From an optimization exercise on the open Yosys and OpenROAD flow, aimed at small area; shortcuts taken in it are not production practice.
Only simulation tests tie the RTL to the original design; equivalence was not proved.
Some runs may be left out. An edit can pass the tests and still lose a function that they never use.
No activity file was given, so power comes from the tool's default toggle rates.

Figure 1. Signal wires on met2 (run 1).
(1 px per um)
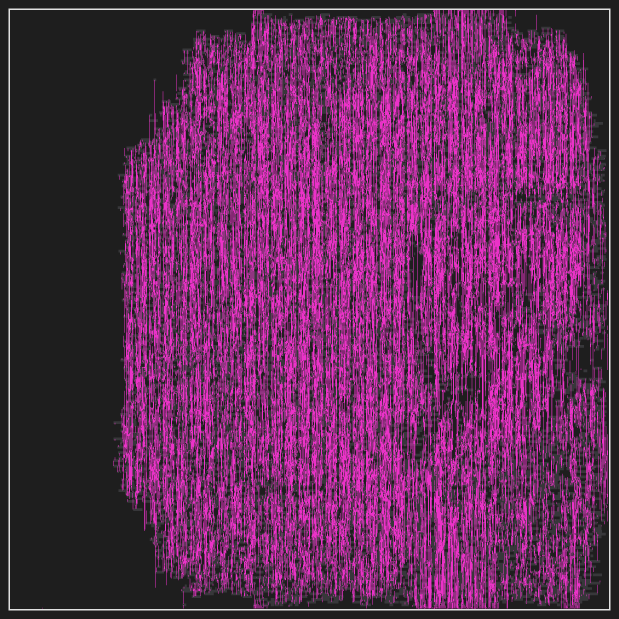
Figure 2. The worst timing path (run 1).
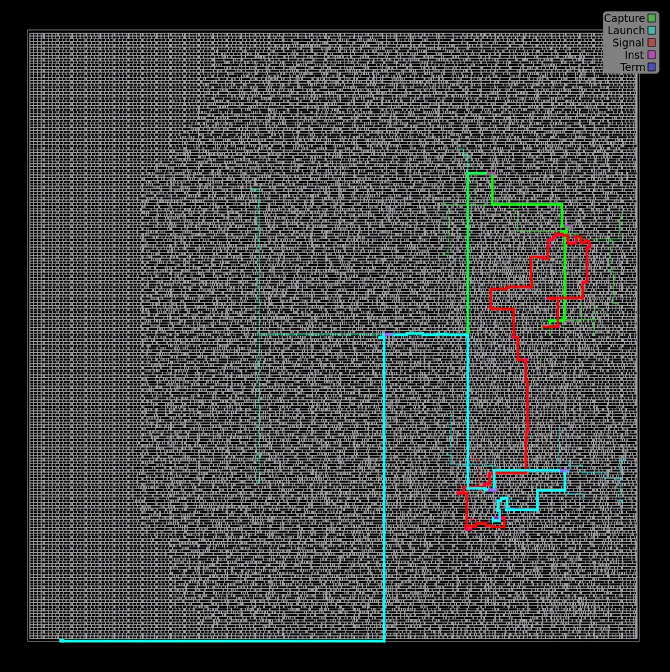
Figure 3. M1 wires (run 1).
(1 px per um) Supply wires on this layer in grey.
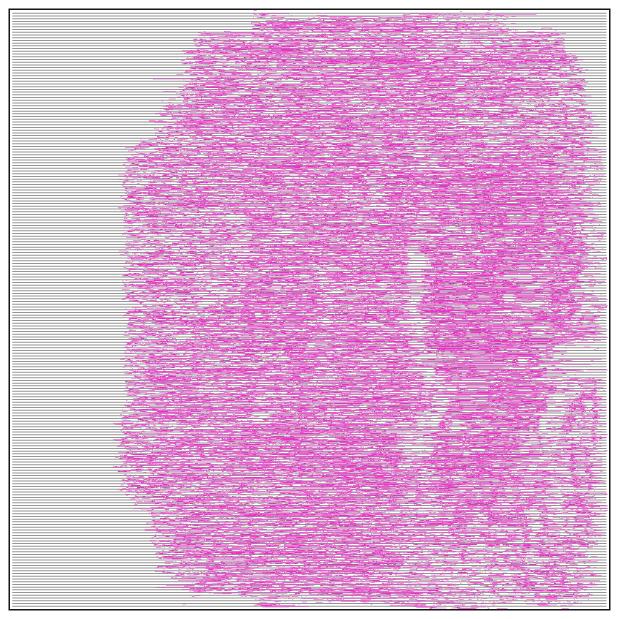
$ cat flow/config.mk
export PLATFORM = sky130hd
export DESIGN_NAME = legv8_core
export DESIGN_NICKNAME = legv8_core
export VERILOG_FILES = /design/flow/design.v
export SDC_FILE = /design/flow/constraint.sdc
export NUM_CORES = 4
export LEC_CHECK = 0
export CAP_MARGIN = 20
export CORE_MARGIN = 2
export CORE_UTILIZATION = 40
export SLEW_MARGIN = 20
$ cat flow/constraint.sdc
create_clock -name core_clock -period 7.0 [get_ports {clk}]
set_input_delay 1.4000 -clock core_clock [delete_from_list [all_inputs] [get_ports {clk}]]
set_output_delay 1.4000 -clock core_clock [all_outputs]
set_load 0.01 [all_outputs]
$ cat flow/design.v
module adder #(parameter N = 64)
					(input logic [N-1:0] a, b,
					output logic [N-1:0] y);
	assign y = a + b;
endmodule
module mux2 #(parameter N = 64)
				(input logic [N-1:0] d0, d1,
				input logic s,
				output logic [N-1:0] y);
	assign y = s ? d1 : d0;
endmodule
module flopr #(parameter N = 64) (
	input logic clk,
	input logic reset,
	input logic [N-1:0] d,
	output logic [N-1:0] q
);
	always_ff @(posedge clk, posedge reset)
		if (reset) q <= '0;  
		else q <= d;
endmodule
module sl2 #(parameter N = 64)
				(input logic [N-1:0] a,					
				output logic [N-1:0] y);
	assign y[0] = 1'b0;
	assign y[1] = 1'b0;
	assign y[63:2] = a[61:0];
endmodule
module signext(
	input logic [31:0] a,
	output logic [63:0] y
);
	logic [10:0] opcode;
	assign opcode = a[31:21];
	always_comb
		casez (opcode)
			11'b111_1100_0010: y = {{55{a[20]}}, a[20:12]};
			11'b111_1100_0000: y = {{55{a[20]}}, a[20:12]};
			11'b101_1010_0???: y = {{45{a[23]}}, a[23:5]};  
			11'b010_1010_0???: y = {{45{a[23]}}, a[23:5]};  
			11'b100_1000_100?,  
			11'b110_1000_100?,  
			11'b101_1000_100?,  
			11'b111_1000_100?: y = {{52{1'b0}} , a[21:10]};  
			default: y = 64'b0;
		endcase
endmodule
module regfile(
	input logic clk, reset, we3,
	input logic [4:0] ra1, ra2, wa3,
	input logic [63:0] wd3,
	output logic [63:0] rd1, rd2
);
	logic [30:0][63:0] REGS;
	always_ff @(posedge clk, posedge reset) begin
		if (reset) begin
			for (int i = 0; i < 31; i++) REGS[i] <= 64'(i);
		end else if (we3 && (wa3 != 5'd31)) begin
			REGS[wa3] <= wd3;
		end
	end
	assign rd1 = (we3 && (wa3 == ra1)) ? wd3 : ((ra1 == 5'd31) ? 64'd0 : REGS[ra1]);
	assign rd2 = (we3 && (wa3 == ra2)) ? wd3 : ((ra2 == 5'd31) ? 64'd0 : REGS[ra2]);
endmodule
module alu #(parameter N = 64) (
    input  logic [63:0] a, b,
    input  logic [3:0] ALUControl,
    output logic [63:0] result,
    output logic        zero,
    output logic        Ne, V, C,
    output logic        write_flags
);
    logic [63:0] complemento_b;
    always_comb begin
        complemento_b = ~b + 1;
        casez (ALUControl)
            4'b0000: result = a & b; 
            4'b0001: result = a | b;
            4'b0010,
            4'b1010: result = a + b;
            4'b0110,
            4'b1110: result = a + complemento_b; 
            4'b0111: result = b;
            default: result = 64'b0;
        endcase
    end
    always_comb begin
        write_flags = ALUControl[3];
    end
    always_comb begin
        zero = (result == 0);
        Ne = result[63];
        if (ALUControl == 4'b1010) begin
            V = (~(a[63] ^ b[63]) && (result[63] ^ a[63]));
            C = (result < a);
        end else if (ALUControl == 4'b1110) begin
            V = ((a[63] ^ b[63]) && (result[63] ^ a[63]));
            C = (a >= b);
        end else begin
            V = 0;
            C = 0;
        end
    end
endmodule
module aludec (input  logic [10:0] funct,  
					input  logic [1:0]  aluop,  
					output logic [3:0] alucontrol);  				
	always_comb
		if (aluop == 2'b00) alucontrol = 4'b0010;  
		else if (aluop == 2'b01) alucontrol = 4'b0111;  
		else if((aluop == 2'b10) & (funct == 11'b100_0101_1000)) alucontrol = 4'b0010;  
		else if((aluop == 2'b10) & (funct == 11'b110_0101_1000)) alucontrol = 4'b0110;  
		else if((aluop == 2'b10) & (funct == 11'b100_0101_0000)) alucontrol = 4'b0000;  
		else if((aluop == 2'b10) & (funct == 11'b101_0101_0000)) alucontrol = 4'b0001;  
		else if((aluop == 2'b10) & (funct[10:1] == 10'b10_0100_0100)) alucontrol = 4'b0010;  
		else if((aluop == 2'b10) & (funct[10:1] == 10'b11_0100_0100)) alucontrol = 4'b0110;  
		else if((aluop == 2'b10) & (funct == 11'b101_0101_1000)) alucontrol = 4'b1010;  
		else if((aluop == 2'b10) & (funct == 11'b111_0101_1000)) alucontrol = 4'b1110;  
		else if((aluop == 2'b10) & (funct[10:1] == 10'b10_1100_0100)) alucontrol = 4'b1010;  
		else if((aluop == 2'b10) & (funct[10:1] == 10'b11_1100_0100)) alucontrol = 4'b1110;  
		else alucontrol = 4'b0000;
endmodule
module maindec(
	input logic [10:0] Op,
	output logic Reg2Loc, ALUSrc, MemtoReg, RegWrite, MemRead, MemWrite, Branch, condBranch,
	output logic [1:0] ALUOp
);
	always_comb begin
		casez (Op)
			11'b111_1100_0010: begin
				Reg2Loc = 0;
				ALUSrc = 1;
				MemtoReg = 1;
				RegWrite = 1;
				MemRead = 1;
				MemWrite = 0;
				Branch = 0;
				condBranch = 0;
				ALUOp = 2'b00;
			end
			11'b111_1100_0000: begin
				Reg2Loc = 1;
				ALUSrc = 1;
				MemtoReg = 0;
				RegWrite = 0;
				MemRead = 0;
				MemWrite = 1;
				Branch = 0;
				condBranch = 0;
				ALUOp = 2'b00;
			end
			11'b101_1010_0???: begin
				Reg2Loc = 1;
				ALUSrc = 0;
				MemtoReg = 0;
				RegWrite = 0;
				MemRead = 0;
				MemWrite = 0;
				Branch = 1;
				condBranch = 0;
				ALUOp = 2'b01;
			end
			11'b101_0101_1000,  
			11'b111_0101_1000,  
			11'b100_0101_1000,  
			11'b110_0101_1000,  
			11'b100_0101_0000,  
			11'b101_0101_0000: begin  
				Reg2Loc = 0;
				ALUSrc = 0;
				MemtoReg = 0;
				RegWrite = 1;
				MemRead = 0;
				MemWrite = 0;
				Branch = 0;
				condBranch = 0;
				ALUOp = 2'b10;
			end
			11'b101_1000_100?,  
			11'b111_1000_100?,  
			11'b100_1000_100?,  
			11'b110_1000_100?: begin  
				Reg2Loc = 0;
				ALUSrc = 1;
				MemtoReg = 0;
				RegWrite = 1;
				MemRead = 0;
				MemWrite = 0;
				Branch = 0;
				condBranch = 0;
				ALUOp = 2'b10;
			end
			11'b010_1010_0???: begin
				Reg2Loc = 0;
				ALUSrc = 1;
				MemtoReg = 0;
				RegWrite = 0;
				MemRead = 0;
				MemWrite = 0;
				Branch = 0;
				condBranch = 1;
				ALUOp = 2'b10;
			end
			default: begin
				Reg2Loc = 0;
				ALUSrc = 0;
				MemtoReg = 0;
				RegWrite = 0;
				MemRead = 0;
				MemWrite = 0;
				Branch = 0;
				condBranch = 0;
				ALUOp = 2'b00;
			end
		endcase
	end
endmodule
module controller(input logic [10:0] instr,
						output logic [3:0] AluControl,						
						output logic reg2loc, regWrite, AluSrc, Branch,
											memtoReg, memRead, memWrite, condBranch);
	logic [1:0] AluOp_s;
	maindec 	decPpal 	(.Op(instr), 
							.Reg2Loc(reg2loc), 
							.ALUSrc(AluSrc), 
							.MemtoReg(memtoReg), 
							.RegWrite(regWrite), 
							.MemRead(memRead), 
							.MemWrite(memWrite), 
							.Branch(Branch), 
							.condBranch(condBranch),
							.ALUOp(AluOp_s));	
	aludec 	decAlu 	(.funct(instr), 
							.aluop(AluOp_s), 
							.alucontrol(AluControl));
endmodule
module bCondCheck (
    input logic [3:0] sel,
    input logic [3:0] flags,
    output logic cBranch
);
    always_comb begin
        case (sel)
            4'b0000: cBranch = (flags[3] == 1);                				 
            4'b0001: cBranch = (flags[3] == 0);                				 
            4'b0010: cBranch = (flags[1] == 1);                				 
            4'b0011: cBranch = (flags[1] == 0);                				 
            4'b0100: cBranch = (flags[2] == 1);                				 
            4'b0101: cBranch = (flags[2] == 0);                				 
            4'b0110: cBranch = (flags[0] == 1);                				 
            4'b0111: cBranch = (flags[0] == 0);                				 
            4'b1000: cBranch = (flags[3] == 0) && (flags[1] == 1);    		 
            4'b1001: cBranch = (flags[3] == 1) || (flags[1] == 0);    		 
            4'b1010: cBranch = (flags[2] == flags[0]);                		 
            4'b1011: cBranch = (flags[2] != flags[0]);                		 
            4'b1100: cBranch = (flags[3] == 0) && (flags[2] == flags[0]); 	 
            4'b1101: cBranch = (flags[3] == 1) || (flags[2] != flags[0]); 	 
            default: cBranch = 0;
        endcase
    end
endmodule
module flag_register (
	input logic clk,
	input logic reset,
	input logic write_enable,
	input logic [3:0] flags,
	output logic [3:0] q
);
	always_ff @(posedge clk, posedge reset)
		if (reset)
			q <= 4'b0;
		else if (write_enable)
			q <= flags;
endmodule
module fetch #(parameter N = 64) (
	input logic PCSrc_F, clk, reset,
	input logic [N-1:0] PCBranch_F,
	output logic [N-1:0] imem_addr_F
);
	logic [N-1:0] mux_result, adder_result;
	mux2 mux_inst (
		.d0(adder_result),
		.d1(PCBranch_F),
		.s(PCSrc_F),
		.y(mux_result)
	);
	flopr flopr_inst (
	  .clk(clk),
	  .reset(reset),
	  .d(mux_result),
	  .q(imem_addr_F)
    );
	 adder adder_inst (
		.a(imem_addr_F),
		.b(64'h4),
		.y(adder_result)
	 );
endmodule
module decode #(parameter N = 64)
					(input logic regWrite_D, reg2loc_D, clk, reset,
					input logic [N-1:0] writeData3_D,
					input logic [31:0] instr_D,
					output logic [N-1:0] signImm_D, readData1_D, readData2_D, 
					input logic [4:0] wa3_D);  
	logic [4:0] ra2;			
	mux2 	#(5) 	ra2mux	(.d0(instr_D[20:16]), .d1(instr_D[4:0]), .s(reg2loc_D), .y(ra2));
	regfile 		registers(.clk(clk), .reset(reset), .we3(regWrite_D), .ra1(instr_D[9:5]), .ra2(ra2), .wa3(wa3_D), 
								 .wd3(writeData3_D), .rd1(readData1_D), .rd2(readData2_D));
	signext 		ext		(.a(instr_D), .y(signImm_D));	
endmodule
module execute #(parameter N = 64) (
	input logic AluSrc,
	input logic [3:0] AluControl,
	input logic [N-1:0] PC_E, signImm_E, readData1_E, readData2_E,
	output logic [N-1:0] PCBranch_E, aluResult_E, writeData_E,
	output logic n, v, c, write_flags,
	output logic zero_E
);
	logic [N-1:0] sl2_result, mux_result;
	mux2 #(N) mux_inst (
		.d0(readData2_E),
		.d1(signImm_E),
		.s(AluSrc),
		.y(mux_result)
	);
	adder #(N) adder_inst (
		.a(PC_E),
		.b(sl2_result),
		.y(PCBranch_E)
	);
	sl2 #(N) sl2_inst (
		.a(signImm_E),
		.y(sl2_result)
	);
	alu #(N) alu_inst(
		.a(readData1_E),
		.b(mux_result),
		.ALUControl(AluControl),
		.result(aluResult_E),
		.zero(zero_E), 
		.Ne(n), 
		.V(v), 
		.C(c), 
		.write_flags(write_flags)
	);
	assign writeData_E = readData2_E;
endmodule
module memory (
    input logic clk, reset, Branch_M, write_flags_M, condBranch,
    input logic [3:0] CPSR_flags,
    input logic [3:0] cond_code,                    
    output logic PCSrc_M
);
    logic [3:0] flags_out;
    logic branch_condition_met;
    logic unconditional_branch;
    flag_register CPSR_FLAGS (
        .clk(clk),
        .reset(reset),
        .write_enable(write_flags_M),
        .flags(CPSR_flags),
        .q(flags_out)
    );
    bCondCheck BCOND (
        .sel(cond_code),
        .flags(flags_out),
        .cBranch(branch_condition_met)
    );
    mux2 MUX_MEM (
        .d0(unconditional_branch),
        .d1(branch_condition_met),
        .s(condBranch),
        .y(PCSrc_M)
    );
    assign unconditional_branch = Branch_M & CPSR_flags[3];
endmodule
module writeback #(parameter N = 64)
					(input logic [N-1:0] aluResult_W, DM_readData_W,
					input logic memtoReg,
					output logic [N-1:0] writeData3_W);					
	mux2 #(64) MtoRmux (.d0(aluResult_W), .d1(DM_readData_W), .s(memtoReg), .y(writeData3_W));
endmodule
module datapath #(parameter N = 64)
					(input logic reset, clk,
					input logic reg2loc,									
					input logic AluSrc,
					input logic [3:0] AluControl,
					input logic	Branch,
					input logic memRead,
					input logic memWrite,
					input logic regWrite,	
					input logic memtoReg,
					input logic condBranch,
					input logic [31:0] IM_readData,
					input logic [N-1:0] DM_readData,
					output logic [N-1:0] IM_addr, DM_addr, DM_writeData, PCBranch_E,
					output logic DM_writeEnable, DM_readEnable, PCSrc );					
	logic [N-1:0] aluResult_E, writeData_E, writeData3; 
	logic [N-1:0] signImm_D, readData1_D, readData2_D;
	logic zero_E;
	logic n_E, v_E, c_E, write_flags_E;
	logic [95:0] qIF_ID;
	logic [271:0] qID_EX;
	logic [207:0] qEX_MEM;
	logic [134:0] qMEM_WB;
	fetch 	#(64) 	FETCH 	(.PCSrc_F(PCSrc),
										.clk(clk),
										.reset(reset),
										.PCBranch_F(qEX_MEM[201:138]),
										.imem_addr_F(IM_addr));								
	flopr 	#(96)		IF_ID 	(.clk(clk),
										.reset(reset),
										.d({IM_addr, IM_readData}),
										.q(qIF_ID));
	decode 	#(64) 	DECODE 	(.regWrite_D(qMEM_WB[134]),
										.reg2loc_D(reg2loc), 
										.clk(clk),
										.reset(reset),
										.writeData3_D(writeData3),
										.instr_D(qIF_ID[31:0]), 
										.signImm_D(signImm_D), 
										.readData1_D(readData1_D),
										.readData2_D(readData2_D),
										.wa3_D(qMEM_WB[4:0]));				
	flopr 	#(272)	ID_EX 	(.clk(clk),
										.reset(reset),
										.d({condBranch, AluSrc, AluControl, Branch, memRead, memWrite, regWrite, memtoReg,	
											qIF_ID[95:32], signImm_D, readData1_D, readData2_D, qIF_ID[4:0]}),
										.q(qID_EX));	
	execute 	#(64) 	EXECUTE 	(.AluSrc(qID_EX[270]),
										.AluControl(qID_EX[269:266]),
										.PC_E(qID_EX[260:197]), 
										.signImm_E(qID_EX[196:133]), 
										.readData1_E(qID_EX[132:69]), 
										.readData2_E(qID_EX[68:5]), 
										.PCBranch_E(PCBranch_E), 
										.aluResult_E(aluResult_E), 
										.writeData_E(writeData_E), 
										.zero_E(zero_E),
										.n(n_E),
										.c(c_E),
										.v(v_E),
										.write_flags(write_flags_E));											
	flopr 	#(208)	EX_MEM 	(.clk(clk),
										.reset(reset),
										.d({qID_EX[271], qID_EX[265:261], PCBranch_E, zero_E, n_E, c_E, v_E, write_flags_E, aluResult_E, writeData_E, qID_EX[4:0]}),
										.q(qEX_MEM));	
	memory				MEMORY	(.clk(clk),
										.reset(reset),
									   .condBranch(qEX_MEM[207]),
										.Branch_M(qEX_MEM[206]), 
										.CPSR_flags(qEX_MEM[137:134]),
										.write_flags_M(qEX_MEM[133]),
										.cond_code(qEX_MEM[3:0]),
										.PCSrc_M(PCSrc));
	assign DM_writeData = qEX_MEM[68:5];
	assign DM_addr = qEX_MEM[132:69];
	assign DM_writeEnable = qEX_MEM[204];
	assign DM_readEnable = qEX_MEM[205];
	flopr 	#(135)	MEM_WB 	(.clk(clk),
										.reset(reset),
										.d({qEX_MEM[203:202], qEX_MEM[132:69],	DM_readData, qEX_MEM[4:0]}),
										.q(qMEM_WB));
	writeback #(64) 	WRITEBACK (.aluResult_W(qMEM_WB[132:69]), 
										.DM_readData_W(qMEM_WB[68:5]), 
										.memtoReg(qMEM_WB[133]), 
										.writeData3_W(writeData3));		
endmodule
module legv8_core (
	input  logic        clk,
	input  logic        reset,
	output logic [63:0] IM_addr,
	input  logic [31:0] IM_readData,
	output logic [63:0] DM_addr,
	output logic [63:0] DM_writeData,
	output logic        DM_writeEnable,
	output logic        DM_readEnable,
	input  logic [63:0] DM_readData
);
	logic [10:0] instr;
	logic [3:0] AluControl;
	logic reg2loc, regWrite, AluSrc, Branch, memtoReg, memRead, memWrite, condBranch;
	logic PCSrc;
	logic [63:0] PCBranch_E;
	controller 		c 			(.instr(instr),
									.AluControl(AluControl),
									.reg2loc(reg2loc),
									.regWrite(regWrite),
									.AluSrc(AluSrc),
									.Branch(Branch),
									.memtoReg(memtoReg),
									.memRead(memRead),
									.memWrite(memWrite),
									.condBranch(condBranch));
	datapath #(64) dp 		(.reset(reset),
									.clk(clk),
									.reg2loc(reg2loc),
									.AluSrc(AluSrc),
									.AluControl(AluControl),
									.Branch(Branch),
									.memRead(memRead),
									.memWrite(memWrite),
									.regWrite(regWrite),
									.memtoReg(memtoReg),
									.condBranch(condBranch),
									.IM_readData(IM_readData),
									.DM_readData(DM_readData),
									.IM_addr(IM_addr),
									.DM_addr(DM_addr),
									.DM_writeData(DM_writeData),
									.DM_writeEnable(DM_writeEnable),
									.DM_readEnable(DM_readEnable),
									.PCSrc(PCSrc),
									.PCBranch_E(PCBranch_E));
	flopr #(11)		IF_ID_TOP(.clk(clk),
									.reset(reset),
									.d(IM_readData[31:21]),
									.q(instr));
endmodule
$ cat flow/run.sh
#!/bin/bash
# synth_recipe.tcl (not shown) runs the flow's synth.tcl, then flattens the netlist and writes it again
# the make line also repeats each setting of config.mk as NAME=value (left out here)
make -C /OpenROAD-flow-scripts/flow DESIGN_CONFIG=/design/flow/config.mk WORK_HOME=/design/flow/orfs CLKGATE_MAP_FILE= SYNTH_SCRIPT=/design/flow/synth_recipe.tcl finish
==> results by group, run 1 <==
Synthesis
  – Synth unique cells: 96
  – Synth area leader: dfrtp_1
  – Ys async rst share: 100%
  – Synth cell count leaders: dfrtp_1, nand2_1, a21oi_1, o21ai_0, nor2_1
  – Seq/Total Area, Yosys: 48.1%
  – Synth warn: 16
  – Post-Synthesis Cells: 13900
  – Syn Std Cell Area: 0.142 mm^2
  – FF+latch count, synth: 2715

Setup path
  – CP endpoint: dp.EX_MEM.q[135]
  – Worst endpoint required time: 7840 ps
  – Worst EP arrival: 7510 ps
  – Crit-path max FO: 11
  – RR Startpoint: dp.ID_EX.q[270]
  – Worst Reg-to-Reg Cells: 30
  – Max stage delay on crit path: 450 ps
  – Worst R2R End: dp.EX_MEM.q[135]
  – Worst path top cell family by delay: compound AO/OA/AOI/OAI gates

Timing
  – Fin crit share: 95.3%
  – Setup violators final: 0
  – Worst Hold Margin: 318 ps
  – Final hold viol count: 0
  – Worst setup margin: 331 ps
  – Fmax: 150 MHz
  – Skew final: 73.1 ps

Clock tree
  – Hold Buf Count CTS: 0
  – Clock Tree Buf Depth: 4
  – Root buf cell: clkbuf_16
  – Clock latency on the worst-skew pair: 920 ps
  – CTS H-tree depth: 5

Worst hold path
  – Hold Path Depth: 0
  – Worst Hold End: dp.ID_EX.q[244]
  – Worst hold path type: flop to flop
  – HP Start: dp.IF_ID.q[79]

Drt
  – Antenna-violating nets left: 0
  – Top sig layer: met5
  – DRT met1 WL: 219 mm
  – Via density: 6.14
  – WL final: 541 mm
  – WL met2: 243 mm
  – WL met3: 52.5 mm

Global routing
  – Total gr overflow: 0
  – Overall routing resource usage: 29.9%
  – Initial antenna violation count: 38
  – Routing usage on met3: 6.64%
  – Vias in the first global route: 110000
  – Pin count of the biggest net entering global routing: 162
  – GR Layer Usage met1: 40.6%
  – GR met2 Demand/Resource: 46.2%

Pwr
  – Logic power comb: 5.65 mW
  – Final Power: 38.8 mW
  – Psw: 11.3 mW
  – Switching Share: 29.2%
  – Worst vdd ir: 215 uV
  – Clk pwr share: 42.0%

Final layout
  – Fin area: 0.160 mm^2
  – Nets@finish: 14000
  – Share of layout cells above drive strength 1: 14.4%
  – Post-layout util: 45.4%

Placed design
  – Post-DP HPWL: 337 mm
  – Pre-CTS WS: -318 ps
  – Port bufs: 291
  – Placed instance count: 18000
  – GPL Wtd Cong: 1.02

Die
  – Row Count: 218
  – Die Y: 599 um
  – Horiz. Die Dim: 599 um

Outcome
  – Status: finished clean
-- Figure 1 (at the start) --
- longest straight run: 192 um
- share of all routed wire: 45%
- nets with wire on the layer: 10736
- main direction: vertical
- wire length on this layer: 243 mm

-- Figure 2 (at the start) --
final cell count without fillers: 18500
Tmin final: 6670 ps

-- Figure 3 (at the start) --
- wire length on this layer: 219 mm
- nets with wire on the layer: 13124
- main direction: horizontal

run 1: kinds of logic after synthesis:
group,count (synthesis),synth area share (%)
fa+ha+maj,327,2.91
compound gates,3938,16.1
mux,1204,15.4
buf+inv,1613,4.69
xor+xnor,190,1.18
simple gates,3938,11.6
flops,2715,48.1
run 1: repair_timing:
item,4_1_cts,5_1_grt
resized for setup,5,26
gates cloned,0,0
endpoints found under the setup margin,1,1
buffers inserted,0,1
pin swaps,0,1
run 1: flip-flops by register name, summed over array words and instances (netlist names):
name and flops:
dp.MEMORY.CPSR_FLAGS.q 4, dp.ID_EX.q 226, dp.EX_MEM.q 206, dp.DECODE.registers.REGS 1984, IF_ID_TOP.q 10, dp.FETCH.flopr_inst.q 64, dp.IF_ID.q 86, dp.MEM_WB.q 135
run 1: final cells by class:
class	count	area (um^2)
Fill cell	33000	192000
Sequential cell	2715	68100
Multi-Input combinational cell	9597	68000
Clock buffer	438	8820
Timing Repair Buffer	696	7230
Tap cell	4730	5920
Clock inverter	88	1110
Inverter	246	933
Antenna cell	14	35.0
--- run 2 (changed files replaced; the others as in run 1) ---
==> flow/design.v <==
module regfile (
	input  logic        clk, reset,
	input  logic        we,
	input  logic [4:0]  wa,
	input  logic [63:0] wd,
	input  logic [4:0]  ra1, ra2,
	input  logic        alt_sel,
	input  logic [63:0] alt,
	input  logic [63:0] r31,
	output logic [63:0] rd1, rd2
);
	logic [30:0][63:0] R;
	logic [30:0]       written;
	logic              w31;
	logic [30:0] wsel;
	always_comb
		for (int i = 0; i < 31; i++) wsel[i] = we && wa == 5'(i);
	for (genvar i = 0; i < 31; i++) begin : g_reg
		always_ff @(posedge clk)
			if (wsel[i]) R[i] <= wd;
		always_ff @(posedge clk, posedge reset)
			if (reset) written[i] <= 1'b0;
			else if (wsel[i]) written[i] <= 1'b1;
	end
	always_ff @(posedge clk, posedge reset)
		if (reset) w31 <= 1'b0;
		else w31 <= we && wa == 5'd31;
	logic [31:0] s1, s2;    
	logic        u1, u2;    
	always_comb begin
		for (int i = 0; i < 31; i++) begin
			s1[i] = !alt_sel && ra1 == 5'(i) && written[i];
			s2[i] = ra2 == 5'(i) && written[i];
		end
		s1[31] = !alt_sel && ra1 == 5'd31 && w31;
		s2[31] = ra2 == 5'd31 && w31;
		u1 = !alt_sel && ra1 != 5'd31 && !written[ra1];
		u2 = ra2 != 5'd31 && !written[ra2];
	end
	always_comb begin
		rd1 = ({64{s1[31]}} & r31) | ({64{alt_sel}} & alt) | {59'd0, {5{u1}} & ra1};
		rd2 = ({64{s2[31]}} & r31) | {59'd0, {5{u2}} & ra2};
		for (int i = 0; i < 31; i++) begin
			rd1 = rd1 | ({64{s1[i]}} & R[i]);
			rd2 = rd2 | ({64{s2[i]}} & R[i]);
		end
	end
endmodule
module alu (
	input  logic [63:0] a, b,
	input  logic        sub, logic_op, or_op,
	output logic [63:0] result,
	output logic [3:0]  flags    
);
	logic [63:0] bx, g, p, G, P, c, sum;
	assign bx = b ^ {64{sub}};
	assign g = a & bx;
	assign p = a ^ bx;
	always_comb begin
		G = g;
		P = p;
		G[0] = g[0] | (p[0] & sub);
		for (int l = 0; l < 6; l++)
			for (int i = 0; i < 64; i++)
				if ((i + 1) % (2 ** (l + 1)) == 0) begin
					G[i] = G[i] | (P[i] & G[i - 2 ** l]);
					P[i] = P[i] & P[i - 2 ** l];
				end
		for (int l = 4; l >= 0; l--)
			for (int i = 3 * 2 ** l - 1; i < 64; i += 2 ** (l + 1)) begin
				G[i] = G[i] | (P[i] & G[i - 2 ** l]);
				P[i] = P[i] & P[i - 2 ** l];
			end
	end
	assign c = {G[62:0], sub};
	assign sum = p ^ c;
	assign result = logic_op ? (or_op ? (a | b) : (a & b)) : sum;
	assign flags = {result == 64'd0, result[63], G[63],
	                !p[63] && (sum[63] != a[63])};
endmodule
module legv8_core (
	input  logic        clk,
	input  logic        reset,
	output logic [63:0] IM_addr,
	input  logic [31:0] IM_readData,
	output logic [63:0] DM_addr,
	output logic [63:0] DM_writeData,
	output logic        DM_writeEnable,
	output logic        DM_readEnable,
	input  logic [63:0] DM_readData
);
	logic [63:2] pc;
	logic        m_take;
	logic [63:0] m_res;
	always_ff @(posedge clk, posedge reset)
		if (reset) pc <= '0;
		else pc <= m_take ? m_res[63:2] : pc + 62'd1;
	assign IM_addr = {pc, 2'b00};
	logic [10:0] op;
	assign op = IM_readData[31:21];
	logic f_R, f_I, f_ld, f_st, f_cbz, f_bc;
	always_comb begin
		f_R = (op == 11'b100_0101_1000) || (op == 11'b110_0101_1000) ||
		      (op == 11'b100_0101_0000) || (op == 11'b101_0101_0000) ||
		      (op == 11'b101_0101_1000) || (op == 11'b111_0101_1000);
		f_I = (op[10:1] == 10'b10_0100_0100) || (op[10:1] == 10'b11_0100_0100) ||
		      (op[10:1] == 10'b10_1100_0100) || (op[10:1] == 10'b11_1100_0100);
		f_ld = (op == 11'b111_1100_0010);
		f_st = (op == 11'b111_1100_0000);
		f_cbz = (op[10:3] == 8'b1011_0100);
		f_bc = (op[10:3] == 8'b0101_0100);
	end
	logic        d_rw, d_ld, d_st, d_cbz, d_bc, d_setf;    
	logic        d_sub, d_logic, d_or, d_useimm, d_immI, d_immB, d_reg2loc, d_br;
	logic [63:0] d_px;
	logic        d_z;
	logic [23:0] d_ins;
	always_ff @(posedge clk, posedge reset)
		if (reset) {d_rw, d_ld, d_st, d_cbz, d_bc, d_setf} <= '0;
		else begin
			d_rw <= f_R | f_I | f_ld;
			d_ld <= f_ld;
			d_st <= f_st;
			d_cbz <= f_cbz;
			d_bc <= f_bc;
			d_setf <= (f_R & op[3] | f_I) & op[8];
		end
	always_ff @(posedge clk) begin
		d_sub <= (f_R | f_I) & op[9];
		d_logic <= f_R & ~op[3];
		d_or <= op[8];
		d_useimm <= ~f_R;
		d_immI <= f_I;
		d_immB <= f_cbz | f_bc;
		d_reg2loc <= f_st | f_cbz;
		d_br <= f_cbz | f_bc;
		d_px <= (f_cbz | f_bc) ? {pc, 2'b00} : wd;
		d_z <= wd == 64'd0;
		d_ins <= IM_readData[23:0];
	end
	logic [63:0] rd1, rd2;
	logic        m_rw;
	logic [4:0]  m_rd;
	logic [63:0] wd;
	regfile RF (.clk(clk), .reset(reset), .we(m_rw), .wa(m_rd), .wd(wd),
	            .ra1(d_ins[9:5]), .ra2(d_reg2loc ? d_ins[4:0] : d_ins[20:16]),
	            .alt_sel(d_br), .alt(d_px),
	            .r31(d_br ? {63'd0, ~d_z} : d_px),
	            .rd1(rd1), .rd2(rd2));
	logic [20:0] d_imm;
	always_comb
		if (d_immB) d_imm = {d_ins[23:5], 2'b00};
		else if (d_immI) d_imm = {9'd0, d_ins[21:10]};
		else d_imm = {{12{d_ins[20]}}, d_ins[20:12]};
	logic        e_rw, e_ld, e_st, e_cbz, e_bc, e_setf;    
	logic        e_sub, e_logic, e_or, e_useimm;
	logic [63:0] e_a, e_b;
	logic [20:0] e_imm;
	logic [4:0]  e_rd;
	always_ff @(posedge clk, posedge reset)
		if (reset) {e_rw, e_ld, e_st, e_cbz, e_bc, e_setf} <= '0;
		else {e_rw, e_ld, e_st, e_cbz, e_bc, e_setf} <= {d_rw, d_ld, d_st, d_cbz, d_bc, d_setf};
	always_ff @(posedge clk) begin
		e_sub <= d_sub;
		e_logic <= d_logic;
		e_or <= d_or;
		e_useimm <= d_useimm;
		e_a <= rd1;
		e_b <= rd2;
		e_imm <= d_imm;
		e_rd <= d_ins[4:0];
	end
	logic [63:0] res;
	logic [3:0]  nf;
	logic [3:0]  flags;    
	alu ALU (.a(e_a), .b(e_useimm ? {{43{e_imm[20]}}, e_imm} : e_b),
	         .sub(e_sub), .logic_op(e_logic), .or_op(e_or),
	         .result(res), .flags(nf));
	always_ff @(posedge clk, posedge reset)
		if (reset) flags <= '0;
		else if (e_setf) flags <= nf;
	logic cond;
	always_comb
		case (e_rd[3:0])
			4'b0000: cond = flags[3];
			4'b0001: cond = ~flags[3];
			4'b0010: cond = flags[1];
			4'b0011: cond = ~flags[1];
			4'b0100: cond = flags[2];
			4'b0101: cond = ~flags[2];
			4'b0110: cond = flags[0];
			4'b0111: cond = ~flags[0];
			4'b1000: cond = ~flags[3] & flags[1];
			4'b1001: cond = flags[3] | ~flags[1];
			4'b1010: cond = flags[2] == flags[0];
			4'b1011: cond = flags[2] != flags[0];
			4'b1100: cond = ~flags[3] & (flags[2] == flags[0]);
			4'b1101: cond = flags[3] | (flags[2] != flags[0]);
			default: cond = 1'b0;
		endcase
	logic        m_ld, m_st;    
	logic [63:0] m_sd;
	always_ff @(posedge clk, posedge reset)
		if (reset) {m_rw, m_ld, m_st, m_take} <= '0;
		else begin
			m_rw <= e_rw;
			m_ld <= e_ld;
			m_st <= e_st;
			m_take <= (e_cbz & (e_b == 64'd0)) | (e_bc & cond);
		end
	always_ff @(posedge clk) begin
		m_res <= res;
		m_sd <= e_b;
		m_rd <= e_rd;
	end
	assign DM_addr = m_res;
	assign DM_writeData = m_sd;
	assign DM_writeEnable = m_st;
	assign DM_readEnable = m_ld;
	assign wd = m_ld ? DM_readData : m_res;
endmodule
==> flow/config.mk <==
export PLATFORM = sky130hd
export DESIGN_NAME = legv8_core
export DESIGN_NICKNAME = legv8_core
export VERILOG_FILES = /design/flow/design.v
export SDC_FILE = /design/flow/constraint.sdc
export NUM_CORES = 4
export LEC_CHECK = 0
export CAP_MARGIN = 20
export CORE_MARGIN = 2
export CORE_UTILIZATION = 40
export CTS_BUF_LIST = sky130_fd_sc_hd__clkbuf_16
export CTS_CLUSTER_DIAMETER = 100
export CTS_CLUSTER_SIZE = 24
export PLACE_DENSITY = 0.5
export SLEW_MARGIN = 20
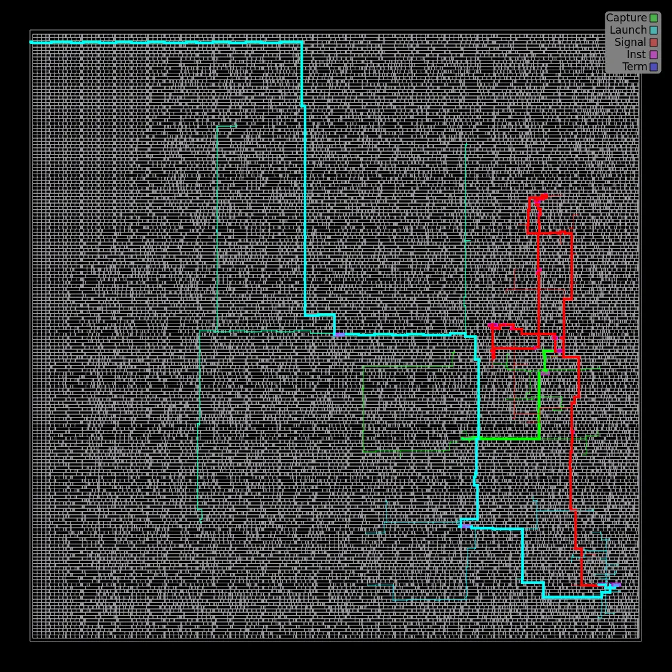
Figure 4: run 2, the worst timing path.
worst setup margin: 736 ps
Setup TNS: 0 ps
post-layout util: 44.8%
final cell count without fillers: 10900

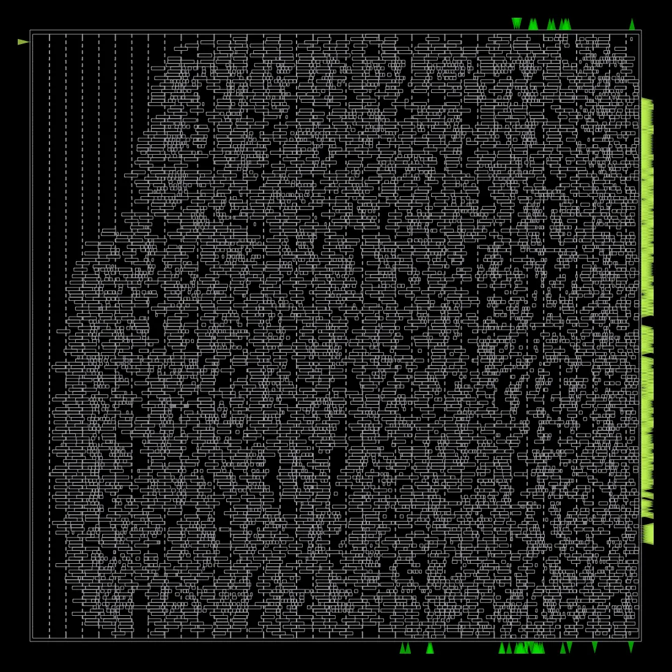
Figure 5: run 2, placed standard cells.
Filler Cell Count: 22700
Core Area: 0.257 mm^2
n_taps: 3384

==> run 2 against run 1 <==
  * Critical path depth decreased by 11
  * Register-to-register slack gained 410 ps
  * Sequential cell count down 230
  * Via count shrank 25%
  * Utilization decreased by 0.58 points
  * Sequential share of layout area is 18 points higher
  * Critical endpoint is now flags[3]
  * Largest cell class unchanged
==> results by group, run 2 <==
Placed design
  – Post-DP HPWL: 329 mm
  – Pre-CTS WS: 898 ps
  – Port bufs: 289
  – Placed instance count: 10600
  – GPL Wtd Cong: 0.968

Timing
  – Worst slew margin: 14.7%
  – Skew final: 69.6 ps
  – Fmax: 160 MHz
  – Fin crit share: 89.5%
  – Worst Hold Margin: 334 ps
  – Tmin final: 6260 ps
  – Final hold viol count: 0
  – Setup violators final: 0
  – RSZ-0062 raised after global routing: false
  – Worst Tran Pin Value: 1270 ps

Synthesis
  – Synth area leader: edfxtp_1
  – FF+latch count, synth: 2485
  – Synth warn: 3
  – Ys async rst share: 4.59%

Pwr
  – Clk pwr share: 32.4%
  – Logic power comb: 1.39 mW
  – Switching Share: 24.6%
  – Comb pwr share: 5.3%
  – Worst vdd ir: 233 uV

Die
  – Row Count: 186
  – Die Y: 512 um

Final layout
  – Fin area: 0.115 mm^2
  – Max reg flops: 1984
  – CLK BUF: 121
  – Multi-input combinational area share: 27.0%
  – Share of layout cells above drive strength 1: 8.81%
  – #MultiIn Comb: 4133
  – Biggest register: RF.R
  – Seq cells: 2485
  – Register Area: 0.0702 mm^2
  – Area of the multi-input gates: 0.0311 mm^2
  – Inverters: 120
  – Antenna Cells: 59
  – Nets@finish: 7557
  – ClkCell Share: 3.24%

Clock tree
  – Post-cts repair resize count: 0
  – Post-CTS setup buffers: 0
  – Hold Buf Count CTS: 0
  – CTS H-tree depth: 3
  – Clock Tree Buf Depth: 3
  – Clock latency on the worst-skew pair: 920 ps

Global routing
  – Pin count of the biggest net entering global routing: 83
  – Overall routing resource usage: 43.1%
  – Total gr overflow: 0
  – Vias in the first global route: 78000

Worst hold path
  – Worst Hold End: e_useimm
  – Hold Path Depth: 0
  – Worst hold path type: flop to flop
  – HP Start: d_useimm

Drt
  – Antenna-violating nets left: 0
  – Via density: 7.79
  – WL final: 585 mm

Setup path
  – Worst R2R End: flags[3]
  – Worst EP arrival: 7040 ps
  – Max stage delay on crit path: 740 ps
  – Worst path top cell family by delay: simple AND/OR/NAND/NOR gates
  – Worst Reg-to-Reg Cells: 19

Outcome
  – Status: finished clean
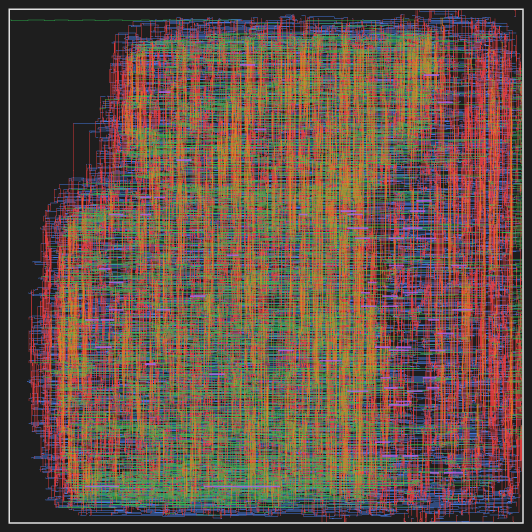
Figure 6: run 2, wiring by layer.
(1 px per um)
- purple: met5 (wire length 911 um)
- orange: met4 (wire length 44.1 mm)
- green: met3 (wire length 106 mm)
- red: met2 (wire length 232 mm)
- blue: met1 (wire length 201 mm)

-- run 2: cell count changes in the layout (fill, tap and decap cells not counted), moves of 755 or more --
| cell | before | now |
|---|---|---|
| a21oi_1 | 1432 | 96 |
| nand2_1 | 1838 | 340 |
| dfrtp_1 | 2631 | 112 |
| a22oi_1 | 72 | 1246 |
| edfxtp_1 | 0 | 1984 |
| mux4_2 | 770 | 15 |
| o21ai_0 | 1357 | 123 |
| nor2_1 | 1241 | 87 |
-- run 2: cells by family after synthesis --
| kind of cell | count (synthesis) | share of synthesized area, % |
|---|---|---|
| DFF | 2485 | 67.9 |
| AOI/OAI and AO/OA | 2341 | 17.6 |
| and+or+nand+nor | 1323 | 6.78 |
| buffers and inverters | 665 | 2.59 |
| muxes | 179 | 2.08 |
| xor gates and xnor gates | 157 | 1.33 |
| adders and majority gates | 131 | 1.73 |
| other | 1 | 0.00363 |
-- run 2: routing by layer --
metal | track usage (%) | vias to the layer above | share of wire [%]
met5 | 0.420 | - | 0.16
met4 | 24.7 | 126 | 7.5
met3 | 22.5 | 2568 | 18
met2 | 59.6 | 9599 | 40
met1 | 53.5 | 42500 | 34
li1 | - | 30200 | -
## Run 3: what changed since run 2
--- a/flow/config.mk
+++ b/flow/config.mk
@@ -10,6 +10,6 @@
 export CORE_UTILIZATION = 40
 export CTS_BUF_LIST = sky130_fd_sc_hd__clkbuf_16
 export CTS_CLUSTER_DIAMETER = 100
-export CTS_CLUSTER_SIZE = 24
+export CTS_CLUSTER_SIZE = 18
 export PLACE_DENSITY = 0.5
 export SLEW_MARGIN = 20
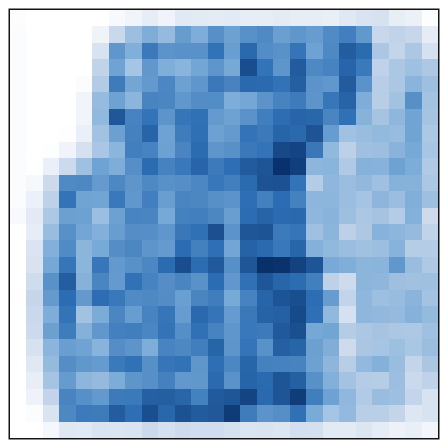
Figure 7: run 3, routed metal per tile.
26 x 26 tiles, from white (low) to dark blue (high), scaled to the fullest tile. Values are wire area over tile area, all layers added.
- mean over tiles: 0.42
- tiles over half the peak: 52%
- fullest tile: 0.88
- emptiest ninth of the die: north-west
- nearly empty tiles: 8.9%
- densest ninth of the die: centre

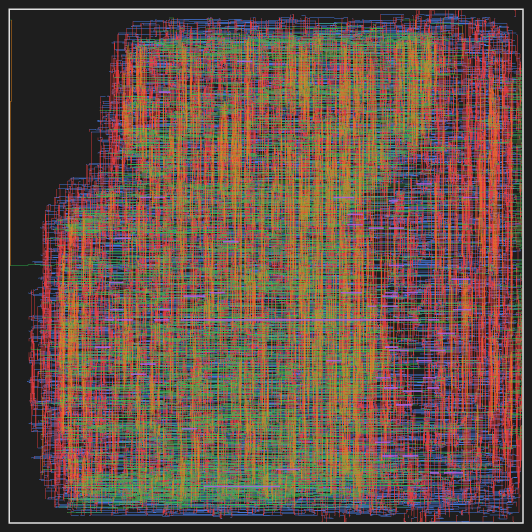
Figure 8: run 3, wiring by layer.
(1 px per um)
routed length per instance: 53.4 um
DR vias: 85500
overall routing resource usage: 43.3%
WL final: 588 mm

==> run 3 against run 2 <==
  * Highest routed layer unchanged
  * Combinational power hardly changed
  * Global-route usage rose by 0.18 points
  * First-iteration DRC count grew 3.1%
  * Via count up 0.59%
  * Critical path depth is the same
  * Largest cell class unchanged
  * Still clean
==> results by group, run 3 <==
Timing
  – Fmax: 157 MHz
  – Worst Hold Margin: 327 ps
  – RSZ-0062 raised after global routing: false
  – Worst slew margin: 12.9%
  – Worst setup margin: 619 ps
  – Setup TNS: 0 ps
  – Fin crit share: 91.2%
  – Skew final: 37.8 ps
  – Tmin final: 6380 ps
  – Setup violators final: 0

Pwr
  – Clk pwr share: 35.0%
  – Psw: 6.68 mW
  – Worst vdd ir: 303 uV
  – Comb pwr share: 5.1%
  – Final Power: 27.5 mW

Final layout
  – Area of the multi-input gates: 0.0311 mm^2
  – ClkCell Share: 4.00%
  – Register Area: 0.0702 mm^2
  – Inverters: 120
  – Final cell count without fillers: 11000
  – Seq cells: 2485
  – Nets@finish: 7593
  – Biggest register: RF.R
  – Non-clock buffer share: 4.57%
  – CLK BUF: 161
  – Multi-input combinational area share: 26.8%
  – Buffers outside the clock class: 503

Setup path
  – Worst path top cell family by delay: simple AND/OR/NAND/NOR gates
  – Worst Reg-to-Reg Cells: 19
  – Worst endpoint required time: 7800 ps
  – Worst EP arrival: 7180 ps
  – RR Startpoint: e_useimm

Global routing
  – Vias in the first global route: 78500
  – Pin count of the biggest net entering global routing: 83
  – Total gr overflow: 0

Outcome
  – Status: finished clean

Synthesis
  – Post-Synthesis Cells: 7282
  – Seq/Total Area, Yosys: 67.9%
  – Synth warn: 3
  – Ys async rst share: 4.59%
  – Syn Std Cell Area: 0.103 mm^2
  – Synth cell count leaders: edfxtp_1, a22oi_1, dfxtp_1, nand2_1, nand4_1

Clock tree
  – Clock Tree Buf Depth: 3
  – Post-cts repair resize count: 0
  – Clock latency on the worst-skew pair: 900 ps
  – Hold Buf Count CTS: 0
  – CTS H-tree depth: 4

Worst hold path
  – Worst hold path type: flop to flop
  – Hold Path Depth: 0
  – Worst Hold End: e_useimm

Placed design
  – Post-DP HPWL: 329 mm
  – Port bufs: 289
  – Placed instance count: 10600
  – Pre-CTS WS: 898 ps

Die
  – Core Area: 0.257 mm^2
  – N_taps: 3384
  – Horiz. Die Dim: 512 um
  – Row Count: 186
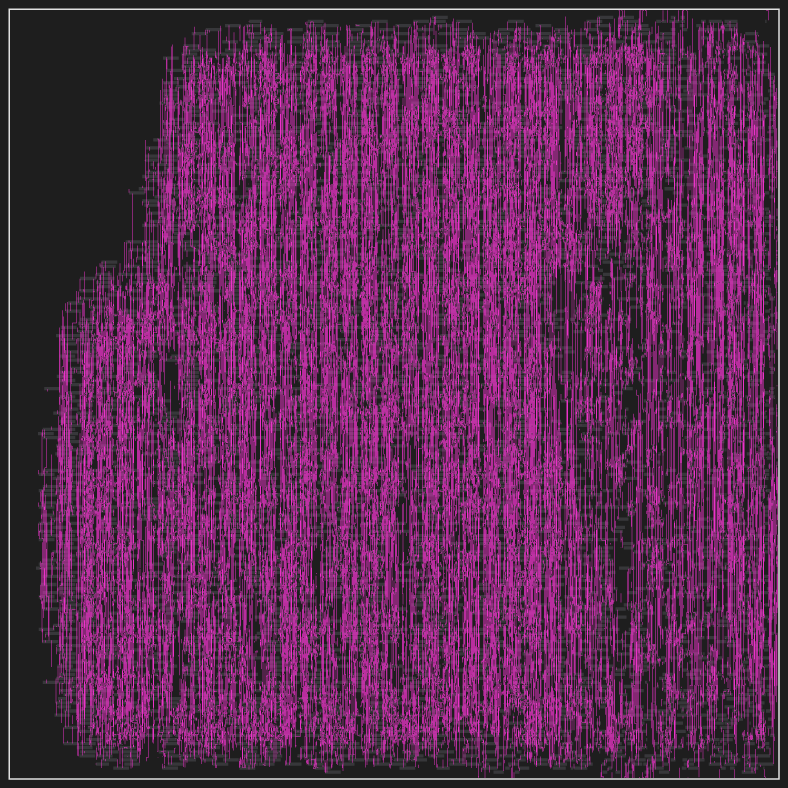
Figure 9: run 3, signal wires on met2.
(1.5 px per um)
- share of all routed wire: 40%
- longest straight run: 163 um
- wire length on this layer: 234 mm
- main direction: vertical

==> run 3: cell counts after synthesis <==
No cell type changed its count.
==> run 3: cell families (layout without fill, tap and decap cells) <==
logic type,Yosys count,in the layout,share of synthesized area [%]
AOI/OAI and AO/OA,2341,2341,17.6
xor gates and xnor gates,157,157,1.33
adders and majority gates,131,131,1.73
buffers and inverters,665,900,2.59
DFF,2485,2485,67.9
muxes,179,179,2.08
other,1,97,0.00363
and+or+nand+nor,1323,1323,6.78
==> run 3: worst register-to-register path, stage by stage, from the launching register on <==
cell       delay (ps)
dfxtp_1           660
and2_2            540
buf_4             380
a21o_1            180
xor2_1            170
ha_1              290
a21oi_1           220
o21ai_0           220
a311oi_1          320
a21oi_1           160
nor4_1            770
a211oi_1          220
nor3_1            430
fa_1              270
xor2_1            140
nor2_1             70
a2111oi_0         440
nor4b_1           500
nand4_1           180
o22ai_2           130
==> run 3: layer usage <==
layer	GRT usage [%]	wire length (um)
met5	0.292	1040
met4	24.5	43900
met3	22.2	105000
met2	60.0	234000
met1	54.0	203000
## Run 4: what changed since run 3
--- a/flow/config.mk
+++ b/flow/config.mk
@@ -7,9 +7,9 @@
 export LEC_CHECK = 0
 export CAP_MARGIN = 20
 export CORE_MARGIN = 2
-export CORE_UTILIZATION = 40
+export CORE_UTILIZATION = 48
 export CTS_BUF_LIST = sky130_fd_sc_hd__clkbuf_16
 export CTS_CLUSTER_DIAMETER = 100
-export CTS_CLUSTER_SIZE = 18
-export PLACE_DENSITY = 0.5
+export CTS_CLUSTER_SIZE = 24
+export PLACE_DENSITY = 0.56
 export SLEW_MARGIN = 20
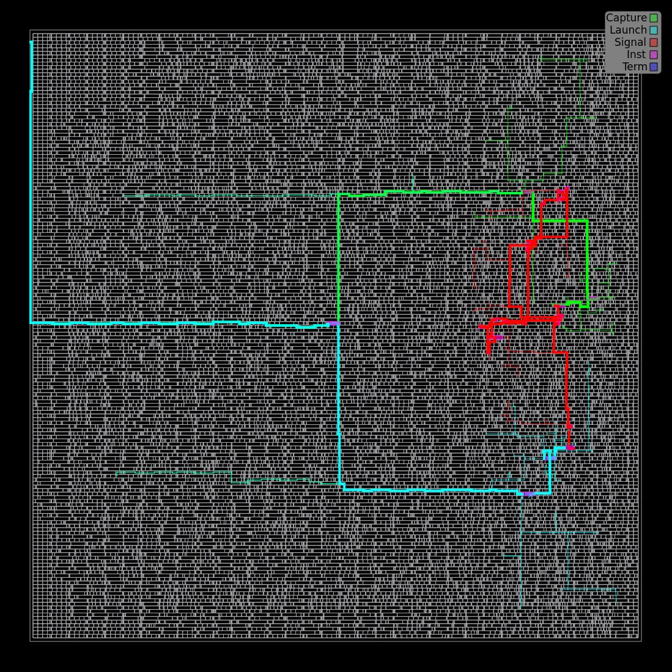
Figure 10: run 4, the worst timing path.
final cell count without fillers: 10400
Tmin final: 6110 ps
worst setup margin: 889 ps
post-layout util: 53.3%

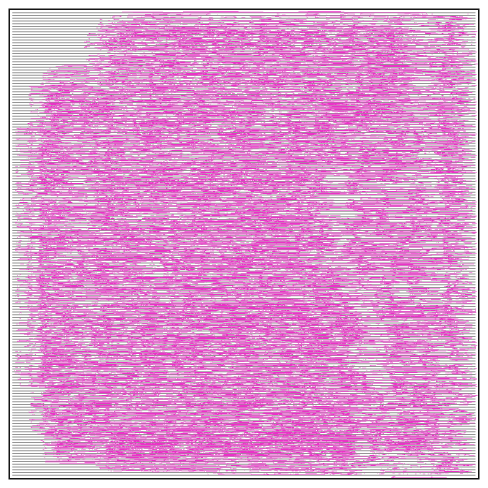
Figure 11: run 4, M1 wires.
(1 px per um) Supply wires on this layer in grey.
DR vias: 86600
GR Layer Usage met1: 61.2%
WL final: 559 mm

==> run 4 against run 3 <==
  * Design area fell by 1.7%
  * Sequential power hardly changed
  * Clock power is 16% lower
  * Largest cell class unchanged
  * Highest routed layer unchanged
==> results by group, run 4 <==
Timing
  – Final hold viol count: 0
  – Fmax: 164 MHz
  – Worst Hold Margin: 329 ps
  – Skew final: 56.0 ps
  – Worst Tran Pin Value: 1320 ps
  – RSZ-0062 raised after global routing: false
  – Setup TNS: 0 ps
  – Fin crit share: 87.3%
  – Setup violators final: 0
  – Worst slew margin: 12.0%

Clock tree
  – CTS H-tree depth: 3
  – Hold Buf Count CTS: 0
  – Root buf cell: clkbuf_16
  – Post-cts repair resize count: 0
  – Post-CTS setup buffers: 0
  – Clock Tree Buf Depth: 3
  – Clock latency on the worst-skew pair: 880 ps

Setup path
  – CP endpoint: flags[3]
  – Cell Chain, Critical Path: and2_2, buf_4, a21o_1, xor2_1, ha_1, a21oi_1, o21ai_0, a311oi_1, a21oi_1, nor4_1, a211oi_1, nor3_1, fa_1, xor2_1, nor2_1, a2111oi_0, nor4b_1, nand4_1, o22ai_2
  – Worst EP arrival: 6870 ps
  – WS Path Type: flop to flop
  – Setup crit end kind: flop
  – Worst Reg-to-Reg Cells: 19
  – Number of cells on the critical path: 19
  – Worst endpoint required time: 7750 ps
  – Crit-path max FO: 25
  – Worst R2R End: flags[3]
  – Worst path top cell family by delay: simple AND/OR/NAND/NOR gates
  – Bufs and invs on worst path: 1
  – Max stage delay on crit path: 710 ps
  – Slowest CP cell: nor4_1
  – RR Startpoint: e_useimm

Placed design
  – GPL Wtd Cong: 1.01
  – Port bufs: 289
  – Placed instance count: 10100
  – Post-DP HPWL: 318 mm
  – Pre-CTS WS: 1000 ps
  – DP Area: 0.110 mm^2

Final layout
  – Fin area: 0.114 mm^2
  – Area growth syn-to-layout: 10.6%
  – Max reg flops: 1984
  – Share of layout cells above drive strength 1: 8.65%
  – Filler Cell Count: 17500
  – Biggest register: RF.R
  – Nets@finish: 7555
  – Most common cell after layout, fill and taps aside: edfxtp_1

Drt
  – # DRC: 0
  – Via density: 8.31
  – DRT met1 WL: 186 mm
  – Top sig layer: met5
  – Antenna-violating nets left: 0
  – Routed length per instance: 53.6 um
  – WL met2: 214 mm
  – Router iterations before antenna repair: 11
  – WL met3: 111 mm

Global routing
  – Initial antenna violation count: 88
  – Overall routing resource usage: 49.7%
  – GR met2 Demand/Resource: 65.9%
  – Routing usage on met3: 29.2%
  – Vias in the first global route: 77800
  – Pin count of the biggest net entering global routing: 95
  – Total gr overflow: 0
  – Busiest layer in global routing: met2

Die
  – Die Y: 468 um
  – Horiz. Die Dim: 468 um

Synthesis
  – FF+latch count, synth: 2485
  – Synth area leader: edfxtp_1
  – Synth unique cells: 87
  – Number of enable flip-flop cells after synthesis: 1984
  – Syn Std Cell Area: 0.103 mm^2
  – Synth warn: 3
  – Mux share of post-synthesis cell area: 2.08%
  – Post-Synthesis Cells: 7282
  – Synth cell count leaders: edfxtp_1, a22oi_1, dfxtp_1, nand2_1, nand4_1
  – Synth Area in Simple Gates: 6.78%
  – Synth Flop Type: edfxtp_1
  – Most common cell in the netlist: edfxtp_1
  – Adder-cell share of the synthesized area: 1.73%
  – Complex-gate fraction of the synthesized area: 17.6%
  – Ys async rst share: 4.59%
  – Combinational family with the most area after synthesis: compound AO/OA/AOI/OAI gates
  – Seq/Total Area, Yosys: 67.9%
  – Xor/xnor share of the synthesized area: 1.33%

Outcome
  – Status: finished clean

Worst hold path
  – HP Start: d_logic
  – Worst Hold End: e_logic
  – Hold Path Depth: 0
  – Worst hold path type: flop to flop

Pwr
  – Final Power: 25.9 mW
  – Worst vdd ir: 264 uV
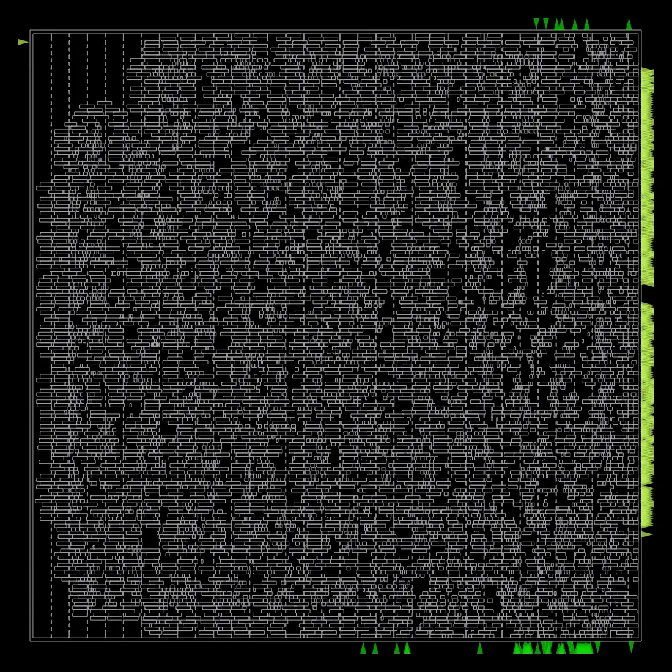
Figure 12: run 4, placed standard cells.
Seq cells: 2485
Row Count: 170
n_taps: 2838
Core Area: 0.214 mm^2

[run 4: cell counts after synthesis]
No cell type changed its count.
[run 4: area by class of cell]
| cell class | count | area [um^2] | area share, % |
|---|---|---|---|
| clock buffers | 118 | 2950 | 2.58 |
| clock inverters | 96 | 463 | 0.405 |
| diodes | 131 | 328 | 0.287 |
| multi-input cells | 4133 | 31100 | 27.2 |
| flip-flops and latches | 2485 | 70200 | 61.4 |
| inverters | 120 | 453 | 0.396 |
| repair buffers | 506 | 5220 | 4.57 |
| well taps | 2838 | 3550 | 3.11 |
[run 4: worst reg2reg max path, cell delays in order (launching register included)]
cell       delay (ps)
dfxtp_1           410
and2_2            480
buf_4             460
a21o_1            210
xor2_1            170
ha_1              290
a21oi_1           220
o21ai_0           220
a311oi_1          340
a21oi_1           170
nor4_1            720
a211oi_1          230
nor3_1            410
fa_1              260
xor2_1            140
nor2_1             70
a2111oi_0         410
nor4b_1           500
nand4_1           190
o22ai_2           140
[run 4: power breakdown]
| part | switching [mW] | internal (mW) |
|---|---|---|
| sequential | 0.290 | 16.2 |
| combinational | 0.926 | 0.413 |
| clock | 4.98 | 3.11 |
| total | 6.20 | 19.7 |
## Run 5: what changed since run 4
==> flow/flow/run.sh (new file) <==
#!/bin/bash
# The standard layout (standard.sh: ORFS from the standard synthesis to the final
# layout), with one change: the buffers that buffer_ports puts on every input and output
# port are sky130_fd_sc_hd__buf_1 instead of the tool's default choice. Every port still
# gets its own buffer. Each tool's full output goes to a log file in this folder.
set -euo pipefail
bash standard.sh finish "BUFFER_PORTS_ARGS=-buffer_cell sky130_fd_sc_hd__buf_1" > standard_flow.log 2>&1
==> flow/standard.sh (new file) <==
#!/bin/bash
# synth_recipe.tcl (not shown) runs the flow's synth.tcl, then flattens the netlist and writes it again
# the make line also repeats each setting of config.mk as NAME=value (left out here)
make -C /OpenROAD-flow-scripts/flow DESIGN_CONFIG=/design/flow/config.mk WORK_HOME=/design/flow/orfs CLKGATE_MAP_FILE= SYNTH_SCRIPT=/design/flow/synth_recipe.tcl "${@:-finish}"
--- a/flow/config.mk
+++ b/flow/config.mk
@@ -7,9 +7,9 @@
 export LEC_CHECK = 0
 export CAP_MARGIN = 20
 export CORE_MARGIN = 2
-export CORE_UTILIZATION = 48
+export CORE_UTILIZATION = 40
 export CTS_BUF_LIST = sky130_fd_sc_hd__clkbuf_16
 export CTS_CLUSTER_DIAMETER = 100
 export CTS_CLUSTER_SIZE = 24
-export PLACE_DENSITY = 0.56
+export PLACE_DENSITY = 0.5
 export SLEW_MARGIN = 20
removed: flow/run.sh
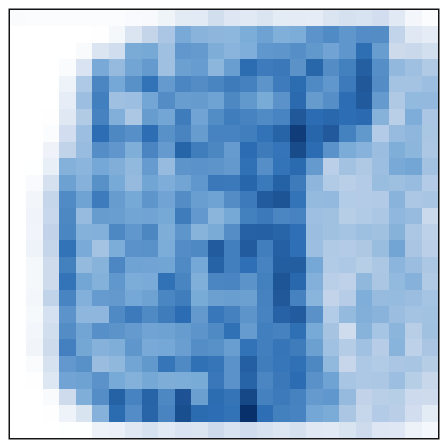
Figure 13: run 5, routed metal per tile.
26 x 26 tiles, from white (low) to dark blue (high), scaled to the fullest tile. Values are wire area over tile area, all layers added.
DR vias: 85400
routed length per instance: 53.5 um
overall routing resource usage: 43.2%

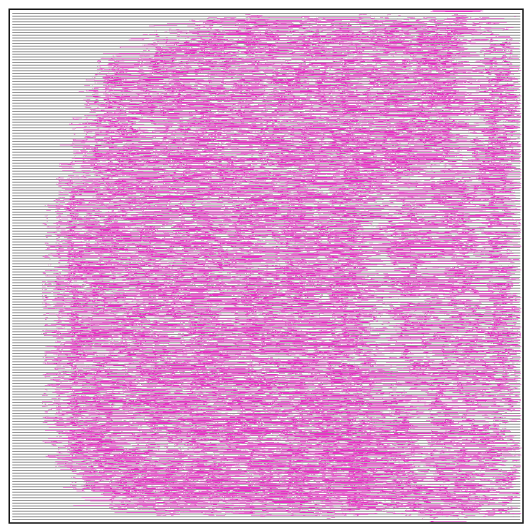
Figure 14: run 5, M1 wires.
(1 px per um) Supply wires on this layer in grey.
- share of all routed wire: 35%
- nets with wire on the layer: 7146
- main direction: horizontal

==> run 5 against run 4 <==
  * Clock skew is 6.7 ps higher
  * Sequential power hardly changed
  * Design area is 0.71% lower
  * Cell count increased by 5.2%
  * Count of clock-buffer cells in the layout up 3
  * Combinational power decreased by 7%
  * Via count decreased by 1.4%
  * Routed wire length is 4.9% higher
  * Worst hold slack improved by 3.7 ps
  * Still clean on timing, DRC and antenna
  * Largest cell class unchanged
  * Clock power grew 3.5%
  * Critical path depth is 1 higher
  * Largest power group unchanged
==> results by group, run 5 <==
Pwr
  – Final Power: 26.1 mW
  – Logic power comb: 1.24 mW
  – Comb pwr share: 4.7%
  – Pint: 19.8 mW
  – Clk pwr share: 32.1%
  – Clk pwr: 8.37 mW
  – Psw: 6.35 mW
  – Top Consumer: registers
  – Register share of total power: 63.2%
  – Flop+latch power: 16.5 mW
  – PwrDens: 230 mW/mm^2
  – Worst vdd ir: 227 uV
  – Switching Share: 24.3%

Final layout
  – Filler Cell Count: 23000
  – Multi-input combinational area share: 27.4%
  – Inverters: 120
  – Area of the multi-input gates: 0.0311 mm^2
  – Non-clock buffer share: 3.19%
  – Share of layout cells above drive strength 1: 8.86%
  – Fin area: 0.113 mm^2
  – Register Area: 0.0702 mm^2
  – Seq cells: 2485
  – #MultiIn Comb: 4133
  – Fraction of area in registers: 61.9%
  – CLK BUF: 121
  – Biggest register: RF.R
  – Antenna Cells: 104
  – Most common cell after layout, fill and taps aside: edfxtp_1
  – Nets@finish: 7569
  – Max reg flops: 1984
  – Area growth syn-to-layout: 9.82%
  – ClkCell Share: 3.16%
  – Biggest Area Class: sequential cells
  – Buffers outside the clock class: 518

Synthesis
  – Syn Std Cell Area: 0.103 mm^2
  – Number of enable flip-flop cells after synthesis: 1984
  – Synth top area cells: edfxtp_1, a22oi_1, dfxtp_1
  – FF+latch count, synth: 2485
  – Synth Flop Type: edfxtp_1
  – Post-Synthesis Cells: 7282
  – Synth cell count leaders: edfxtp_1, a22oi_1, dfxtp_1, nand2_1, nand4_1
  – Ys async rst share: 4.59%
  – Synth unique cells: 87
  – Seq/Total Area, Yosys: 67.9%
  – Synth warn: 3
  – Synth area leader: edfxtp_1
  – Most common cell in the netlist: edfxtp_1

Worst hold path
  – Worst Hold End: e_sub
  – Hold Path Depth: 0
  – Worst hold path type: flop to flop
  – HP Start: d_sub

Drt
  – Via density: 7.78
  – WL final: 586 mm
  – # DRC: 0
  – Router iterations before antenna repair: 13
  – Antenna-violating nets left: 0

Outcome
  – Status: finished clean

Timing
  – Fmax: 153 MHz
  – Setup violators final: 0
  – Skew final: 62.7 ps
  – Fin crit share: 93.5%
  – Final hold viol count: 0
  – Worst slew margin: 6.06%
  – Worst Tran Pin Value: 1410 ps
  – RSZ-0062 raised after global routing: false
  – Setup TNS: 0 ps

Placed design
  – DP Area: 0.110 mm^2
  – GPL Wtd Cong: 0.950
  – Pre-CTS WS: 662 ps
  – Placed instance count: 10600
  – Post-DP HPWL: 335 mm
  – Port bufs: 289

Setup path
  – Setup crit end kind: flop
  – Number of cells on the critical path: 20
  – CP endpoint: flags[3]
  – Cell Chain, Critical Path: buf_4, inv_2, buf_4, a21o_1, xor2_1, ha_1, a21oi_1, o21ai_0, a311oi_1, a21oi_1, nor4_1, a211oi_1, nor3_1, fa_1, xor2_1, nor2_1, a2111oi_0, nor4b_1, nand4_1, o22ai_2
  – Worst Reg-to-Reg Cells: 20
  – Worst R2R End: flags[3]
  – RR Startpoint: e_useimm
  – Slowest CP cell: nor4_1
  – Bufs and invs on worst path: 3
  – WS Path Type: flop to flop
  – Crit-path max FO: 24
  – Worst EP arrival: 7320 ps
  – Worst path top cell family by delay: compound AO/OA/AOI/OAI gates
  – Max stage delay on crit path: 730 ps
  – Worst endpoint required time: 7780 ps

Die
  – N_taps: 3384
  – Row Count: 186
  – Core Area: 0.257 mm^2
  – Horiz. Die Dim: 512 um
  – # IOs: 292
  – Die Y: 512 um

Clock tree
  – Post-cts repair resize count: 0
  – Post-CTS setup buffers: 0
  – Hold Buf Count CTS: 0
  – CTS H-tree depth: 3
  – Clock latency on the worst-skew pair: 870 ps
  – Root buf cell: clkbuf_16
  – Clock Tree Buf Depth: 3

Global routing
  – Total gr overflow: 0
  – Pin count of the biggest net entering global routing: 93
  – Vias in the first global route: 78500
  – Initial antenna violation count: 113
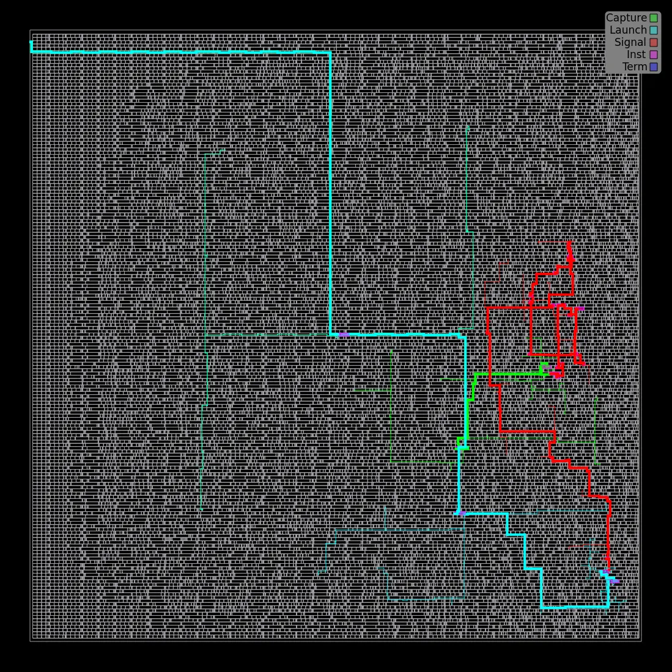
Figure 15: run 5, the worst timing path.
Tmin final: 6540 ps
post-layout util: 44.2%
final cell count without fillers: 11000
worst setup margin: 457 ps

-- run 5: cell counts after synthesis --
No cell type changed its count.
-- run 5: cell families (layout without fill, tap and decap cells) --
kind of cell / after synthesis / in the layout / share of synthesized area (%)
simple gates: 1323 / 1323 / 6.78
flops: 2485 / 2485 / 67.9
other cells: 1 / 106 / 0.00363
buf+inv: 665 / 861 / 2.59
mux: 179 / 179 / 2.08
xor+xnor: 157 / 157 / 1.33
fa+ha+maj: 131 / 131 / 1.73
compound gates: 2341 / 2341 / 17.6
-- run 5: metal layers --
metal | routed length [um] | up-vias | part of all wire, % | global-route usage, %
met2 | 234000 | 9575 | 40 | 59.7
met3 | 105000 | 2535 | 18 | 22.2
li1 | - | 30300 | - | -
met5 | 1020 | - | 0.17 | 1.06
met1 | 202000 | 42900 | 35 | 53.6
met4 | 43600 | 118 | 7.4 | 25.3
-- run 5: metrics by stage --
| stage | hold WS, ps | util, % |
|---|---|---|
| floorplan | 310 | - |
| global placement | 314 | 42.6 |
| detailed placement | 313 | 42.6 |
| CTS | 333 | 44.0 |
| global route | 344 | 44.1 |
| finish | 333 | 44.2 |

==> layout pictures side by side <==
Wiring by layer.
(1 px per um)
(a)
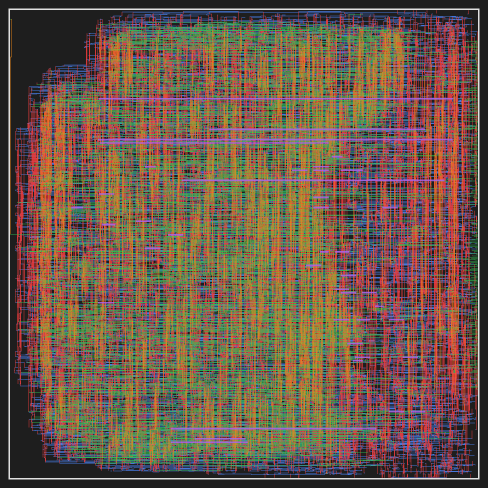
(b)
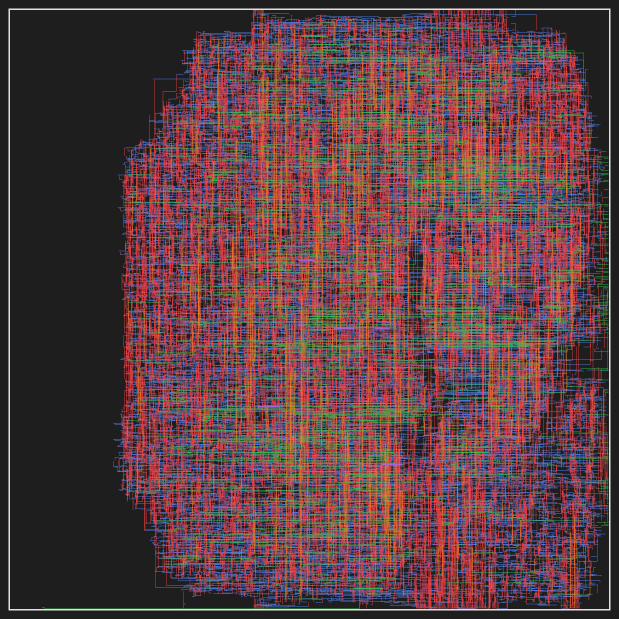
(c)
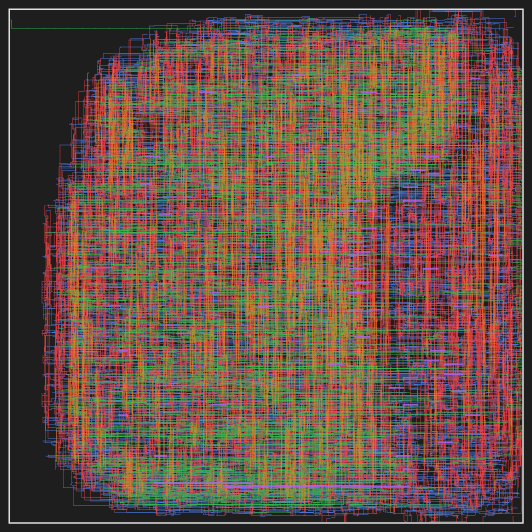
(a) comes from run 4.
(c) comes from run 5.
(b) comes from run 1.

Key to (a):
- red: met2 (wire length 214 mm)
- green: met3 (wire length 111 mm)
- orange: met4 (wire length 46.0 mm)
- blue: met1 (wire length 186 mm)
- purple: met5 (wire length 2160 um)


==> notes/layouts.md <==
Pictures saved along the way, in no particular order.

Routed metal per tile.
picture 1
26 x 26 tiles, from white (low) to dark blue (high), scaled to the fullest tile. Values are wire area over tile area, all layers added.
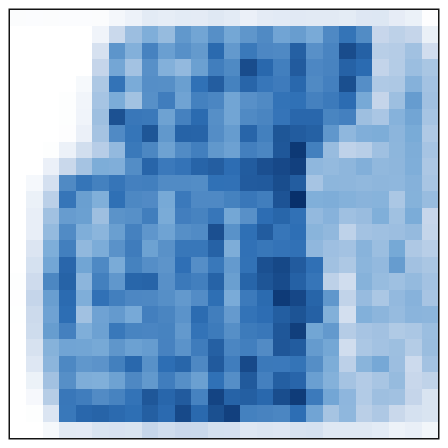
picture 2
(0.5 px per um) 30 x 30 tiles, from white (low) to dark blue (high), scaled to the fullest tile. Values are wire area over tile area, all layers added.
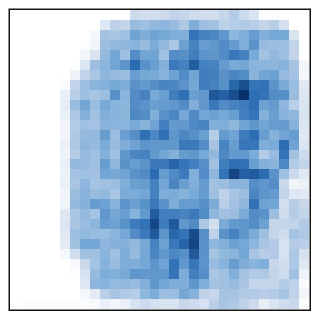
picture 3
23 x 23 tiles, from white (low) to dark blue (high), scaled to the fullest tile. Values are wire area over tile area, all layers added.
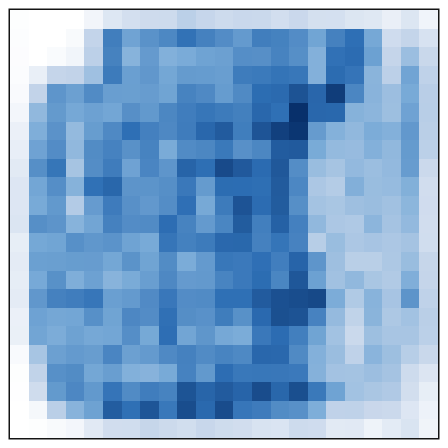
For run 1, see picture 2.
For run 2, see picture 1.
For run 4, see picture 3.

Key to picture 2:
- tiles over half the peak: 34%
- mean over tiles: 0.26
- emptiest ninth of the die: north-west
- fullest tile: 0.70

[what the ideal ports hide]
No port has a modelled driver above. Below, the same layouts with a new extraction and two added sets of constraints. Step 1: set_driving_cell puts a clkbuf_16 on clk and a buf_2 on each other input, an assumption about the parent block. Step 2 times the ports against the registers' clock, not the clock port: input delays grow and output delays shrink by t, the midpoint of the rising clock arrivals with the driver on. Slacks: no drivers / after step 1 / after step 2; pairs: no drivers / after step 1.
| run | shift t [ns] | slack for setup (ns) | worst hold slack (ns) | worst register clock-pin slew, ns | worst data-port slew with drivers (ns) |
|---|---|---|---|---|---|
| run 1 | 1.002 | 0.331 / 0.331 / 0.331 | 0.318 / 0.318 / 0.318 | 0.07 / 0.07 | 0.20 |
| run 2 | 0.978 | 0.736 / 0.736 / 0.736 | 0.334 / 0.334 / 0.334 | 0.11 / 0.11 | 0.14 |
| run 3 | 0.974 | 0.619 / 0.619 / 0.619 | 0.327 / 0.327 / 0.327 | 0.10 / 0.10 | 0.13 |
| run 4 | 0.937 | 0.889 / 0.889 / 0.889 | 0.329 / 0.329 / 0.329 | 0.11 / 0.11 | 0.09 |
| run 5 | 0.951 | 0.457 / 0.457 / 0.457 | 0.333 / 0.333 / 0.333 | 0.12 / 0.12 | 0.10 |
After both steps setup and hold are still met in every run listed.
